What follows belongs to an exercise in optimizing a design on an open flow for small area, a short achievable clock period and few clock cycles; a production flow would make more cautious choices. In this exercise RTL edits were held to simulation tests only and were not proved equivalent to the original. Some runs may be left out. An edit can pass the tests and still lose a function that they never use.

===== flow/design.v =====
module MM(
  input wire clk,
  input wire [31:0] in_temp_key,
  input wire [31:0] in_text,
  input wire [31:0] in_answer,
  input wire [31:0] in_N,
  output reg [31:0] MM_temp_key,
  output reg [31:0] MM_text,
  output reg [31:0] MM_answer
);
wire [31:0] op_b = (in_temp_key % 2 == 0) ? in_text : in_answer;
wire [63:0] prod = in_text * op_b;
reg  [32:0] rem;
reg  [33:0] diff;
reg  [31:0] red;
integer k;
always@* begin
  rem = 33'd0;
  for(k = 63; k >= 0; k = k - 1) begin
    rem  = {rem[31:0], prod[k]};
    diff = {1'b0, rem} - {2'b00, in_N};
    if(!diff[33])
      rem = diff[32:0];
  end
  red = rem[31:0];
end
always@ (posedge clk) begin
  if(in_temp_key % 2 == 0) begin
    MM_text <= red;
    MM_answer <= in_answer;
    MM_temp_key <= in_temp_key/2;
  end
  else begin
    MM_text   <= in_text;
    MM_answer <= red;
    MM_temp_key <= in_temp_key-1;
  end
end
endmodule
module SBPRSA (
  input wire clk,
  input wire rst_n,
  input wire exe,
  input wire [31:0]data,
  input wire [31:0] MM_temp_key,
  input wire [31:0] MM_text,
  input wire [31:0] MM_answer,
  output reg en,
  output reg [7:0] addr,
  output reg [31:0]result,
  output reg [1:0]status,
  output reg o_en,
  output reg [31:0] in_temp_key,
  output reg [31:0] in_text,
  output reg [31:0] in_answer,
  output reg [31:0] in_N
);
  reg       [ 3:0] state, state_next;
  parameter [ 3:0] IDLE       = 4'b0000;
  parameter [ 3:0] LOAD_KEY   = 4'b0001;
  parameter [ 3:0] CATCH_KEY  = 4'b0010;
  parameter [ 3:0] GET_KEY    = 4'b0011;
  parameter [ 3:0] LOAD_DATA  = 4'b0100;
  parameter [ 3:0] CATCH_DATA = 4'b0101;
  parameter [ 3:0] CALC       = 4'b0110;
  parameter [ 3:0] CALC2      = 4'b1010;
  parameter [ 3:0] OUT        = 4'b0111;
  parameter [ 3:0] OUT2       = 4'b1000;
  parameter [ 3:0] FINISH     = 4'b1001;
  reg [7:0] i,i_next;
  reg [31:0] kkk,kkk_next;
  reg [31:0] nnn,nnn_next;
  reg [31:0] text,text_next;
  reg [31:0] answer,answer_next;
  reg [31:0] key,key_next;
  reg [31:0] temp_key,temp_key_next;
  reg [31:0] N,N_next;
always@ (posedge clk or negedge rst_n) begin
  if(!rst_n)begin
    state <= IDLE;
    en    <= 1'b0;
  end
  else begin
    state <= state_next;
    en    <= 1'b1;
  end
end
always@ (posedge clk) begin
    i     <= i_next;
    key   <= key_next;
    N     <= N_next;
    kkk   <= kkk_next;
    nnn   <= nnn_next;
    text   <= text_next;
    answer <= answer_next;
    temp_key <= temp_key_next;
end
always@* begin
  case(state)
      IDLE:begin
        if(exe)
          state_next = LOAD_KEY;
        else
          state_next = IDLE;
      end
      LOAD_KEY:begin
          state_next = CATCH_KEY;
      end
      CATCH_KEY:begin
          state_next = GET_KEY;
      end
      GET_KEY:begin
        if(i != 191)
            state_next = LOAD_KEY;
        else
            state_next = LOAD_DATA;
      end
      LOAD_DATA:begin
          state_next = CATCH_DATA;
      end
      CATCH_DATA:begin
          state_next = CALC;
      end
      CALC:begin
          state_next = CALC2;
      end
      CALC2:begin
        if(temp_key > 0)
          state_next = CALC;
        else
          state_next = OUT;
      end
      OUT :begin
          state_next = OUT2;
      end
      OUT2:begin
        if(i<63)
          state_next = LOAD_DATA;
        else
          state_next = FINISH;
      end
      FINISH:begin
          state_next = FINISH;
      end
      default:begin
        state_next = IDLE;
      end
  endcase
end
always@* begin
  status        = 2'b01;
  addr          = i;
  i_next        = i;
  key_next      = key;
  temp_key_next = key;
  N_next        = N;
  o_en          = 1'b0;
  kkk_next      = 32'd0;
  nnn_next      = 32'd0;
  text_next     = 32'd0;
  answer_next   = 32'd1;
  result        = 32'd0;
  in_text       = 32'd0;
  in_N          = 32'd0;
  in_answer     = 32'd0;
  in_temp_key   = 32'd0;
  case(state)
      IDLE:begin
        status   = 2'b00;
        addr     = 8'd0;
        i_next   = 8'd127;
        key_next = 32'd0;
        temp_key_next = 32'd0;
        N_next   = 32'd0;
      end
      LOAD_KEY:begin
        temp_key_next = 32'd0;
      end
      CATCH_KEY:begin
        temp_key_next = 32'd0;
        if(i == 127)  begin
          kkk_next = data;
          nnn_next = 32'd0;
        end
        else begin
          kkk_next = 32'd0;
          nnn_next = data;
        end
      end
      GET_KEY:begin
        kkk_next = kkk;
        temp_key_next = 32'd0;
        nnn_next = nnn;
        if(i != 191)
          i_next = 8'd191;
        else
          i_next = 8'd0;
        if(i == 127)
          key_next = kkk;
        else
          N_next   = nnn;
      end
      LOAD_DATA:begin
      end
      CATCH_DATA:begin
        text_next = data;
      end
      CALC:begin
        in_text = text;
        in_N    = N;
        in_answer = answer;
        in_temp_key = temp_key;
        text_next = text;
        answer_next = answer;
        temp_key_next = temp_key;
      end
      CALC2:begin
        in_text = text;
        in_N    = N;
        in_answer = answer;
        in_temp_key = temp_key;
        text_next = MM_text;
        answer_next = MM_answer;
        temp_key_next = MM_temp_key;
      end
      OUT:begin
        o_en     = 1'b1;
        answer_next = answer;
        result   = answer;
      end
      OUT2:begin
        i_next   = i+8'd1;
        answer_next   = answer;
      end
      FINISH:begin
        status   = 2'b11;
        addr     = 8'd0;
        i_next   = 8'd127;
        key_next = 32'd0;
        temp_key_next = 32'd0;
        N_next   = 32'd0;
      end
      default:begin
        status   = 2'b00;
        addr     = 8'd0;
        i_next   = 8'd127;
        key_next = 32'd0;
        temp_key_next = 32'd0;
        N_next   = 32'd0;
      end
  endcase
end
endmodule
module RSA (
  input  wire        clk,
  input  wire        rst_n,
  input  wire        exe,
  input  wire [31:0] data,
  output wire        en,
  output wire [7:0]  addr,
  output wire [31:0] result,
  output wire [1:0]  status,
  output wire        o_en
);
  wire [31:0] MM_temp_key;
  wire [31:0] MM_text;
  wire [31:0] MM_answer;
  wire [31:0] in_temp_key;
  wire [31:0] in_text;
  wire [31:0] in_answer;
  wire [31:0] in_N;
  SBPRSA sbprsa
  (
    .clk(clk),
    .rst_n(rst_n),
    .exe(exe),
    .data(data),
    .en(en),
    .addr(addr),
    .result(result),
    .status(status),
    .o_en(o_en),
    .MM_temp_key(MM_temp_key),
    .MM_text(MM_text),
    .MM_answer(MM_answer),
    .in_temp_key(in_temp_key),
    .in_text(in_text),
    .in_answer(in_answer),
    .in_N(in_N)
  );
  MM mm
  (
    .clk(clk),
    .MM_temp_key(MM_temp_key),
    .MM_text(MM_text),
    .MM_answer(MM_answer),
    .in_temp_key(in_temp_key),
    .in_text(in_text),
    .in_answer(in_answer),
    .in_N(in_N)
  );
endmodule

===== flow/config.mk =====
export PLATFORM = sky130hd
export DESIGN_NAME = RSA
export DESIGN_NICKNAME = RSA
export VERILOG_FILES = /design/flow/design.v
export SDC_FILE = /design/flow/constraint.sdc
export NUM_CORES = 4
export LEC_CHECK = 0
export CAP_MARGIN = 20
export CORE_MARGIN = 2
export CORE_UTILIZATION = 40
export SLEW_MARGIN = 20

===== flow/constraint.sdc =====
create_clock -name core_clock -period 400.0 [get_ports {clk}]
set_input_delay 80.0000 -clock core_clock [delete_from_list [all_inputs] [get_ports {clk}]]
set_output_delay 80.0000 -clock core_clock [all_outputs]
set_load 0.01 [all_outputs]

===== flow/run.sh =====
#!/bin/bash
# synth_recipe.tcl (not shown) runs the flow's synth.tcl, then flattens the netlist and writes it again
# the make line also repeats each setting of config.mk as NAME=value (left out here)
make -C /OpenROAD-flow-scripts/flow DESIGN_CONFIG=/design/flow/config.mk WORK_HOME=/design/flow/orfs CLKGATE_MAP_FILE= SYNTH_SCRIPT=/design/flow/synth_recipe.tcl finish

### Cells coloured by class, run 1

(1 px per um) Fill, decap, tap and diode cells in grey.
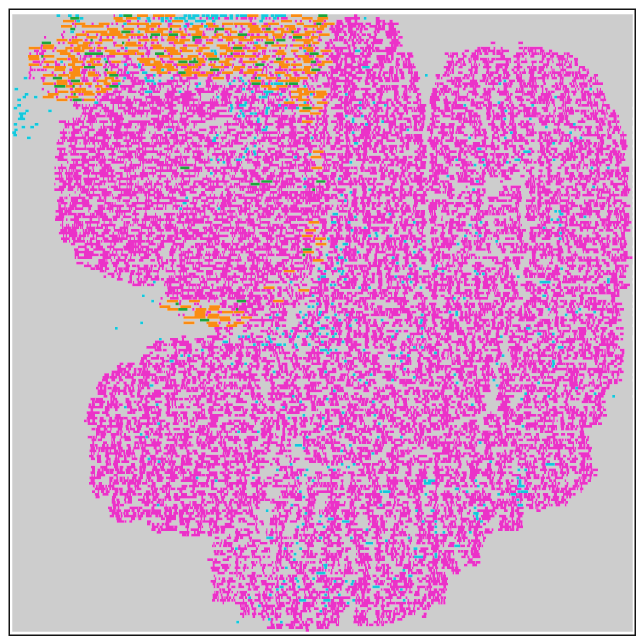
- remaining buffers and delay cells: cyan (cells 612; share of their area 3.3%)
- remaining logic cells: magenta (cells 18559; share of their area 90%)
- sequential cells: orange (cells 333; share of their area 5.6%)
- clock drivers and dummy loads: green (cells 69; share of their area 0.79%)
final core utilization: 43.4%
row count: 227

### Cell outlines without signal wires, run 1

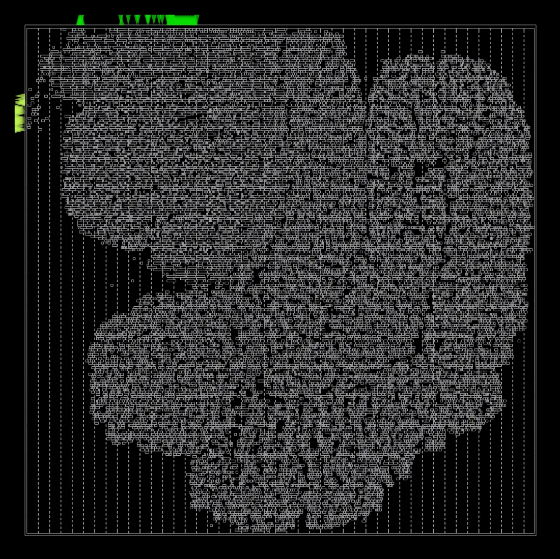
TAP cells: 5038
Cell Count, Final, Fillers Out: 24600
core area: 383000 um2
Seq area share: 5.43%
seq_cells: 333

### Sequential cells coloured by instance or generate block, run 1

(1 px per um) Other cells in grey.
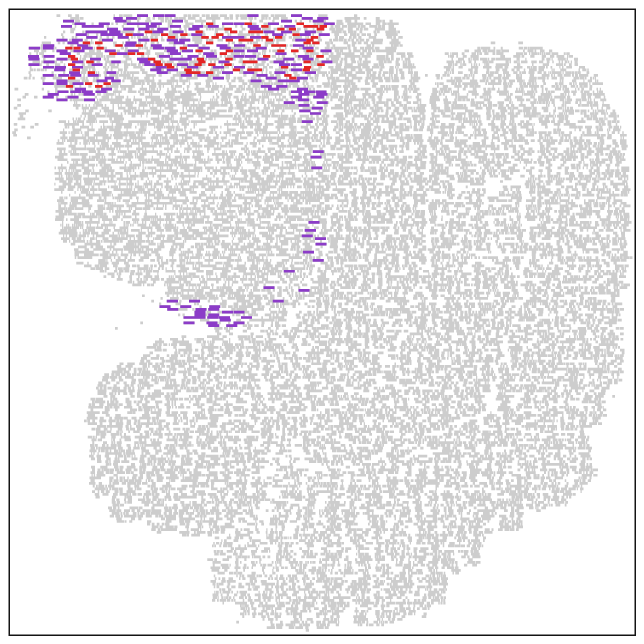
- mm: red (sequential cells 96)
- sbprsa: purple (sequential cells 237)
die area: 390000 um2

==> impl_metrics.tcl, run 1 <==
set metrics [dict create \
    min_from "sbprsa.nnn[4]$_SDFFCE_PP0N_" \
    critPathKind "flip-flop to flip-flop" \
    gr-total-overflow 0 \
    register_area_um2 9020 \
    worst_hold_slack_ps 499 \
    synth_top_cell_by_area "ha_1" \
    yosys_warnings 2 \
    pin_count 79 \
    grt_first_pass_wirelength_mm 835 \
    grt_max_degree 166 \
    period_minus_slack_ps 366290 \
    routed_wirelength_mm 572 \
    async_reset_ff_share_pct 1.50 \
    layout-drive-gt1-share_pct 11.9 \
    whs_path_depth 1 \
    worstPathRequired_ps 400460 \
    hold_class "flip-flop to flip-flop" \
    vias 142000 \
    initial_utilization_pct 40.2 \
    drt_iter0_markers 10900 \
    synth_edf_count 232 \
    path_max_fanout 50 \
    die_h_um 624 \
    skew_ps 56.5 \
    path_buf_inv 36 \
    htreeDepth 2 \
    cts_num_sinks 333 \
    netlist.area_leader.share_pct 18.5 \
    multi_input_area_um2 136000 \
    setup_viol 0 \
    endpoint "mm.MM_text[6]$_DFF_P_" \
    clock.fmax_ghz 0.00273 \
    clk_latency_ps 640 \
    holdPathEnd "sbprsa.N[4]$_SDFFCE_PN0P_" \
    critical_path.max_stage_delay_ps 580 \
    ys_top_cells_by_count "ha_1, inv_1, nor2_1" \
    end_kind "flip-flop" \
    track_usage_pct 27.9 \
    critPathTopFamily "compound AO/OA/AOI/OAI gates" \
    path_clk_slew_ps 60 \
    hpwlAfterDp_mm 450 \
    fillers 38500 \
    cts_tree "done" \
    status "finished clean" \
    cts-root-buf "clkbuf_16" \
    worstSetupStartpointType "flip-flop" \
    cap_viol_max_count 0 \
    drc 0 \
    syn2layout_area_growth_pct 7.84 \
    grt_pass1_vias 134000 \
    crit_path_frequent_cell "a21boi_0" \
    syn_area_per_cell_um2 7.91 \
    clock_path_buffers 3 \
    firstDrtPassIters 8 \
]
Testbench counts for the RTL of run 1, summed over its fixed seeds: cycles 126,504.
run 1: metal layers:
layer	vias to the layer above	wire length, um	track usage [%]
met5	-	26	0
met4	4	32100	13.0
met3	1047	44400	4.55
met2	5028	256000	45.4
met1	67900	240000	36.1
li1	67700	-	-
run 1: timing repair:
item,CTS,global route
gates cloned,0,15
endpoints found under the setup margin,61,64
buffers inserted,0,102
gates resized for setup,2,586
pin swaps,0,43
run 1: kinds of logic after synthesis:
kind of cell,synth area share [%]
compound gates,20.4
simple gates,14.1
fa+ha+maj,31.0
mux,12.6
other cells,0.00488
xor+xnor,9.09
buf+inv,6.94
flops,5.85
run 1: layout by cell type, fill, tap and decap left out, types with 766 or more instances in the layout:
master / Yosys / layout
o21ai_0: 1402 / 1185
fa_1: 959 / 959
a21o_1: 770 / 766
mux2_2: 1173 / 1171
nand2_1: 1714 / 1655
inv_1: 2091 / 2089
ha_1: 2282 / 2281
a21oi_1: 1412 / 1391
nor2_1: 1735 / 1721
xnor2_1: 868 / 867
run 1: area by class of cell:
class | count | area share, %
antenna | 16 | 0.0241
clock buffer | 52 | 0.635
clock inverter | 17 | 0.129
inverter | 2092 | 4.73
multi-input combinational | 16500 | 82.1
sequential | 333 | 5.43
tap | 5038 | 3.80
timing repair buffer | 612 | 3.15
run 1: through the flow:
stage	cells	setup slack (ps)	area (um2)	TNS [ps]
2_1_floorplan	19500	30250	154000	0
3_3_place_gp	24400	7260	162000	0
3_5_place_dp	24400	1840	162000	0
4_1_cts	24500	54.4	163000	0
5_1_grt	24600	-603	166000	-32460
6_report	24600	33710	166000	0
run 1: registers in the layout, indices dropped and copies added (netlist names):
register,flops
sbprsa.answer,32
sbprsa.text,32
sbprsa.key,32
sbprsa.en,1
sbprsa.kkk,32
sbprsa.state,4
mm.MM_text,32
mm.MM_answer,32
sbprsa.N,32
sbprsa.i,8
mm.MM_temp_key,32
sbprsa.temp_key,32
sbprsa.nnn,32
## Run 2: what changed since run 1
==> flow/design.v (replaced) <==
module MM (
  input  wire [31:0] A,
  input  wire [31:0] B,
  input  wire [31:0] N,
  input  wire        force_sub,
  output wire [31:0] res
);
  wire [32:0] BN = {1'b0, B} + {1'b0, N};
  wire [32:0] Bx = {1'b0, B};
  wire [32:0] Nx = {1'b0, N[31:1], 1'b1};
  wire [31:0] S [0:32];
  wire [32:0] C [0:32];
  assign S[0] = 32'd0;
  assign C[0] = 33'd0;
  genvar i;
  generate
    for (i = 0; i < 32; i = i + 1) begin : row
      wire        q    = S[i][0] ^ C[i][0] ^ (A[i] & B[0]);
      wire        s_bn = A[i] & q;
      wire        s_b  = A[i] & ~q;
      wire        s_n  = ~A[i] & q;
      wire [32:0] sel  = ({33{s_bn}} & BN) | ({33{s_b}} & Bx) | ({33{s_n}} & Nx);
      wire [32:0] s3   = {1'b0, S[i]};
      wire [32:0] sum  = s3 ^ C[i] ^ sel;
      wire [32:0] cy   = (s3 & C[i]) | (s3 & sel) | (C[i] & sel);
      assign S[i+1] = sum[32:1];
      assign C[i+1] = {cy[32:1], s3[0] | C[i][0] | sel[0]};
    end
  endgenerate
  wire [32:0] T = {1'b0, S[32]} + C[32];
  wire [33:0] D = {1'b0, T} - {2'b00, N};
  assign res = (force_sub | ~D[33]) ? D[31:0] : T[31:0];
endmodule
module RSA (
  input  wire        clk,
  input  wire        rst_n,
  input  wire        exe,
  input  wire [31:0] data,
  output reg         en,
  output reg  [7:0]  addr,
  output wire [31:0] result,
  output reg  [1:0]  status,
  output reg         o_en
);
  localparam [3:0] IDLE = 4'd0,  LDN  = 4'd1,  LDK   = 4'd2,  FSUB = 4'd3,
                   SNI  = 4'd4,  DBL  = 4'd5,  SQR2  = 4'd6,  CIN  = 4'd7,
                   SQ   = 4'd8,  MUL  = 4'd9,  COUT  = 4'd10, LAST = 4'd11,
                   DONE = 4'd12;
  reg [3:0]  state;
  reg [5:0]  cnt;       
  reg [31:0] N;
  reg [31:0] key;
  reg [31:0] R2;        
  reg [31:0] base;      
  reg [31:0] acc;
  assign result = acc;
  reg [4:0] msb;
  integer k;
  always @* begin
    msb = 5'd0;
    for (k = 1; k < 32; k = k + 1)
      if (key[k]) msb = k[4:0];
  end
  wire key0 = (key == 32'd0);
  wire kbit = key[cnt[4:0]];
  reg  [31:0] opA;
  reg  [31:0] opB;
  always @* begin
    case (state)
      CIN:     opA = key0 ? 32'd1 : base;
      MUL:     opA = base;
      COUT:    opA = 32'd1;
      DBL:     opA = {acc[30:0], 1'b0};
      FSUB:    opA = 32'd0;
      default: opA = acc;
    endcase
    opB = (state == CIN) ? R2 : acc;
  end
  wire [31:0] mres;
  MM mm (.A(opA), .B(opB), .N(N), .force_sub(state == FSUB), .res(mres));
  always @(posedge clk or negedge rst_n) begin
    if (!rst_n) begin
      state  <= IDLE;
      en     <= 1'b0;
      addr   <= 8'd191;
      status <= 2'b00;
      o_en   <= 1'b0;
    end else begin
      en   <= 1'b1;
      o_en <= (state == COUT);
      case (state)
        IDLE: if (exe) begin state <= LDN; status <= 2'b01; end
        LDN:  begin state <= LDK; addr <= 8'd127; end
        LDK:  begin state <= FSUB; addr <= 8'd0; end
        FSUB: state <= N[31] ? DBL : SNI;
        SNI:  if (cnt == 6'd0) state <= DBL;
        DBL:  state <= SQR2;
        SQR2: if (cnt == 6'd0) begin state <= CIN; addr <= addr + 8'd1; end
        CIN:  state <= (msb == 5'd0) ? COUT : SQ;
        SQ:   if (kbit) state <= MUL;
              else if (cnt == 6'd0) state <= COUT;
        MUL:  state <= (cnt == 6'd0) ? COUT : SQ;
        COUT: begin
                addr  <= addr + 8'd1;
                state <= (addr == 8'd64) ? LAST : CIN;
              end
        LAST: begin state <= DONE; status <= 2'b11; end
        default: ;
      endcase
    end
  end
  always @(posedge clk) begin
    case (state)
      LDK:  N   <= data;
      FSUB: begin key <= data; cnt <= 6'd39; end
      SNI:  cnt <= cnt - 6'd1;
      DBL:  cnt <= 6'd4;
      SQR2: cnt <= cnt - 6'd1;
      CIN:  cnt <= {1'b0, msb - 5'd1};
      SQ:   if (!kbit) cnt <= cnt - 6'd1;
      MUL:  cnt <= cnt - 6'd1;
      default: ;
    endcase
    if (state == FSUB || state == SNI || state == DBL || state == SQR2 ||
        state == CIN || state == SQ || state == MUL || state == COUT)
      acc <= mres;
    if (state == SQR2)
      R2 <= mres;
    if (state == CIN)
      base <= mres;
    else if ((state == SQR2 && cnt == 6'd0) || state == COUT)
      base <= data;
  end
endmodule
==> run 2 against run 1 <==
Wire length down 62%; design area down 65%; via count down 64%; clock skew down 46 ps; synthesized cell count down 66%; utilization down 1.2 points; maximum frequency rose to 4.5 times the previous value; die area down 64%; clock-buffer cell count down 34; critical path type is now flip-flop to primary output.
==> impl_metrics.tcl, run 2 <==
set metrics [dict create \
    ys_top_cells_by_count "a21oi_1, fa_1, clkbuf_1" \
    timing.final.hold_violations 0 \
    slew-limit-headroom_pct 21.7 \
    rr_worst_depth 232 \
    period_minus_slack_ps 81640 \
    die_h_um 375 \
    path_depth 1 \
    path_buf_inv 1 \
    htreeDepth 4 \
    clk_latency_ps 450 \
    cts-root-buf "clkbuf_16" \
    cap_viol_max_count 0 \
    grt_pass1_vias 50500 \
    pin_count 79 \
    grt_first_pass_wirelength_mm 332 \
    firstDrtPassIters 8 \
    timing.rr.end "base[30]$_DFFE_PP_" \
    initial_utilization_pct 40.2 \
    grt_max_degree 72 \
    cts_num_sinks 182 \
    worstSetupStartpointType "flip-flop" \
    routed_wirelength_mm 218 \
    ys_types 94 \
    dr.max_layer_used "met5" \
    hold_buffers 0 \
    status "finished clean" \
    layout-drive-gt1-share_pct 8.71 \
    vias 51300 \
    ys_ff_latch 182 \
    worstReg2RegStart "state[3]$_DFFE_PN0P_" \
    critPathKind "flip-flop to primary output" \
    setup_viol 0 \
    worstPathRequired_ps 320000 \
    wl_met1_mm 86.5 \
    worstSetupStartpoint "acc[0]$_DFFE_PP_" \
    track_usage_pct 30.6 \
    yosys_warnings 2 \
    cts_resized 0 \
    clock.fmax_ghz 0.0122 \
    clock_path_buffers 2 \
    place_ws_ps 318630 \
    path_clk_slew_ps 70 \
    rsz0062_at_grt "false" \
    fin_nets 7367 \
    die_w_um 375 \
    synth_top_cell_by_area "fa_1" \
    async_reset_ff_share_pct 8.79 \
    syn_area_per_cell_um2 8.26 \
    cts_tree "done" \
    numPortBuffers 78 \
    ant_nets 0 \
    syn2layout_area_growth_pct 4.78 \
    skew_ps 10.2 \
    hold_class "flip-flop to flip-flop" \
    r2r_slack_ps 334580 \
    netlist.area_leader.share_pct 33.9 \
    multi_input_area_um2 46100 \
    path_max_fanout 4 \
    die_area_um2 141000 \
    critPathTopFamily "buffers and inverters" \
    gr-total-overflow 0 \
    met2RoutedLength_mm 99.6 \
    netlist_area_um2 55200 \
    synth_edf_count 166 \
    worst_slack_ps 318360 \
    hpwlAfterDp_mm 168 \
    endpoint "result[0]" \
    final_cell_mix "a21oi_1, fa_1, nor2_1" \
    synth_ff_type "edfxtp_1" \
    cp_cell_sequence "clkdlybuf4s50_1" \
    end_kind "primary output" \
    critical_path.max_stage_delay_ps 670 \
    wl_met3_mm 21.3 \
    cts_setup_buffers 0 \
    viasPerCell 6.38 \
    drc 0 \
    arrival_ps 1640 \
    register_area_um2 5390 \
    drt_iter0_markers 6297 \
    fin_tns_setup_ps 0 \
    tightest_slew_ps 1170 \
    final_common_cell "a21oi_1" \
]
Testbench counts for the RTL of run 2, summed over its fixed seeds: cycles 60,360.
[run 2: tightest hold or removal path, stage by stage, from the launching register on]
cell and delay, ps:
dfstp_2 390, nand2_1 60, nand2_1 40
[run 2: cell families after synthesis]
| kind of cell | share of synthesized area [%] |
|---|---|
| DFF | 9.78 |
| buffers and inverters | 7.27 |
| and+or+nand+nor | 11.3 |
| xor gates and xnor gates | 1.91 |
| other | 0.00680 |
| AOI/OAI and AO/OA | 27.2 |
| adders and majority gates | 37.6 |
| muxes | 4.87 |
[run 2: cell type report]
cell class	instances	share of cell area, %
multi-input cells	5487	79.8
repair buffers	314	4.44
flip-flops and latches	182	9.33
inverters	230	1.50
clock inverters	14	0.297
clock buffers	18	0.743
well taps	1794	3.88
diodes	3	0.0130
[run 2: per-layer routing]
layer | up-vias | global-route usage [%]
li1 | 22500 | -
met1 | 25500 | 40.7
met2 | 2855 | 49.0
met3 | 472 | 5.86
met4 | 10 | 11.9
met5 | - | 0.789
[run 2: per-stage QoR]
step / area [um2] / utilization, % / hold WS (ps) / instances
final: 57800 / 42.1 / 487 / 8042
after global placement: 57200 / 41.7 / 466 / 8007
after global routing: 57800 / 42.1 / 503 / 8039
after CTS: 57800 / 42.1 / 493 / 8039
after detailed placement: 57200 / 41.7 / 480 / 8007
after floorplan: 55200 / - / 470 / 6680
[run 2: how the worst min path moves through the flow]
stage | startpoint | to | slack, ps | depth (start not counted)
after floorplan | addr[7]$_DFFE_PN1P_ | addr[7]$_DFFE_PN1P_ | 470 | 2
after global placement | addr[7]$_DFFE_PN1P_ | addr[7]$_DFFE_PN1P_ | 470 | 2
after detailed placement | status[0]$_DFFE_PN0P_ | status[0]$_DFFE_PN0P_ | 480 | 1
after CTS | addr[7]$_DFFE_PN1P_ | addr[7]$_DFFE_PN1P_ | 490 | 2
after global routing | addr[7]$_DFFE_PN1P_ | addr[7]$_DFFE_PN1P_ | 500 | 2
final | addr[7]$_DFFE_PN1P_ | addr[7]$_DFFE_PN1P_ | 490 | 2
### Cell outlines without signal wires, run 2

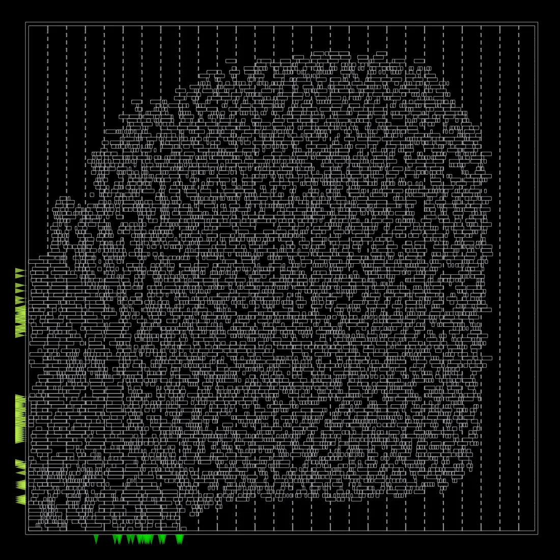
core area: 137000 um2
Fillers: 13600
row count: 136

### A small window of the routed layout, run 2

Region (262, 262) to (302, 302) um. Cells in grey, sequential cells in the stronger grey; small squares are vias.
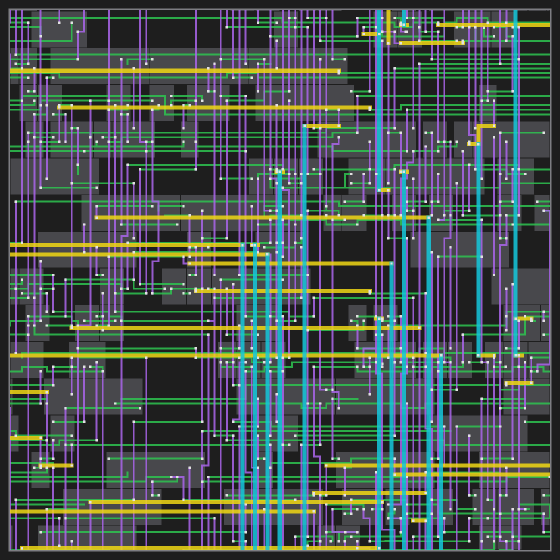
- M1: green
- M2: purple
- M3: yellow
- M4: cyan
- sequential cells in the window: 0
- most frequent: a21oi_1 (25), fa_1 (24), nor2_1 (15)
- cells with their middle in the window: 92

## Run 3: what changed since run 2
--- a/flow/design.v
+++ b/flow/design.v
@@ -43,9 +43,10 @@
   output reg         o_en
 );
-  localparam [3:0] IDLE = 4'd0,  LDN  = 4'd1,  LDK   = 4'd2,  FSUB = 4'd3,
-                   SNI  = 4'd4,  DBL  = 4'd5,  SQR2  = 4'd6,  CIN  = 4'd7,
-                   SQ   = 4'd8,  MUL  = 4'd9,  COUT  = 4'd10, LAST = 4'd11,
-                   DONE = 4'd12;
+  localparam [3:0] IDLE = 4'd0,  LDN  = 4'd1,  LDK  = 4'd2,  FSUB = 4'd3,
+                   SNI  = 4'd4,  DBL  = 4'd5,  SQR2 = 4'd6,  CIN  = 4'd7,
+                   PSQ  = 4'd8,  PMUL = 4'd9,  SQ   = 4'd10, SQ2  = 4'd11,
+                   MULB = 4'd12, MUL3 = 4'd13, COUT = 4'd14, LAST = 4'd15;
   reg [3:0]  state;
+  reg        done;
   reg [5:0]  cnt;       
   reg [31:0] N;
@@ -53,4 +54,5 @@
   reg [31:0] R2;        
   reg [31:0] base;      
+  reg [31:0] b3;        
   reg [31:0] acc;
   assign result = acc;
@@ -62,16 +64,19 @@
       if (key[k]) msb = k[4:0];
   end
-  wire key0 = (key == 32'd0);
-  wire kbit = key[cnt[4:0]];
+  wire key0  = (key == 32'd0);
+  wire kbit  = key[cnt[4:0]];
+  wire kbit1 = key[cnt[4:0] - 5'd1];
+  wire last  = (cnt == 6'd0);
   reg  [31:0] opA;
   reg  [31:0] opB;
   always @* begin
     case (state)
-      CIN:     opA = key0 ? 32'd1 : base;
-      MUL:     opA = base;
-      COUT:    opA = 32'd1;
-      DBL:     opA = {acc[30:0], 1'b0};
-      FSUB:    opA = 32'd0;
-      default: opA = acc;
+      CIN:       opA = key0 ? 32'd1 : base;
+      PMUL, MULB: opA = base;
+      MUL3:      opA = b3;
+      COUT:      opA = 32'd1;
+      DBL:       opA = {acc[30:0], 1'b0};
+      FSUB:      opA = 32'd0;
+      default:   opA = acc;
     endcase
     opB = (state == CIN) ? R2 : acc;
@@ -82,4 +87,5 @@
     if (!rst_n) begin
       state  <= IDLE;
+      done   <= 1'b0;
       en     <= 1'b0;
       addr   <= 8'd191;
@@ -90,20 +96,23 @@
       o_en <= (state == COUT);
       case (state)
-        IDLE: if (exe) begin state <= LDN; status <= 2'b01; end
+        IDLE: if (exe && !done) begin state <= LDN; status <= 2'b01; end
         LDN:  begin state <= LDK; addr <= 8'd127; end
         LDK:  begin state <= FSUB; addr <= 8'd0; end
         FSUB: state <= N[31] ? DBL : SNI;
-        SNI:  if (cnt == 6'd0) state <= DBL;
+        SNI:  if (last) state <= DBL;
         DBL:  state <= SQR2;
-        SQR2: if (cnt == 6'd0) begin state <= CIN; addr <= addr + 8'd1; end
-        CIN:  state <= (msb == 5'd0) ? COUT : SQ;
-        SQ:   if (kbit) state <= MUL;
-              else if (cnt == 6'd0) state <= COUT;
-        MUL:  state <= (cnt == 6'd0) ? COUT : SQ;
+        SQR2: if (last) begin state <= CIN; addr <= addr + 8'd1; end
+        CIN:  state <= (msb == 5'd0) ? COUT : PSQ;
+        PSQ:  state <= PMUL;
+        PMUL: state <= last ? COUT : SQ;
+        SQ:   if (kbit) state <= (!last && kbit1) ? SQ2 : MULB;
+              else if (last) state <= COUT;
+        SQ2:  state <= MUL3;
+        MULB, MUL3: state <= last ? COUT : SQ;
         COUT: begin
                 addr  <= addr + 8'd1;
                 state <= (addr == 8'd64) ? LAST : CIN;
               end
-        LAST: begin state <= DONE; status <= 2'b11; end
+        LAST: begin state <= IDLE; done <= 1'b1; status <= 2'b11; end
         default: ;
       endcase
@@ -114,20 +123,19 @@
       LDK:  N   <= data;
       FSUB: begin key <= data; cnt <= 6'd39; end
-      SNI:  cnt <= cnt - 6'd1;
       DBL:  cnt <= 6'd4;
-      SQR2: cnt <= cnt - 6'd1;
       CIN:  cnt <= {1'b0, msb - 5'd1};
-      SQ:   if (!kbit) cnt <= cnt - 6'd1;
-      MUL:  cnt <= cnt - 6'd1;
+      SNI, SQR2, PMUL, MULB, MUL3: cnt <= cnt - 6'd1;
+      SQ:   if (!kbit || (!last && kbit1)) cnt <= cnt - 6'd1;
       default: ;
     endcase
-    if (state == FSUB || state == SNI || state == DBL || state == SQR2 ||
-        state == CIN || state == SQ || state == MUL || state == COUT)
+    if (!(state == PMUL && !kbit))
       acc <= mres;
     if (state == SQR2)
       R2 <= mres;
+    if (state == PMUL)
+      b3 <= mres;
     if (state == CIN)
       base <= mres;
-    else if ((state == SQR2 && cnt == 6'd0) || state == COUT)
+    else if ((state == SQR2 && last) || state == COUT)
       base <= data;
   end
--- a/flow/config.mk
+++ b/flow/config.mk
@@ -6,4 +6,5 @@
 export NUM_CORES = 4
 export LEC_CHECK = 0
+export ABC_AREA = 1
 export CAP_MARGIN = 20
 export CORE_MARGIN = 2
==> run 3 against run 2 <==
Utilization up 0.34 points; global-route usage decreased by 1.3 points; clock-buffer cell count grew 15; non-clock buffer count shrank 5; register-to-register slack got worse by 3100 ps; highest routed layer is now met4.
==> impl_metrics.tcl, run 3 <==
set metrics [dict create \
    cts_tree "done" \
    layout-drive-gt1-share_pct 8.42 \
    rr_worst_depth 286 \
    track_usage_pct 29.3 \
    cts_setup_buffers 0 \
    grt_pass1_vias 47600 \
    ys_ff_latch 215 \
    fin_nets 6657 \
    netlist_area_um2 50500 \
    ant_nets 0 \
    syn_area_per_cell_um2 8.66 \
    rsz0062_at_grt "false" \
    die_w_um 359 \
    ys_top_cells_by_count "a21oi_1, fa_1, o22ai_1" \
    setup_viol 0 \
    critPathKind "flip-flop to primary output" \
    path_buf_inv 1 \
    tightest_slew_ps 1160 \
    firstDrtPassIters 7 \
    whs_path_depth 1 \
    timing.final.hold_violations 0 \
    die_area_um2 129000 \
    die_h_um 359 \
    r2r_slack_ps 331490 \
    drc 0 \
    initial_utilization_pct 40.3 \
    hold_class "flip-flop to flip-flop" \
    timing.rr.end "base[23]$_DFFE_PP_" \
    clk_latency_ps 560 \
    arrival_ps 1650 \
    cap_viol_max_count 0 \
    final_cell_mix "a21oi_1, fa_1, o22ai_1" \
    cp_cell_sequence "clkdlybuf4s50_1" \
    syn2layout_area_growth_pct 5.54 \
    status "finished clean" \
    placedCellCount 7149 \
    clock.fmax_ghz 0.0122 \
    drt_iter0_markers 5760 \
    synth_top_cell_by_area "fa_1" \
    cts-root-buf "clkbuf_16" \
    worstSetupStartpointType "flip-flop" \
    end_kind "primary output" \
    rows 130 \
    viasPerCell 6.56 \
    critPathTopFamily "flip-flops" \
    vias 47200 \
    path_max_fanout 4 \
    grt_first_pass_wirelength_mm 300 \
    slew-limit-headroom_pct 21.8 \
    cts_resized 0 \
    netlist.area_leader.share_pct 37.0 \
    worstReg2RegStart "state[1]$_DFFE_PN0P_" \
    ys_types 65 \
    path_clk_slew_ps 60 \
    async_reset_ff_share_pct 7.91 \
    routed_wirelength_mm 191 \
    htreeDepth 1 \
    period_minus_slack_ps 81650 \
    min_from "done$_DFFE_PN0P_" \
    hpwlAfterDp_mm 148 \
    grt_max_degree 65 \
    yosys_warnings 2 \
    worst_hold_slack_ps 471 \
    worstPathRequired_ps 320000 \
]
Testbench counts for the RTL of run 3, summed over its fixed seeds: cycles 55,688.
-- run 3: cell count changes after synthesis, sizes merged, moves of 146 or more --
cell	change
inv	+203
o22ai	+903
o21ai	-423
a22oi	-409
nand2	+166
mux2	-146
a21oi	-156
nor2	-440
nor3	-207
clkbuf	-305
buf	+168
-- run 3: worst max path at each step --
| stage | start | cells after the start | to |
|---|---|---|---|
| floorplan | addr[2]$_DFFE_PN1P_ | 0 | addr[2] |
| global placement | addr[2]$_DFFE_PN1P_ | 1 | addr[2] |
| finish | addr[2]$_DFFE_PN1P_ | 1 | addr[2] |
| detailed placement | addr[2]$_DFFE_PN1P_ | 1 | addr[2] |
| CTS | addr[2]$_DFFE_PN1P_ | 1 | addr[2] |
| global route | addr[0]$_DFFE_PN1P_ | 1 | addr[0] |
-- run 3: final cells by class --
type | instances | area (um2) | area share (%)
inverters | 432 | 1620 | 3.04
diodes | 1 | 2.50 | 0.00469
clock inverters | 11 | 124 | 0.232
clock buffers | 33 | 644 | 1.21
well taps | 1650 | 2060 | 3.87
multi-input cells | 4545 | 39900 | 74.9
repair buffers | 309 | 2560 | 4.79
flip-flops and latches | 215 | 6380 | 12.0
-- run 3: stage by stage --
step                instance area, um2  utilization, %  setup WS (ps)
floorplan                        50500               -         319450
global placement                 52500            41.8         318930
detailed placement               52500            41.8         318930
CTS                              53300            42.5         318330
global route                     53300            42.5         318310
finish                           53300            42.5         318350
-- run 3: logic make-up after synthesis --
kind of cell,count (synthesis),synth area share [%]
XOR/XNOR,91,1.64
adder cells (fa/ha/maj),1095,41.0
AO/OA/AOI/OAI,2365,27.6
other,1,0.00742
flip-flops,215,12.6
buffers and inverters,1076,8.85
AND/OR/NAND/NOR,993,8.30
-- run 3: metal layers --
metal  vias up  routed length (um)  GRT usage, %
met5         -                   0             0
met4         0                7750          10.0
met3       405               21300          7.04
met2      2820               84900          45.4
met1     23900               76900          40.0
li1      20100                   -             -
### Cell outlines without signal wires, run 3

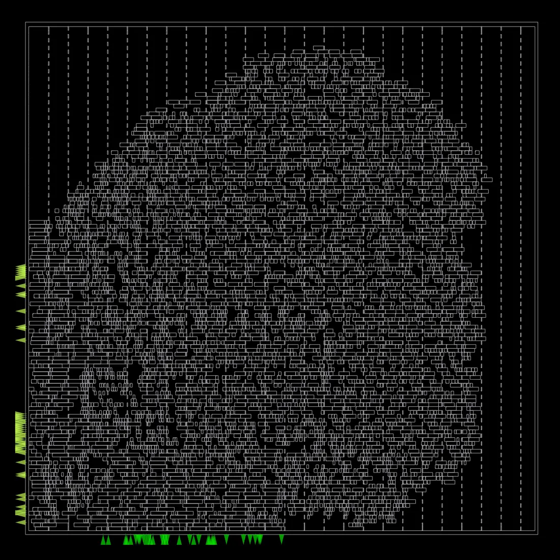
Fillers: 12400
seq_cells: 215
Cell Count, Final, Fillers Out: 7196
core area: 126000 um2
TAP cells: 1650

### Wires at chosen ports, followed through buffers, run 3

(2 px per um)
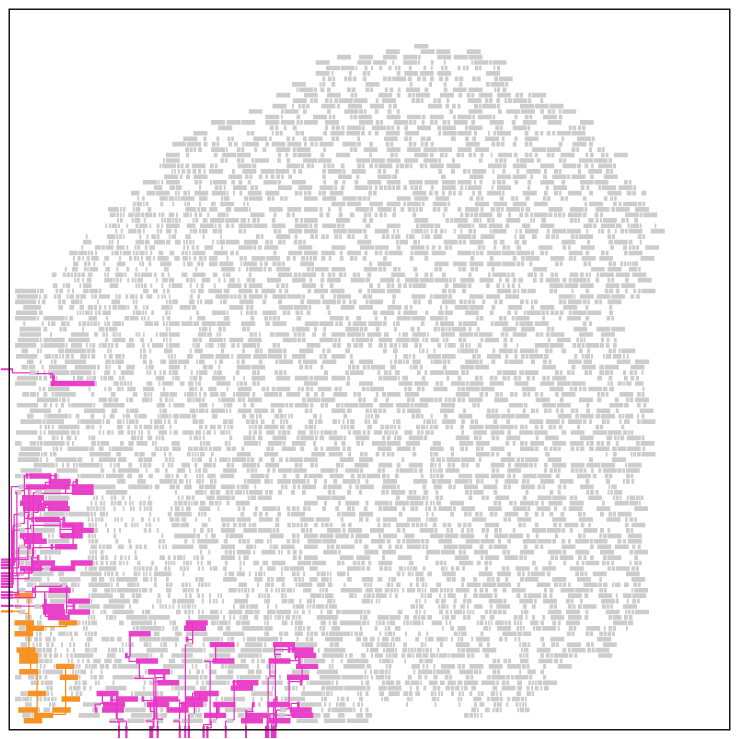
- data: magenta (bits 32; direction input; end cells 96; buffers 32; wire 1410 um)
- rst_n: orange (bits 1; direction input; end cells 17; buffers 1; wire 128 um)
Ports: 79
Buffers on Ports: 78

--- run 4 (changed files replaced; the others as in run 3) ---
==> flow/design.v <==
function [33:0] rca33;
  input [32:0] a;
  input [32:0] b;
  input        cin;
  integer      n;
  reg          c;
  begin
    c = cin;
    for (n = 0; n < 33; n = n + 1) begin
      rca33[n] = a[n] ^ b[n] ^ c;
      c        = (a[n] & b[n]) | (a[n] & c) | (b[n] & c);
    end
    rca33[33] = c;
  end
endfunction
module MM (
  input  wire [31:0] A,
  input  wire [31:0] B,
  input  wire [31:0] N,
  input  wire        force_sub,
  output wire [31:0] res
);
  wire [33:0] bn_s = rca33({1'b0, B}, {1'b0, N}, 1'b0);
  wire [32:0] BN = bn_s[32:0];
  wire [32:0] Bx = {1'b0, B};
  wire [32:0] Nx = {1'b0, N[31:1], 1'b1};
  wire        q0   = A[0] & B[0];
  wire [32:0] sel0 = ({33{A[0] & q0}} & BN) | ({33{A[0] & ~q0}} & Bx) | ({33{~A[0] & q0}} & Nx);
  wire [31:0] S1   = sel0[32:1];
  wire        q1   = S1[0] ^ (A[1] & B[0]);
  wire [32:0] sel1 = ({33{A[1] & q1}} & BN) | ({33{A[1] & ~q1}} & Bx) | ({33{~A[1] & q1}} & Nx);
  wire [32:0] sum1 = {1'b0, S1} ^ sel1;
  wire [32:0] cy1  = {1'b0, S1} & sel1;
  wire [31:0] nS [2:32];
  wire [32:0] nC [2:32];
  assign nS[2] = ~sum1[32:1];
  assign nC[2] = ~{cy1[32:1], S1[0] | sel1[0]};
  genvar i, j;
  generate
    for (i = 2; i < 32; i = i + 1) begin : row
      wire        q    = nS[i][0] ^ nC[i][0] ^ (A[i] & B[0]);
      wire        l_bn, l_b, l_n, s_bn, s_b, s_n;
      MMdec dl (.a(A[i]), .q(q), .s_bn(l_bn), .s_b(l_b), .s_n(l_n));
      MMdec dh (.a(A[i]), .q(q), .s_bn(s_bn), .s_b(s_b), .s_n(s_n));
      wire        nsel0 = ~((l_bn & BN[0]) | (l_b & B[0]) | l_n);
      wire [32:0] nsum;
      wire [32:0] ncy;
      assign ncy[0] = nS[i][0] & nC[i][0] & nsel0;
      for (j = 1; j < 32; j = j + 1) begin : col
        wire nsel;
        if (j == 1) begin : lo
          MMsel us (.s_bn(l_bn), .s_b(l_b), .s_n(l_n), .bn(BN[j]), .b(B[j]), .n(N[j]),
                    .nsel(nsel));
        end else begin : hi
          MMsel us (.s_bn(s_bn), .s_b(s_b), .s_n(s_n), .bn(BN[j]), .b(B[j]), .n(N[j]),
                    .nsel(nsel));
        end
        MMfa  uf (.a(nS[i][j]), .b(nC[i][j]), .c(nsel), .sum(nsum[j]), .cy(ncy[j]));
      end
      wire nsel32 = ~(s_bn & BN[32]);
      assign nsum[32] = ~(nC[i][32] ^ nsel32);
      assign ncy[32]  = nC[i][32] | nsel32;
      assign nsum[0]  = 1'b1;
      assign nS[i+1] = nsum[32:1];
      assign nC[i+1] = ncy;
    end
  endgenerate
  wire [32:0] T = ~({1'b1, nS[32]} + nC[32] + 33'd1);
  wire [33:0] D = {1'b0, T} - {2'b00, N};
  assign res = (force_sub | ~D[33]) ? D[31:0] : T[31:0];
endmodule
module MMdec (
  input  wire a,
  input  wire q,
  output wire s_bn,
  output wire s_b,
  output wire s_n
);
  assign s_bn = a & q;
  assign s_b  = a & ~q;
  assign s_n  = ~a & q;
endmodule
module MMsel (
  input  wire s_bn,
  input  wire s_b,
  input  wire s_n,
  input  wire bn,
  input  wire b,
  input  wire n,
  output wire nsel
);
  assign nsel = ~((s_bn & bn) | (s_b & b) | (s_n & n));
endmodule
module MMfa (
  input  wire a,
  input  wire b,
  input  wire c,
  output wire sum,
  output wire cy
);
  assign sum = a ^ b ^ c;
  assign cy  = (a & b) | (a & c) | (b & c);
endmodule
module RSA (
  input  wire        clk,
  input  wire        rst_n,
  input  wire        exe,
  input  wire [31:0] data,
  output reg         en,
  output reg  [7:0]  addr,
  output wire [31:0] result,
  output reg  [1:0]  status,
  output reg         o_en
);
  localparam [3:0] IDLE = 4'd0,  LDN  = 4'd1,  LDK  = 4'd2,  FSUB = 4'd3,
                   SNI  = 4'd4,  DBL  = 4'd5,  SQR2 = 4'd6,  CIN  = 4'd7,
                   PSQ  = 4'd8,  PMUL = 4'd9,  SQ   = 4'd10, SQ2  = 4'd11,
                   MULB = 4'd12, MUL3 = 4'd13, COUT = 4'd14, LAST = 4'd15;
  reg [3:0]  state;
  reg        done;
  reg [5:0]  cnt;       
  reg [31:0] N;
  reg [31:0] key;
  reg [31:0] R2;        
  reg [31:0] base;      
  reg [31:0] b3;        
  reg [31:0] acc;
  assign result = acc;
  reg [4:0] msb;
  integer k;
  always @* begin
    msb = 5'd0;
    for (k = 1; k < 32; k = k + 1)
      if (key[k]) msb = k[4:0];
  end
  wire key0  = (key == 32'd0);
  wire kbit  = key[cnt[4:0]];
  wire kbit1 = key[cnt[4:0] - 5'd1];
  wire last  = (cnt == 6'd0);
  reg  [31:0] opA;
  reg  [31:0] opB;
  always @* begin
    case (state)
      CIN:       opA = key0 ? 32'd1 : base;
      PMUL, MULB: opA = base;
      MUL3:      opA = b3;
      COUT:      opA = 32'd1;
      DBL:       opA = {acc[30:0], 1'b0};
      FSUB:      opA = 32'd0;
      default:   opA = acc;
    endcase
    opB = (state == CIN) ? R2 : acc;
  end
  wire [31:0] mres;
  MM mm (.A(opA), .B(opB), .N(N), .force_sub(state == FSUB), .res(mres));
  always @(posedge clk or negedge rst_n) begin
    if (!rst_n) begin
      state  <= IDLE;
      done   <= 1'b0;
      en     <= 1'b0;
      addr   <= 8'd191;
      status <= 2'b00;
      o_en   <= 1'b0;
    end else begin
      en   <= 1'b1;
      o_en <= (state == COUT);
      case (state)
        IDLE: if (exe && !done) begin state <= LDN; status <= 2'b01; end
        LDN:  begin state <= LDK; addr <= 8'd127; end
        LDK:  begin state <= FSUB; addr <= 8'd0; end
        FSUB: state <= N[31] ? DBL : SNI;
        SNI:  if (last) state <= DBL;
        DBL:  state <= SQR2;
        SQR2: if (last) begin state <= CIN; addr <= addr + 8'd1; end
        CIN:  state <= (msb == 5'd0) ? COUT : PSQ;
        PSQ:  state <= PMUL;
        PMUL: state <= last ? COUT : SQ;
        SQ:   if (kbit) state <= (!last && kbit1) ? SQ2 : MULB;
              else if (last) state <= COUT;
        SQ2:  state <= MUL3;
        MULB, MUL3: state <= last ? COUT : SQ;
        COUT: begin
                addr  <= addr + 8'd1;
                state <= (addr == 8'd64) ? LAST : CIN;
              end
        LAST: begin state <= IDLE; done <= 1'b1; status <= 2'b11; end
        default: ;
      endcase
    end
  end
  always @(posedge clk) begin
    case (state)
      LDK:  N   <= data;
      FSUB: begin key <= data; cnt <= 6'd39; end
      DBL:  cnt <= 6'd4;
      CIN:  cnt <= {1'b0, msb - 5'd1};
      SNI, SQR2, PMUL, MULB, MUL3: cnt <= cnt - 6'd1;
      SQ:   if (!kbit || (!last && kbit1)) cnt <= cnt - 6'd1;
      default: ;
    endcase
    if (!(state == PMUL && !kbit))
      acc <= mres;
    if (state == SQR2)
      R2 <= mres;
    if (state == PMUL)
      b3 <= mres;
    if (state == CIN)
      base <= mres;
    else if ((state == SQR2 && last) || state == COUT)
      base <= data;
  end
endmodule
==> flow/config.mk <==
export PLATFORM = sky130hd
export DESIGN_NAME = RSA
export DESIGN_NICKNAME = RSA
export VERILOG_FILES = /design/flow/design.v
export SDC_FILE = /design/flow/constraint.sdc
export NUM_CORES = 4
export LEC_CHECK = 0
export CAP_MARGIN = 20
export CORE_MARGIN = 2
export CORE_UTILIZATION = 40
export SLEW_MARGIN = 20
export SYNTH_HIERARCHICAL = 1
export SYNTH_MINIMUM_KEEP_SIZE = 0
==> run 4 against run 3 <==
Critical path depth unchanged; first-iteration DRC count up 81%; maximum frequency about the same; via count down 11%; area after synthesis down 6.7%; final cell count down 21%; largest cell class unchanged; highest routed layer unchanged.
==> impl_metrics.tcl, run 4 <==
set metrics [dict create \
    status "finished clean" \
    die_w_um 347 \
    period_minus_slack_ps 81650 \
    path_buf_inv 1 \
    gr-total-overflow 0 \
    antennaDiodeCount 0 \
    initial_utilization_pct 40.5 \
    synth_ff_type "edfxtp_1" \
    synth_top_cell_by_area "fa_1" \
    ys_top_cells_by_count "fa_1, a222oi_1, nand2_1" \
    critPathKind "flip-flop to primary output" \
    synth_edf_count 198 \
    synth_fa_ha_area_share_pct 44.3 \
    ys_ff_latch 215 \
    fin_tns_setup_ps 0 \
    synthXorXnorAreaFrac_pct 1.58 \
    skew_ps 18.1 \
    htreeDepth 1 \
    syn2layout_area_growth_pct 8.68 \
    end_kind "primary output" \
    critPathTopFamily "flip-flops" \
    worstPathRequired_ps 320000 \
    routed_wirelength_mm 168 \
    placedCellCount 5644 \
    rows 125 \
    synth.most_common_cell "fa_1" \
    worstSetupStartpointType "flip-flop" \
    cts_num_sinks 215 \
    path_max_fanout 7 \
    clock_path_buffers 3 \
    cts-root-buf "clkbuf_16" \
    viasPerCell 7.40 \
    final_common_cell "fa_1" \
    tightest_slew_ps 1110 \
    cts_setup_buffers 0 \
    hpwlAfterDp_mm 128 \
    clock.fmax_ghz 0.0122 \
    setup_viol 0 \
    yosys.area_share.simple_pct 9.17 \
    firstDrtPassIters 17 \
    hold_class "flip-flop to flip-flop" \
    drt_iter0_markers 10400 \
    grt_pass1_vias 43700 \
    synth_top_family_by_area "adder cells" \
    yosysSeqAreaShare_pct 13.5 \
    pin_count 79 \
    track_usage_pct 27.3 \
    critical_path.max_stage_delay_ps 600 \
    cp_cell_sequence "clkdlybuf4s50_1" \
    core_um2 117000 \
    grt_max_degree 65 \
    antenna_found_initial 1 \
    clk_latency_ps 510 \
    gr-usage-met3_pct 3.36 \
    arrival_ps 1660 \
    cap_viol_max_count 0 \
    fin_nets 5269 \
    ys_types 95 \
    ant_nets 0 \
    async_reset_ff_share_pct 7.91 \
    synthMuxAreaShare_pct 2.28 \
    synth-compound-area-share_pct 26.7 \
    cts_tree "done" \
    netlist.area_leader.share_pct 40.9 \
    yosys_warnings 8 \
    fin_cells 5677 \
    slew-limit-headroom_pct 25.8 \
    die_h_um 347 \
    grt_first_pass_wirelength_mm 262 \
    numPortBuffers 78 \
    die_area_um2 121000 \
    syn_area_per_cell_um2 11.8 \
    cts_resized 0 \
    final_cell_mix "fa_1, a222oi_1, nand2_1" \
    hold_buffers 0 \
    path_clk_slew_ps 70 \
    drc 0 \
    layout-drive-gt1-share_pct 9.66 \
    vias 42000 \
    netlist_area_um2 47200 \
]
Testbench counts for the RTL of run 4, summed over its fixed seeds: cycles 55,688.
run 4: through the flow:
| stage | util [%] | hold WS, ps | cell area (um2) | setup WS [ps] |
|---|---|---|---|---|
| after global placement | 43.5 | 459 | 50700 | 318510 |
| after detailed placement | 43.5 | 467 | 50700 | 318490 |
| after global routing | 44.0 | 498 | 51300 | 318300 |
| final | 44.0 | 482 | 51300 | 318350 |
| after CTS | 44.0 | 486 | 51300 | 318330 |
| after floorplan | - | 444 | 47200 | 319080 |
run 4: path summary, 6_finish.rpt:
| kind | startpoint | to | slack, ps | cells after the start |
|---|---|---|---|---|
| worst min-delay path | status[0]$_DFFE_PN0P_ | status[0]$_DFFE_PN0P_ | 480 | 1 |
| max in group asynchronous | rst_n | status[1]$_DFFE_PN0P_ | 319480 | 1 |
| worst min register to register | status[0]$_DFFE_PN0P_ | status[0]$_DFFE_PN0P_ | 480 | 1 |
| min in group asynchronous | rst_n | state[3]$_DFFE_PN0P_ | 79980 | 1 |
| worst max register to register | state[2]$_DFFE_PN0P_ | base[0]$_DFFE_PP_ | 336860 | 186 |
| worst max-delay path | addr[3]$_DFFE_PN1P_ | addr[3] | 318350 | 1 |
run 4: kinds of logic after synthesis:
kind of cell / count (synthesis)
AO/OA/AOI/OAI: 1387
AND/OR/NAND/NOR: 833
XOR/XNOR: 84
adder cells (fa/ha/maj): 1093
buffers and inverters: 290
other: 1
flip-flops: 215
multiplexers: 87
run 4: modules after synthesis, one instance, submodules excluded:
module / flops+latches / cells inside
MMdec: 0 / 3
MM: 0 / 1145
MMsel: 0 / 1
RSA: 215 / 805
MMfa: 0 / 1
run 4: layout make-up:
class | instances | area [um2]
fill | 10900 | 65200
multi-input combinational | 3485 | 39800
tap | 1524 | 1910
clock inverter | 7 | 41.3
inverter | 197 | 739
sequential | 215 | 6380
clock buffer | 25 | 498
timing repair buffer | 224 | 1890
run 4: metal layers:
metal | share of wire (%) | vias up
met5 | 0 | -
met4 | 2.4 | 0
met3 | 9.9 | 233
met2 | 49 | 2636
met1 | 39 | 22000
li1 | - | 17100
### Routing congestion, run 4

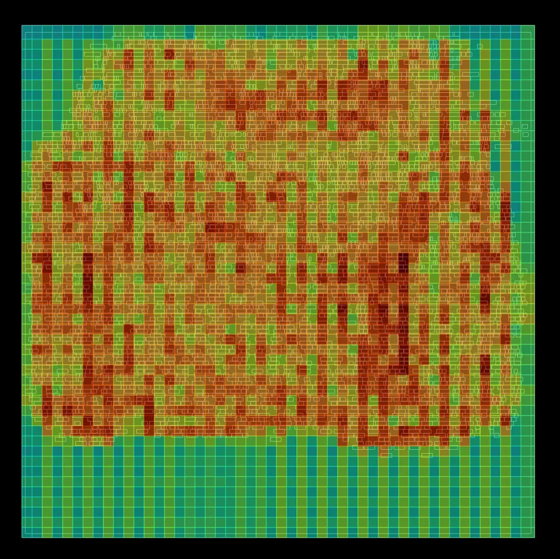
GR Util met2: 46.2%
GRT Max-Usage Layer: met2
GR met1 Demand/Resource: 37.2%
final core utilization: 44.0%

### Wires at chosen ports, followed through buffers, run 4

(2 px per um)
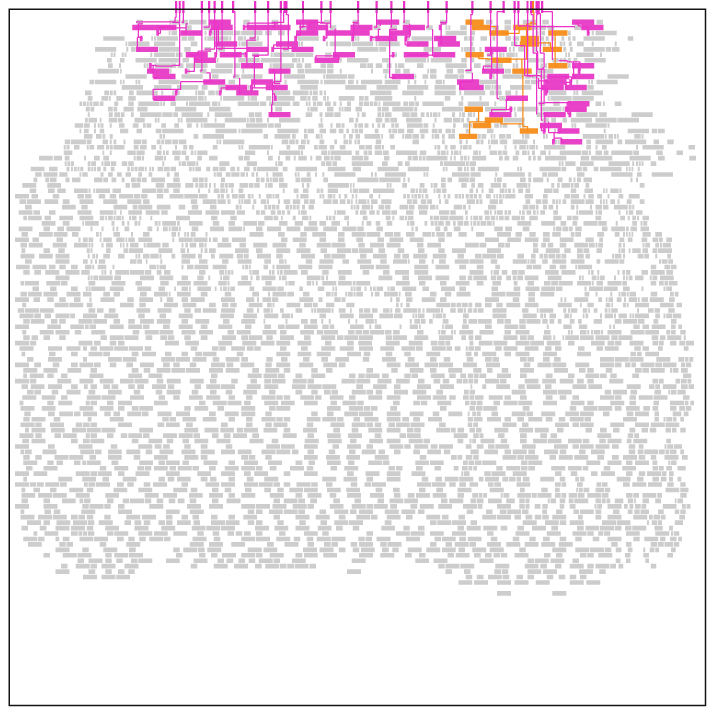
- data: magenta (bits 32; direction input; end cells 96; buffers 32; wire 1540 um)
- rst_n: orange (bits 1; direction input; end cells 17; buffers 1; wire 187 um)

## Run 5: what changed since run 4
--- a/flow/design.v
+++ b/flow/design.v
@@ -1,17 +1,2 @@
-function [33:0] rca33;
-  input [32:0] a;
-  input [32:0] b;
-  input        cin;
-  integer      n;
-  reg          c;
-  begin
-    c = cin;
-    for (n = 0; n < 33; n = n + 1) begin
-      rca33[n] = a[n] ^ b[n] ^ c;
-      c        = (a[n] & b[n]) | (a[n] & c) | (b[n] & c);
-    end
-    rca33[33] = c;
-  end
-endfunction
 module MM (
   input  wire [31:0] A,
@@ -21,6 +6,14 @@
   output wire [31:0] res
 );
-  wire [33:0] bn_s = rca33({1'b0, B}, {1'b0, N}, 1'b0);
-  wire [32:0] BN = bn_s[32:0];
+  wire [32:0] BN;
+  wire [32:0] bnc;
+  assign bnc[0] = 1'b0;
+  genvar k;
+  generate
+    for (k = 0; k < 32; k = k + 1) begin : bn_add
+      MMfa f (.a(B[k]), .b(N[k]), .c(bnc[k]), .sum(BN[k]), .cy(bnc[k+1]));
+    end
+  endgenerate
+  assign BN[32] = bnc[32];
   wire [32:0] Bx = {1'b0, B};
   wire [32:0] Nx = {1'b0, N[31:1], 1'b1};
@@ -66,7 +59,23 @@
     end
   endgenerate
-  wire [32:0] T = ~({1'b1, nS[32]} + nC[32] + 33'd1);
-  wire [33:0] D = {1'b0, T} - {2'b00, N};
-  assign res = (force_sub | ~D[33]) ? D[31:0] : T[31:0];
+  wire [32:0] tS;
+  wire [32:0] tc;
+  assign tc[0] = 1'b1;
+  generate
+    for (k = 0; k < 32; k = k + 1) begin : t_add
+      MMfa f (.a(nS[32][k]), .b(nC[32][k]), .c(tc[k]), .sum(tS[k]), .cy(tc[k+1]));
+    end
+  endgenerate
+  assign tS[32] = ~(nC[32][32] ^ tc[32]);
+  wire [31:0] y;
+  wire [32:0] yc;
+  assign yc[0] = 1'b0;
+  generate
+    for (k = 0; k < 32; k = k + 1) begin : d_add
+      MMfa f (.a(tS[k]), .b(N[k]), .c(yc[k]), .sum(y[k]), .cy(yc[k+1]));
+    end
+  endgenerate
+  wire ge = ~(tS[32] & yc[32]);
+  assign res = (force_sub | ge) ? ~y : ~tS[31:0];
 endmodule
 module MMdec (
@@ -138,4 +147,6 @@
   wire kbit1 = key[cnt[4:0] - 5'd1];
   wire last  = (cnt == 6'd0);
+  wire one   = (cnt == 6'd1);
+  wire kshort = (msb == 5'd0);    
   reg  [31:0] opA;
   reg  [31:0] opB;
@@ -164,5 +175,5 @@
     end else begin
       en   <= 1'b1;
-      o_en <= (state == COUT);
+      o_en <= (state == COUT) || (state == MULB && last);
       case (state)
         IDLE: if (exe && !done) begin state <= LDN; status <= 2'b01; end
@@ -172,16 +183,30 @@
         SNI:  if (last) state <= DBL;
         DBL:  state <= SQR2;
-        SQR2: if (last) begin state <= CIN; addr <= addr + 8'd1; end
-        CIN:  state <= (msb == 5'd0) ? COUT : PSQ;
+        SQR2: if (last) state <= CIN;
+        CIN:  begin
+                state <= PSQ;
+                if (msb[4:1] == 4'd0) addr <= addr + 8'd1;
+              end
         PSQ:  state <= PMUL;
-        PMUL: state <= last ? COUT : SQ;
-        SQ:   if (kbit) state <= (!last && kbit1) ? SQ2 : MULB;
-              else if (last) state <= COUT;
+        PMUL: begin
+                state <= last ? COUT : SQ;
+                if (one) addr <= addr + 8'd1;
+              end
+        SQ:   begin
+                if (kbit) state <= (!last && kbit1) ? SQ2 : MULB;
+                else if (last) state <= COUT;
+                if (one && (!kbit || kbit1)) addr <= addr + 8'd1;
+              end
         SQ2:  state <= MUL3;
-        MULB, MUL3: state <= last ? COUT : SQ;
-        COUT: begin
-                addr  <= addr + 8'd1;
-                state <= (addr == 8'd64) ? LAST : CIN;
-              end
+        MUL3: begin
+                state <= last ? COUT : SQ;
+                if (one) addr <= addr + 8'd1;
+              end
+        MULB: begin
+                if (last) state <= (addr == 8'd64) ? LAST : CIN;
+                else      state <= SQ;
+                if (one) addr <= addr + 8'd1;
+              end
+        COUT: state <= (addr == 8'd64) ? LAST : CIN;
         LAST: begin state <= IDLE; done <= 1'b1; status <= 2'b11; end
         default: ;
@@ -194,10 +219,10 @@
       FSUB: begin key <= data; cnt <= 6'd39; end
       DBL:  cnt <= 6'd4;
-      CIN:  cnt <= {1'b0, msb - 5'd1};
+      CIN:  cnt <= kshort ? 6'd0 : {1'b0, msb - 5'd1};
       SNI, SQR2, PMUL, MULB, MUL3: cnt <= cnt - 6'd1;
       SQ:   if (!kbit || (!last && kbit1)) cnt <= cnt - 6'd1;
       default: ;
     endcase
-    if (!(state == PMUL && !kbit))
+    if (!(state == PMUL && !kbit) && !((state == PSQ || state == PMUL) && kshort))
       acc <= mres;
     if (state == SQR2)
@@ -207,5 +232,6 @@
     if (state == CIN)
       base <= mres;
-    else if ((state == SQR2 && last) || state == COUT)
+    else if ((state == SQR2 && last) || state == COUT || (state == MULB && last) ||
+             (state == SQ && last && kbit))
       base <= data;
   end
--- a/flow/config.mk
+++ b/flow/config.mk
@@ -9,4 +9,5 @@
 export CORE_MARGIN = 2
 export CORE_UTILIZATION = 40
+export GPL_TIMING_DRIVEN = 0
 export SLEW_MARGIN = 20
 export SYNTH_HIERARCHICAL = 1
==> run 5 against run 4 <==
Critical path depth stayed put; critical path type unchanged; clock skew is 15 ps higher; still clean on timing, DRC and antenna.
==> impl_metrics.tcl, run 5 <==
set metrics [dict create \
    cts_num_sinks 215 \
    die_h_um 339 \
    worstReg2RegStart "state[1]$_DFFE_PN0P_" \
    netlist.area_leader.share_pct 45.7 \
    routed_wirelength_mm 137 \
    netlist_area_um2 45000 \
    vias 36600 \
    critical_path.max_stage_delay_ps 610 \
    gp_congestion 0.877 \
    synth_edf_count 198 \
    timing.final.hold_violations 0 \
    fin_tns_setup_ps 0 \
    fin_nets 4796 \
    antenna_found_initial 1 \
    ys_types 72 \
    path_depth 1 \
    numPortBuffers 78 \
    arrival_ps 1700 \
    path_buf_inv 1 \
    syn2layout_area_growth_pct 9.88 \
    clock_path_buffers 3 \
    final_cell_mix "fa_1, a222oi_1, nand2_1" \
    firstDrtPassIters 13 \
    rows 122 \
    drt_iter0_markers 7160 \
    cts-root-buf "clkbuf_16" \
    synthXorXnorAreaFrac_pct 0.799 \
    synthMuxAreaShare_pct 2.31 \
    cp_cell_sequence "clkdlybuf4s50_1" \
    path_clk_slew_ps 60 \
    clk_latency_ps 530 \
    grt_max_degree 35 \
    drc 0 \
    fillers 10500 \
    cap_viol_max_count 0 \
    hold_class "flip-flop to flip-flop" \
    cts_resized 0 \
    core_um2 111000 \
    worstSetupStartpointType "flip-flop" \
    worstSetupStartpoint "addr[4]$_DFFE_PN1P_" \
    gr-total-overflow 0 \
    tightest_slew_ps 1130 \
    rsz0062_at_grt "false" \
    synth_ff_type "edfxtp_1" \
    rr_worst_depth 201 \
    critPathKind "flip-flop to primary output" \
    initial_utilization_pct 40.4 \
    synth-compound-area-share_pct 24.5 \
    skew_ps 32.8 \
    hpwlAfterDp_mm 116 \
    synth_fa_ha_area_share_pct 47.6 \
    critPathTopFamily "flip-flops" \
    ant_nets 0 \
    viasPerCell 7.08 \
    min_from "addr[7]$_DFFE_PN1P_" \
    status "finished clean" \
    syn_area_per_cell_um2 12.8 \
    synth_top_family_by_area "adder cells" \
    die_w_um 339 \
    grt_pass1_vias 39000 \
    synth.most_common_cell "fa_1" \
    period_minus_slack_ps 81700 \
    worstPathRequired_ps 320000 \
    place_ws_ps 318720 \
    async_reset_ff_share_pct 7.91 \
    worst_slack_ps 318300 \
    synth_top_cell_by_area "fa_1" \
    slew-limit-headroom_pct 24.6 \
    die_area_um2 115000 \
    cts_tree "done" \
    ys_ff_latch 215 \
    htreeDepth 1 \
    setup_viol 0 \
    end_kind "primary output" \
    path_max_fanout 7 \
    cts_setup_buffers 0 \
    yosysSeqAreaShare_pct 14.2 \
    grt_first_pass_wirelength_mm 218 \
    clock.fmax_ghz 0.0122 \
    yosys.area_share.simple_pct 8.80 \
    track_usage_pct 22.9 \
    yosys_warnings 8 \
    pin_count 79 \
    ys_top_cells_by_count "fa_1, a222oi_1, nand2_1" \
    fin_crit_sh_pct 20.4 \
    hold_buffers 0 \
    layout-drive-gt1-share_pct 10.4 \
    whs_path_depth 2 \
]
Testbench counts for the RTL of run 5, summed over its fixed seeds: cycles 54,984.
run 5: cell types whose count changed after synthesis, sizes merged, moves of 53 or more:
cell,before,now
inv,197,108
o21ai,85,18
fa,963,1026
ha,130,67
a21oi,90,30
nor2,83,30
run 5: final cells by class:
type	count	area (um2)	share of cell area (%)
Antenna cell	1	2.50	0.00507
Buffer	87	392	0.793
Clock buffer	23	533	1.08
Clock inverter	15	161	0.327
Inverter	108	405	0.821
Multi-Input combinational cell	3110	38200	77.3
Sequential cell	215	6380	12.9
Tap cell	1488	1860	3.77
Timing Repair Buffer	125	1480	2.99
run 5: cell families after synthesis:
| kind of cell | Yosys count |
|---|---|
| muxes | 91 |
| DFF | 215 |
| xor gates and xnor gates | 41 |
| adders and majority gates | 1093 |
| AOI/OAI and AO/OA | 1123 |
| other | 3 |
| and+or+nand+nor | 758 |
| buffers and inverters | 195 |
run 5: Yosys stat by module (local to each module, per instance):
module,cells,flip-flops and latches,times used,area [um2]
MMfa,1,0,1026,20.0
MMsel,1,0,930,10.0
MMdec,3,0,60,22.5
RSA,840,215,1,9830
MM,543,0,1,3930
run 5: metal layers:
metal  global-route usage [%]  share of wire (%)  vias to the layer above  routed length, um
li1                         -                  -                    15500                  -
met3                     2.48                6.9                       70               9470
met4                     3.56                1.5                        0               2020
met5                        0                  0                        -                  0
met1                     32.5                 43                    19700              59200
met2                     38.5                 48                     1378              66100
run 5: path summary, 6_finish.rpt:
kind                                             end  slack, ps
max in group asynchronous        addr[6]$_DFFE_PN0P_     319520
worst min-delay path             addr[7]$_DFFE_PN1P_        500
worst min register to register   addr[7]$_DFFE_PN1P_        500
worst max-delay path                         addr[4]     318300
min in group asynchronous       state[3]$_DFFE_PN0P_      79960
worst max register to register     base[6]$_DFFE_PP_     326510
run 5: through the flow:
| stage | util, % | hold WS [ps] | area (um2) | instances |
|---|---|---|---|---|
| global placement | 42.8 | 484 | 47600 | 5086 |
| CTS | 44.1 | 499 | 49000 | 5150 |
| global route | 44.4 | 525 | 49400 | 5171 |
| finish | 44.4 | 500 | 49400 | 5172 |
| floorplan | - | 437 | 45000 | 3520 |
| detailed placement | 43.4 | 484 | 48300 | 5112 |
### Logic cells by family, run 5

(1.5 px per um)
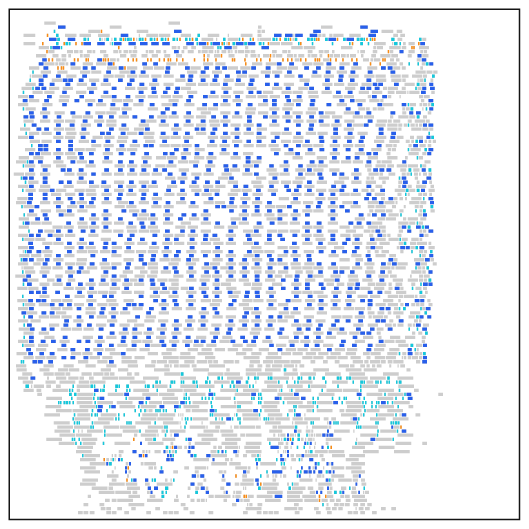
- aoi and oai cells: blue (cells 1109; most used a222oi_1; where widely spread)
- inv cells: orange (cells 108; most used inv_1)
- nand cells: cyan (cells 463; most used nand2_1; where widely spread)
Cell Count, Final, Fillers Out: 5172
commonest non-fill, non-tap cell in the layout: fa_1
multi-input combinational area share: 77.3%

### Wires at chosen ports, followed through buffers, run 5

(2 px per um)
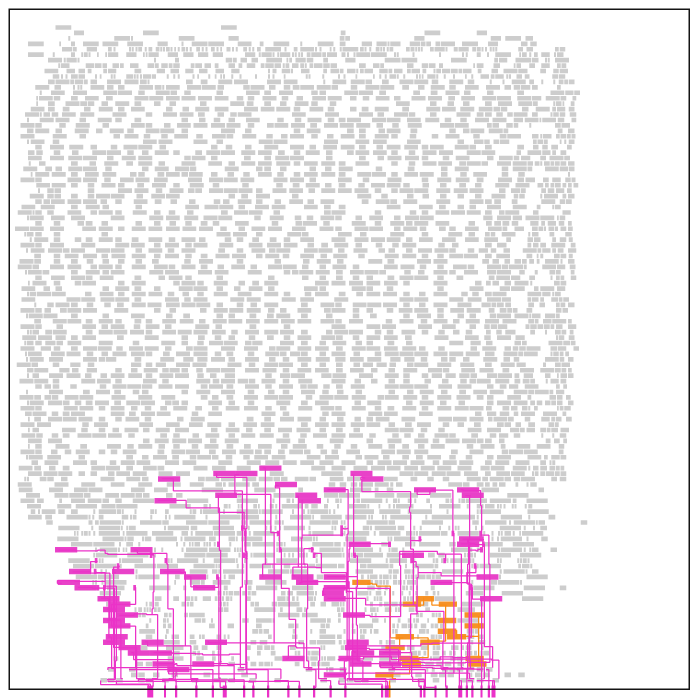
- data: magenta (bits 32; direction input; end cells 96; buffers 32; wire 4870 um)
- rst_n: orange (bits 1; direction input; end cells 17; buffers 1; wire 184 um)

## Run 6: what changed since run 5
--- a/flow/config.mk
+++ b/flow/config.mk
@@ -9,5 +9,4 @@
 export CORE_MARGIN = 2
 export CORE_UTILIZATION = 40
-export GPL_TIMING_DRIVEN = 0
 export SLEW_MARGIN = 20
 export SYNTH_HIERARCHICAL = 1
==> run 6 against run 5 <==
Design area hardly changed; wire length grew 13%; via count rose by 6.0%; utilization about the same; final cell count rose by 0.77%; global-route usage increased by 3.4 points.
==> impl_metrics.tcl, run 6 <==
set metrics [dict create \
    antenna_found_initial 0 \
    setup_viol 0 \
    drt_iter0_markers 9613 \
    core_um2 111000 \
    path_buf_inv 1 \
    cts_buffers 19 \
    die_w_um 339 \
    ys_top_cells_by_count "fa_1, a222oi_1, nand2_1" \
    initial_utilization_pct 40.4 \
    final_common_cell "fa_1" \
    final_cell_mix "fa_1, a222oi_1, nand2_1" \
    rsz0062_at_grt "false" \
    arrival_ps 1670 \
    netlist_area_um2 45000 \
    hold_buffers 0 \
    pin_count 79 \
    gr-total-overflow 0 \
    die_h_um 339 \
    vias 38800 \
    firstDrtPassIters 17 \
    grt_max_degree 66 \
    hold_class "flip-flop to flip-flop" \
    critical_path.max_stage_delay_ps 610 \
    drc 0 \
    cap_viol_max_count 0 \
    cts_resized 0 \
    syn2layout_area_growth_pct 9.81 \
    die_area_um2 115000 \
    hpwlAfterDp_mm 122 \
    cts-root-buf "clkbuf_16" \
    critPathTopFamily "flip-flops" \
    synth_ff_type "edfxtp_1" \
    syn_area_per_cell_um2 12.8 \
    yosys_warnings 8 \
    worstSetupStartpointType "flip-flop" \
    grt_first_pass_wirelength_mm 243 \
    cp_slowest_cell "dfstp_2" \
    clk_latency_ps 510 \
    period_minus_slack_ps 81670 \
    routed_wirelength_mm 155 \
    viasPerCell 7.44 \
    fin_cells 5212 \
    synth_area_leaders "fa_1, a222oi_1, edfxtp_1" \
    ant_nets 0 \
    maxSlewViolCount 0 \
    synth_edf_count 198 \
    cp_cell_sequence "clkdlybuf4s50_1" \
    htreeDepth 1 \
    synth.most_common_cell "fa_1" \
    antennaDiodeCount 0 \
    worst_hold_slack_ps 487 \
    ys_types 72 \
    worst_slack_ps 318330 \
    worstPathRequired_ps 320000 \
    tightest_slew_ps 977 \
    critPathKind "flip-flop to primary output" \
    placedCellCount 5177 \
    clock_path_buffers 3 \
    netlist.area_leader.share_pct 45.7 \
    status "finished clean" \
    cts_tree "done" \
    grt_pass1_vias 40000 \
    end_kind "primary output" \
    cts_num_sinks 215 \
    synth_top_cell_by_area "fa_1" \
    fin_nets 4840 \
    gp_congestion 0.925 \
    timing.final.hold_violations 0 \
    cts_setup_buffers 0 \
    yosysSeqAreaShare_pct 14.2 \
    slew-limit-headroom_pct 34.9 \
    layout-drive-gt1-share_pct 11.7 \
    path_max_fanout 7 \
    place_ws_ps 318660 \
    async_reset_ff_share_pct 7.91 \
    netlist_instances 3519 \
    ys_ff_latch 215 \
    numPortBuffers 78 \
    skew_ps 21.7 \
    fin_tns_setup_ps 0 \
    clock.fmax_ghz 0.0122 \
    path_clk_slew_ps 80 \
    fin_crit_sh_pct 20.4 \
]
-- run 6: changes by cell type in the layout (fill, tap and decap cells not counted), moves of 28 or more --
| cell | delta |
|---|---|
| clkbuf_1 | -58 |
| nor2b_2 | +30 |
| buf_4 | +162 |
| nand2_1 | +28 |
| nor2b_4 | -30 |
| buf_8 | -34 |
| nand2_2 | -28 |
-- run 6: metrics by stage --
stage | instance area (um2) | utilization [%]
floorplan | 45000 | -
global placement | 48700 | 43.8
detailed placement | 48700 | 43.8
CTS | 49300 | 44.4
global route | 49400 | 44.4
finish | 49400 | 44.4
-- run 6: logic make-up (layout without fill, tap and decap cells) --
group | Yosys count | count (layout) | share of synthesized area (%)
DFF | 215 | 215 | 14.2
other | 3 | 4 | 0.0250
xor gates and xnor gates | 41 | 41 | 0.799
adders and majority gates | 1093 | 1093 | 47.6
muxes | 91 | 91 | 2.31
AOI/OAI and AO/OA | 1123 | 1123 | 24.5
buffers and inverters | 195 | 399 | 1.77
and+or+nand+nor | 758 | 758 | 8.80
-- run 6: final timing paths --
kind / start / end / slack (ps) / cells after the start
hold reg to reg: status[0]$_DFFE_PN0P_ / status[0]$_DFFE_PN0P_ / 490 / 2
setup / recovery: addr[4]$_DFFE_PN1P_ / addr[4] / 318330 / 1
max in group asynchronous: rst_n / addr[6]$_DFFE_PN0P_ / 319520 / 1
hold / removal: status[0]$_DFFE_PN0P_ / status[0]$_DFFE_PN0P_ / 490 / 2
setup reg to reg: state[2]$_DFFE_PN0P_ / base[0]$_DFFE_PP_ / 329030 / 199
min in group asynchronous: rst_n / done$_DFFE_PN0P_ / 79970 / 1
-- run 6: area by class of cell --
type	count	area, um2
Fill cell	10500	61800
Multi-Input combinational cell	3110	37900
Clock inverter	12	119
Sequential cell	215	6380
Inverter	108	405
Timing Repair Buffer	258	2170
Clock buffer	21	493
Tap cell	1488	1860
-- run 6: per-layer routing --
layer,part of all wire (%),vias up,GRT usage [%]
met5,0,-,0
met4,4.2,0,9.64
met3,9.6,290,3.19
met2,48,2451,44.1
met1,38,20500,35.1
li1,-,15500,-
-- run 6: per-module statistics from Yosys (local to each module, per instance) --
module,flops+latches,area [um2],cells,times used
RSA,215,9830,840,1
MM,0,3930,543,1
MMdec,0,22.5,3,60
MMfa,0,20.0,1,1026
MMsel,0,10.0,1,930
### Cells coloured by class, run 6

(1.5 px per um) Fill, decap, tap and diode cells in grey.
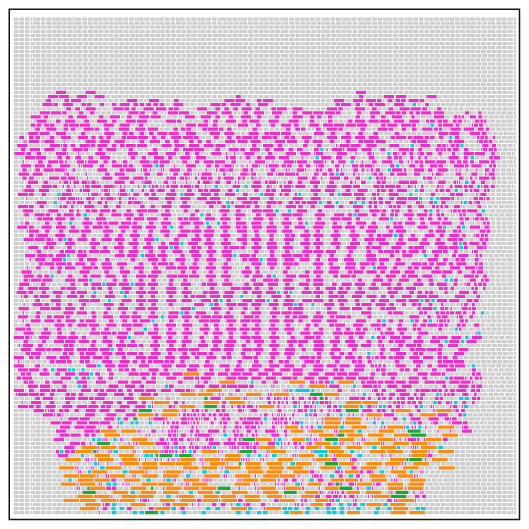
- remaining buffers and delay cells: cyan (cells 258; share of their area 4.6%)
- sequential cells: orange (cells 215; share of their area 13%)
- clock drivers and dummy loads: green (cells 33; share of their area 1.3%)
- remaining logic cells: magenta (cells 3218; share of their area 81%)
row count: 122
final core utilization: 44.4%
Seq area share: 12.9%

### Routing congestion, run 6

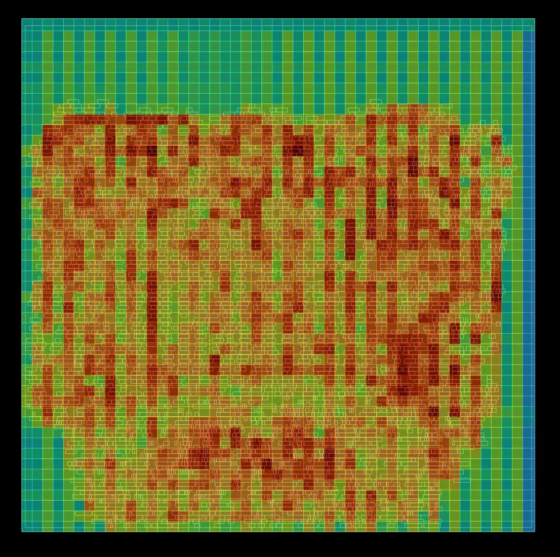
GR met1 Demand/Resource: 35.1%
GR Util met2: 44.1%
WL/cell: 29.8 um
Total Routing Usage GR: 26.3%
met3 Use GR: 3.19%

## Run 7: what changed since run 6
--- a/flow/design.v
+++ b/flow/design.v
@@ -33,16 +33,13 @@
     for (i = 2; i < 32; i = i + 1) begin : row
       wire        q    = nS[i][0] ^ nC[i][0] ^ (A[i] & B[0]);
-      wire        l_bn, l_b, l_n, s_bn, s_b, s_n;
-      MMdec dl (.a(A[i]), .q(q), .s_bn(l_bn), .s_b(l_b), .s_n(l_n));
+      wire        s_bn, s_b, s_n;
       MMdec dh (.a(A[i]), .q(q), .s_bn(s_bn), .s_b(s_b), .s_n(s_n));
-      wire        nsel0 = ~((l_bn & BN[0]) | (l_b & B[0]) | l_n);
       wire [32:0] nsum;
       wire [32:0] ncy;
-      assign ncy[0] = nS[i][0] & nC[i][0] & nsel0;
+      assign ncy[0] = nS[i][0] & nC[i][0];
       for (j = 1; j < 32; j = j + 1) begin : col
         wire nsel;
         if (j == 1) begin : lo
-          MMsel us (.s_bn(l_bn), .s_b(l_b), .s_n(l_n), .bn(BN[j]), .b(B[j]), .n(N[j]),
-                    .nsel(nsel));
+          MMsel1 us (.a(A[i]), .q(q), .bn(BN[j]), .b(B[j]), .n(N[j]), .nsel(nsel));
         end else begin : hi
           MMsel us (.s_bn(s_bn), .s_b(s_b), .s_n(s_n), .bn(BN[j]), .b(B[j]), .n(N[j]),
@@ -89,4 +86,14 @@
   assign s_b  = a & ~q;
   assign s_n  = ~a & q;
+endmodule
+module MMsel1 (
+  input  wire a,
+  input  wire q,
+  input  wire bn,
+  input  wire b,
+  input  wire n,
+  output wire nsel
+);
+  assign nsel = ~((q & a & bn) | (q & ~a & n) | (~q & a & b));
 endmodule
 module MMsel (
==> run 7 against run 6 <==
Still clean; sequential cell count did not move; hold slack got worse by 1.3 ps; design area fell by 1.4%; sequential share of layout area rose by 0.19 points; critical path type unchanged.
==> impl_metrics.tcl, run 7 <==
set metrics [dict create \
    fin_nets 4732 \
    status "finished clean" \
    yosys.area_share.simple_pct 7.22 \
    clock.fmax_ghz 0.0122 \
    layout-drive-gt1-share_pct 10.8 \
    endpoint "addr[4]" \
    synth.most_common_cell "fa_1" \
    netlist.area_leader.share_pct 46.3 \
    syn_area_per_cell_um2 13.0 \
    synth_edf_count 198 \
    cp_cell_sequence "clkdlybuf4s50_1" \
    arrival_ps 1670 \
    drc 0 \
    yosys_warnings 8 \
    ys_ff_latch 215 \
    hold_class "flip-flop to flip-flop" \
    cts_setup_buffers 0 \
    tightest_slew_ps 1090 \
    gr-total-overflow 0 \
    path_max_fanout 7 \
    fin_crit_sh_pct 20.4 \
    pin_count 79 \
    die_w_um 337 \
    synth-compound-area-share_pct 23.6 \
    timing.rr.end "base[0]$_DFFE_PP_" \
    synth_ff_type "edfxtp_1" \
    final_cell_mix "fa_1, a222oi_1, nand2_1" \
    rr_worst_depth 199 \
    fillers 10300 \
    final_common_cell "fa_1" \
    syn2layout_area_growth_pct 9.69 \
    critPathTopFamily "flip-flops" \
    wire_per_inst_um 30.3 \
    netlist_instances 3423 \
    period_minus_slack_ps 81670 \
    clock_path_buffers 3 \
    ys_types 73 \
    synthXorXnorAreaFrac_pct 0.810 \
    yosysSeqAreaShare_pct 14.4 \
    cts-root-buf "clkbuf_16" \
    synth_fa_ha_area_share_pct 48.2 \
    place_ws_ps 318660 \
    rsz0062_at_grt "false" \
    timing.final.hold_violations 0 \
    end_kind "primary output" \
    hpwlAfterDp_mm 120 \
    async_reset_ff_share_pct 7.91 \
    synthMuxAreaShare_pct 4.04 \
    antenna_found_initial 2 \
    clk_latency_ps 510 \
    grt_max_degree 66 \
    firstDrtPassIters 17 \
    worstSetupStartpointType "flip-flop" \
    path_buf_inv 1 \
    worstPathRequired_ps 320000 \
    worst_hold_slack_ps 485 \
    ant_nets 0 \
    die_h_um 337 \
    cap_viol_max_count 0 \
    initial_utilization_pct 40.2 \
    cts_tree "done" \
    cp_slowest_cell "dfstp_2" \
    numPortBuffers 78 \
    critical_path.max_stage_delay_ps 600 \
    worstSetupStartpoint "addr[4]$_DFFE_PN1P_" \
    r2r_slack_ps 333870 \
    placedCellCount 5070 \
    grt_pass1_vias 39500 \
    register_area_um2 6380 \
    slew-limit-headroom_pct 27.3 \
    drt_iter0_markers 8999 \
    placed_area_um2 48000 \
    die_area_um2 114000 \
    synth_top_family_by_area "adder cells" \
    track_usage_pct 27.1 \
    skew_ps 16.5 \
    cts_resized 0 \
    synth_top_cell_by_area "fa_1" \
    gp_congestion 0.916 \
    rows 122 \
    htreeDepth 1 \
    worstReg2RegStart "state[1]$_DFFE_PN0P_" \
    fin_tns_setup_ps 0 \
    worst_slack_ps 318330 \
    maxSlewViolCount 0 \
    multi_input_area_um2 37400 \
    grt_first_pass_wirelength_mm 243 \
    path_depth 1 \
    cts_num_sinks 215 \
    cts_buffers 20 \
    ys_top_cells_by_count "fa_1, a222oi_1, nand2_1" \
    critPathKind "flip-flop to primary output" \
    path_clk_slew_ps 70 \
    netlist_area_um2 44400 \
    vias 37900 \
    setup_viol 0 \
    synth_area_leaders "fa_1, a222oi_1, edfxtp_1" \
    viasPerCell 7.42 \
    routed_wirelength_mm 155 \
    hold_buffers 0 \
]
Testbench counts for the RTL of run 7, summed over its fixed seeds: cycles 54,984.
## run 7: cell types whose count changed in the layout (fill, tap and decap cells not counted), moves of 3 or more
cell      previous run  this run
nor2b_1             67        37
nand2b_1            41        11
clkbuf_1             1         6
buf_4              178       161
a222oi_1           961       931
nand2_1            373       403
mux2i_1             72       102
a221oi_1            33         3
clkinv_1             4         1
mux2_4               0        30
and2b_2             60        30
and2_2              60        30
## run 7: how the worst min path moves through the flow
stage                                     start                     to  cells after the start
after floorplan                done$_DFFE_PN0P_       done$_DFFE_PN0P_                      2
after global placement    status[0]$_DFFE_PN0P_  status[0]$_DFFE_PN0P_                      2
after CTS                 status[0]$_DFFE_PN0P_  status[0]$_DFFE_PN0P_                      2
after global routing      status[0]$_DFFE_PN0P_  status[0]$_DFFE_PN0P_                      2
after detailed placement  status[0]$_DFFE_PN0P_  status[0]$_DFFE_PN0P_                      2
final                     status[0]$_DFFE_PN0P_  status[0]$_DFFE_PN0P_                      2
## run 7: cell type report
class	instances	area share (%)
clock buffers	27	1.13
clock inverters	7	0.185
well taps	1488	3.83
repair buffers	239	4.09
inverters	108	0.833
multi-input cells	3020	76.8
diodes	2	0.0103
flip-flops and latches	215	13.1
## run 7: per-module statistics from Yosys, one instance, submodules excluded
| module | times used | cell area, um2 |
|---|---|---|
| MMdec | 30 | 22.5 |
| MM | 1 | 3440 |
| MMsel | 900 | 10.0 |
| MMfa | 1026 | 20.0 |
| RSA | 1 | 9830 |
| MMsel1 | 30 | 28.8 |
## run 7: routing by layer
layer | vias up | track usage, % | wire length (um)
li1 | 15100 | - | -
met1 | 20200 | 36.3 | 58500
met2 | 2409 | 45.4 | 75000
met3 | 242 | 2.99 | 14600
met4 | 0 | 10.3 | 6560
met5 | - | 0 | 0
## run 7: cells by family (layout without fill, tap and decap cells)
logic type,after synthesis,after routing
other,3,6
AOI/OAI and AO/OA,1063,1063
adders and majority gates,1093,1093
muxes,151,151
and+or+nand+nor,668,668
DFF,215,215
xor gates and xnor gates,41,41
buffers and inverters,189,381
### Cells coloured by class, run 7

(1.5 px per um) Fill, decap, tap and diode cells in grey.
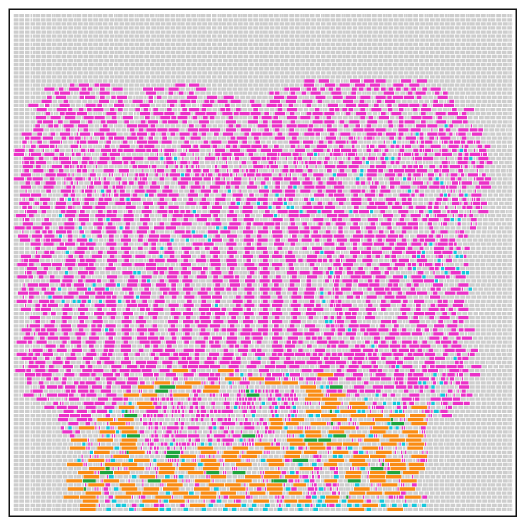
- remaining buffers and delay cells: cyan (cells 239; share of their area 4.3%)
- clock drivers and dummy loads: green (cells 34; share of their area 1.4%)
- sequential cells: orange (cells 215; share of their area 14%)
- remaining logic cells: magenta (cells 3128; share of their area 81%)
Seq area share: 13.1%
core area: 110000 um2
Final Instance Area: 48700 um2
final core utilization: 44.1%

### Logic cells by family, run 7

(1.5 px per um)
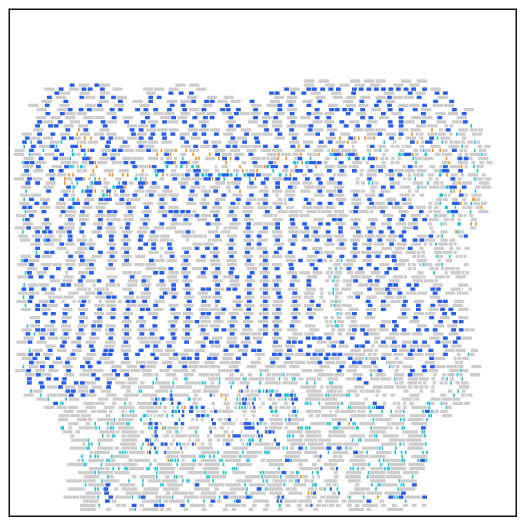
- inv cells: orange (cells 108; most used inv_1)
- aoi and oai cells: blue (cells 1049; most used a222oi_1)
- nand cells: cyan (cells 463; most used nand2_1; where widely spread)
Cell Count, Final, Fillers Out: 5106
multi-input combinational area share: 76.8%

## Run 8: what changed since run 7
--- a/flow/config.mk
+++ b/flow/config.mk
@@ -6,8 +6,9 @@
 export NUM_CORES = 4
 export LEC_CHECK = 0
-export CAP_MARGIN = 20
+export CAP_MARGIN = 10
 export CORE_MARGIN = 2
 export CORE_UTILIZATION = 40
-export SLEW_MARGIN = 20
+export CTS_BUF_LIST = sky130_fd_sc_hd__clkbuf_8
+export SLEW_MARGIN = 10
 export SYNTH_HIERARCHICAL = 1
 export SYNTH_MINIMUM_KEEP_SIZE = 0
==> run 8 against run 7 <==
Sequential cell count is the same; clock skew grew 8.6 ps; critical path type unchanged; utilization is essentially flat; setup slack lost 82 ps; hold slack gained 3.0 ps; still clean; critical path depth is the same; register-to-register slack gained 40 ps; critical endpoint is now addr[2]; sequential share of layout area is essentially flat.
==> impl_metrics.tcl, run 8 <==
set metrics [dict create \
    synth_fa_ha_area_share_pct 48.2 \
    placedCellCount 5070 \
    synth.most_common_cell "fa_1" \
    core_um2 110000 \
    fin_crit_sh_pct 20.4 \
    cts_resized 0 \
    die_area_um2 114000 \
    die_h_um 337 \
    gp_congestion 0.916 \
    path_depth 1 \
    grt_pass1_vias 39600 \
    setup_viol 0 \
    cp_slowest_cell "dfstp_2" \
    netlist_area_um2 44400 \
    min_from "status[0]$_DFFE_PN0P_" \
    cap_viol_max_count 0 \
    worstReg2RegStart "state[1]$_DFFE_PN0P_" \
    grt_first_pass_wirelength_mm 243 \
    cts_num_sinks 215 \
    ys_ff_latch 215 \
    rr_worst_depth 196 \
    worst_slack_ps 318250 \
    grtUsageMet2_pct 45.4 \
    slew-limit-headroom_pct 24.5 \
    fin_nets 4741 \
    synth_ff_type "edfxtp_1" \
    clock_path_buffers 3 \
    synth_top_family_by_area "adder cells" \
    final_cell_mix "fa_1, a222oi_1, nand2_1" \
    htreeDepth 1 \
    layout-drive-gt1-share_pct 11.0 \
    fillers 10300 \
    ant_nets 0 \
    critical_path.max_stage_delay_ps 600 \
    rsz0062_at_grt "false" \
    synthXorXnorAreaFrac_pct 0.810 \
    cts_buffers 29 \
    gr-usage-met3_pct 2.95 \
    cts-root-buf "clkbuf_8" \
    synth_area_leaders "fa_1, a222oi_1, edfxtp_1" \
    clock.fmax_ghz 0.0122 \
    gr-total-overflow 0 \
    path_clk_slew_ps 80 \
    period_minus_slack_ps 81750 \
    hold_class "flip-flop to flip-flop" \
    hpwlAfterDp_mm 120 \
    hold_buffers 0 \
    routed_wirelength_mm 155 \
    critPathKind "flip-flop to primary output" \
    tightest_slew_ps 1130 \
    grt_use_met1_pct 36.4 \
    top_usage_layer "met2" \
    path_buf_inv 1 \
    synth-compound-area-share_pct 23.6 \
    antenna_found_initial 1 \
    cts_tree "done" \
    firstDrtPassIters 17 \
    syn2layout_area_growth_pct 9.62 \
    initial_utilization_pct 40.2 \
    timing.rr.end "base[0]$_DFFE_PP_" \
    netlist_instances 3423 \
    timing.final.hold_violations 0 \
    grt_max_degree 66 \
    syn_area_per_cell_um2 13.0 \
    yosysSeqAreaShare_pct 14.4 \
    cp_cell_sequence "clkdlybuf4s50_1" \
    r2r_slack_ps 333910 \
    clk_latency_ps 600 \
    yosys.area_share.simple_pct 7.22 \
    fin_tns_setup_ps 0 \
    numPortBuffers 78 \
    status "finished clean" \
    endpoint "addr[2]" \
    pin_count 79 \
    synth_top_cell_by_area "fa_1" \
    synthMuxAreaShare_pct 4.04 \
    ys_types 73 \
    arrival_ps 1750 \
    ys_top_cells_by_count "fa_1, a222oi_1, nand2_1" \
    place_ws_ps 318660 \
    skew_ps 25.1 \
    viasPerCell 7.38 \
    whs_path_depth 2 \
    yosys_warnings 8 \
    end_kind "primary output" \
    netlist.area_leader.share_pct 46.3 \
    vias 37800 \
    rows 122 \
    path_max_fanout 7 \
    async_reset_ff_share_pct 7.91 \
    critPathTopFamily "flip-flops" \
    cts_setup_buffers 0 \
    synth_edf_count 198 \
    final_common_cell "fa_1" \
    drc 0 \
    track_usage_pct 27.2 \
    worstSetupStartpoint "addr[2]$_DFFE_PN1P_" \
    fin_cells 5124 \
    wire_per_inst_um 30.2 \
    maxSlewViolCount 0 \
    die_w_um 337 \
    worstSetupStartpointType "flip-flop" \
    drt_iter0_markers 9034 \
    worstPathRequired_ps 320000 \
]
==> run 8: final cells by class <==
type	count	area, um2	share of cell area [%]
multi-input cells	3020	37400	76.9
flip-flops and latches	215	6380	13.1
repair buffers	239	1990	4.09
well taps	1488	1860	3.83
inverters	108	405	0.834
clock buffers	29	399	0.821
clock inverters	24	211	0.435
diodes	1	2.50	0.00515
==> run 8: cells by family after synthesis <==
| kind of cell | after synthesis |
|---|---|
| DFF | 215 |
| xor gates and xnor gates | 41 |
| and+or+nand+nor | 668 |
| AOI/OAI and AO/OA | 1063 |
| buffers and inverters | 189 |
| adders and majority gates | 1093 |
| muxes | 151 |
| other | 3 |
==> run 8: through the flow <==
stage,instance area (um2),utilization (%),hold slack (ps)
finish,48600,44.1,488
global placement,48000,43.5,459
detailed placement,48000,43.5,476
CTS,48600,44.1,493
floorplan,44400,-,437
global route,48600,44.1,505
==> run 8: worst min path at each step <==
stage | end | slack (ps)
after floorplan | done$_DFFE_PN0P_ | 440
after global placement | status[0]$_DFFE_PN0P_ | 460
after detailed placement | status[0]$_DFFE_PN0P_ | 480
after CTS | status[0]$_DFFE_PN0P_ | 490
after global routing | status[0]$_DFFE_PN0P_ | 500
final | status[0]$_DFFE_PN0P_ | 490
==> run 8: layer usage <==
metal	routed length, um	part of all wire (%)	up-vias
met1	58400	38	20100
met4	6810	4.4	0
met2	74900	48	2353
li1	-	-	15100
met3	14600	9.5	259
met5	0	0	-
==> run 8: Yosys stat by module, one instance, submodules excluded <==
| module | cells | cell area (um2) | times used | flops+latches |
|---|---|---|---|---|
| MM | 477 | 3440 | 1 | 0 |
| MMdec | 3 | 22.5 | 30 | 0 |
| MMfa | 1 | 20.0 | 1026 | 0 |
| MMsel | 1 | 10.0 | 900 | 0 |
| MMsel1 | 3 | 28.8 | 30 | 0 |
| RSA | 840 | 9830 | 1 | 215 |
### Cells coloured by class, run 8

(1.5 px per um) Fill, decap, tap and diode cells in grey.
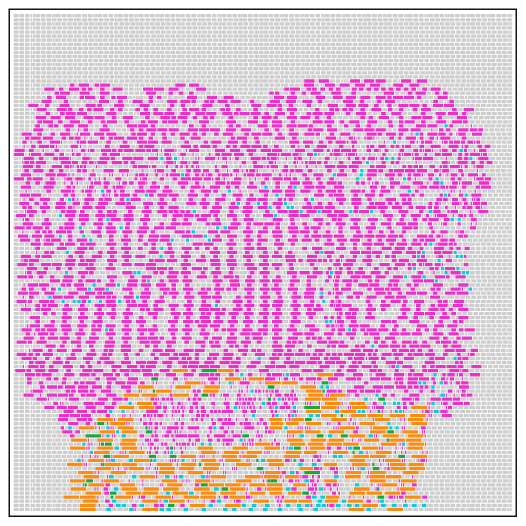
- sequential cells: orange (cells 215; share of their area 14%)
- remaining buffers and delay cells: cyan (cells 239; share of their area 4.3%)
- clock drivers and dummy loads: green (cells 53; share of their area 1.3%)
- remaining logic cells: magenta (cells 3128; share of their area 81%)
Final Instance Area: 48600 um2
Seq area share: 13.1%

### A small window of the routed layout, run 8

Region (233, 233) to (273, 273) um. Cells in grey, sequential cells in the stronger grey; small squares are vias.
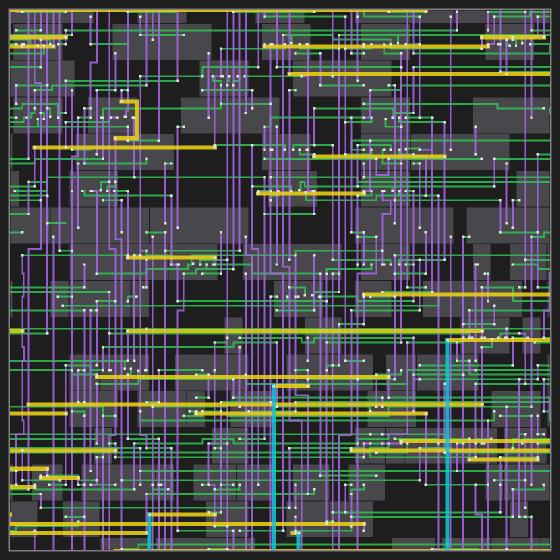
- M3: yellow
- M1: green
- M2: purple
- M4: cyan
- sequential cells in the window: 0
- most frequent: a222oi_1 (18), fa_1 (14)
- cells with their middle in the window: 74

[port drivers added, routing unchanged]
How much do the figures lean on ideal ports? The routed layouts below were timed once more, with nothing changed but the port constraints.
Step 1 sets driving cells, clkbuf_16 on the clock port and buf_2 on the other inputs (assumed; they add their load-dependent delay and slew).
Step 2 also shifts input and output timing later by t, the mid clock arrival at the registers, as if the neighbouring blocks saw the same clock.
a / b / c = no drivers / after step 1 / after step 2; a / b = the first two.
run	shift t [ns]	slack for setup (ns)	worst setup path after step 2	clock arrival spread, ns	pins driven straight from the clock port
run 1	0.668	33.713 / 33.713 / 33.713	register to register	0.057 / 0.056	1
run 2	0.483	318.360 / 318.320 / 318.622	input to register	0.011 / 0.010	1
run 3	0.592	318.351 / 318.302 / 318.894	register to output	0.040 / 0.040	1
run 4	0.550	318.345 / 318.299 / 318.456	input to register	0.018 / 0.018	1
run 5	0.554	318.303 / 318.261 / 318.679	input to register	0.033 / 0.033	1
run 6	0.544	318.332 / 318.290 / 318.623	input to register	0.021 / 0.021	1
run 7	0.550	318.329 / 318.283 / 318.638	input to register	0.017 / 0.016	1
run 8	0.626	318.247 / 318.206 / 318.628	input to register	0.025 / 0.026	1
After both steps setup and hold are still met in every run listed.
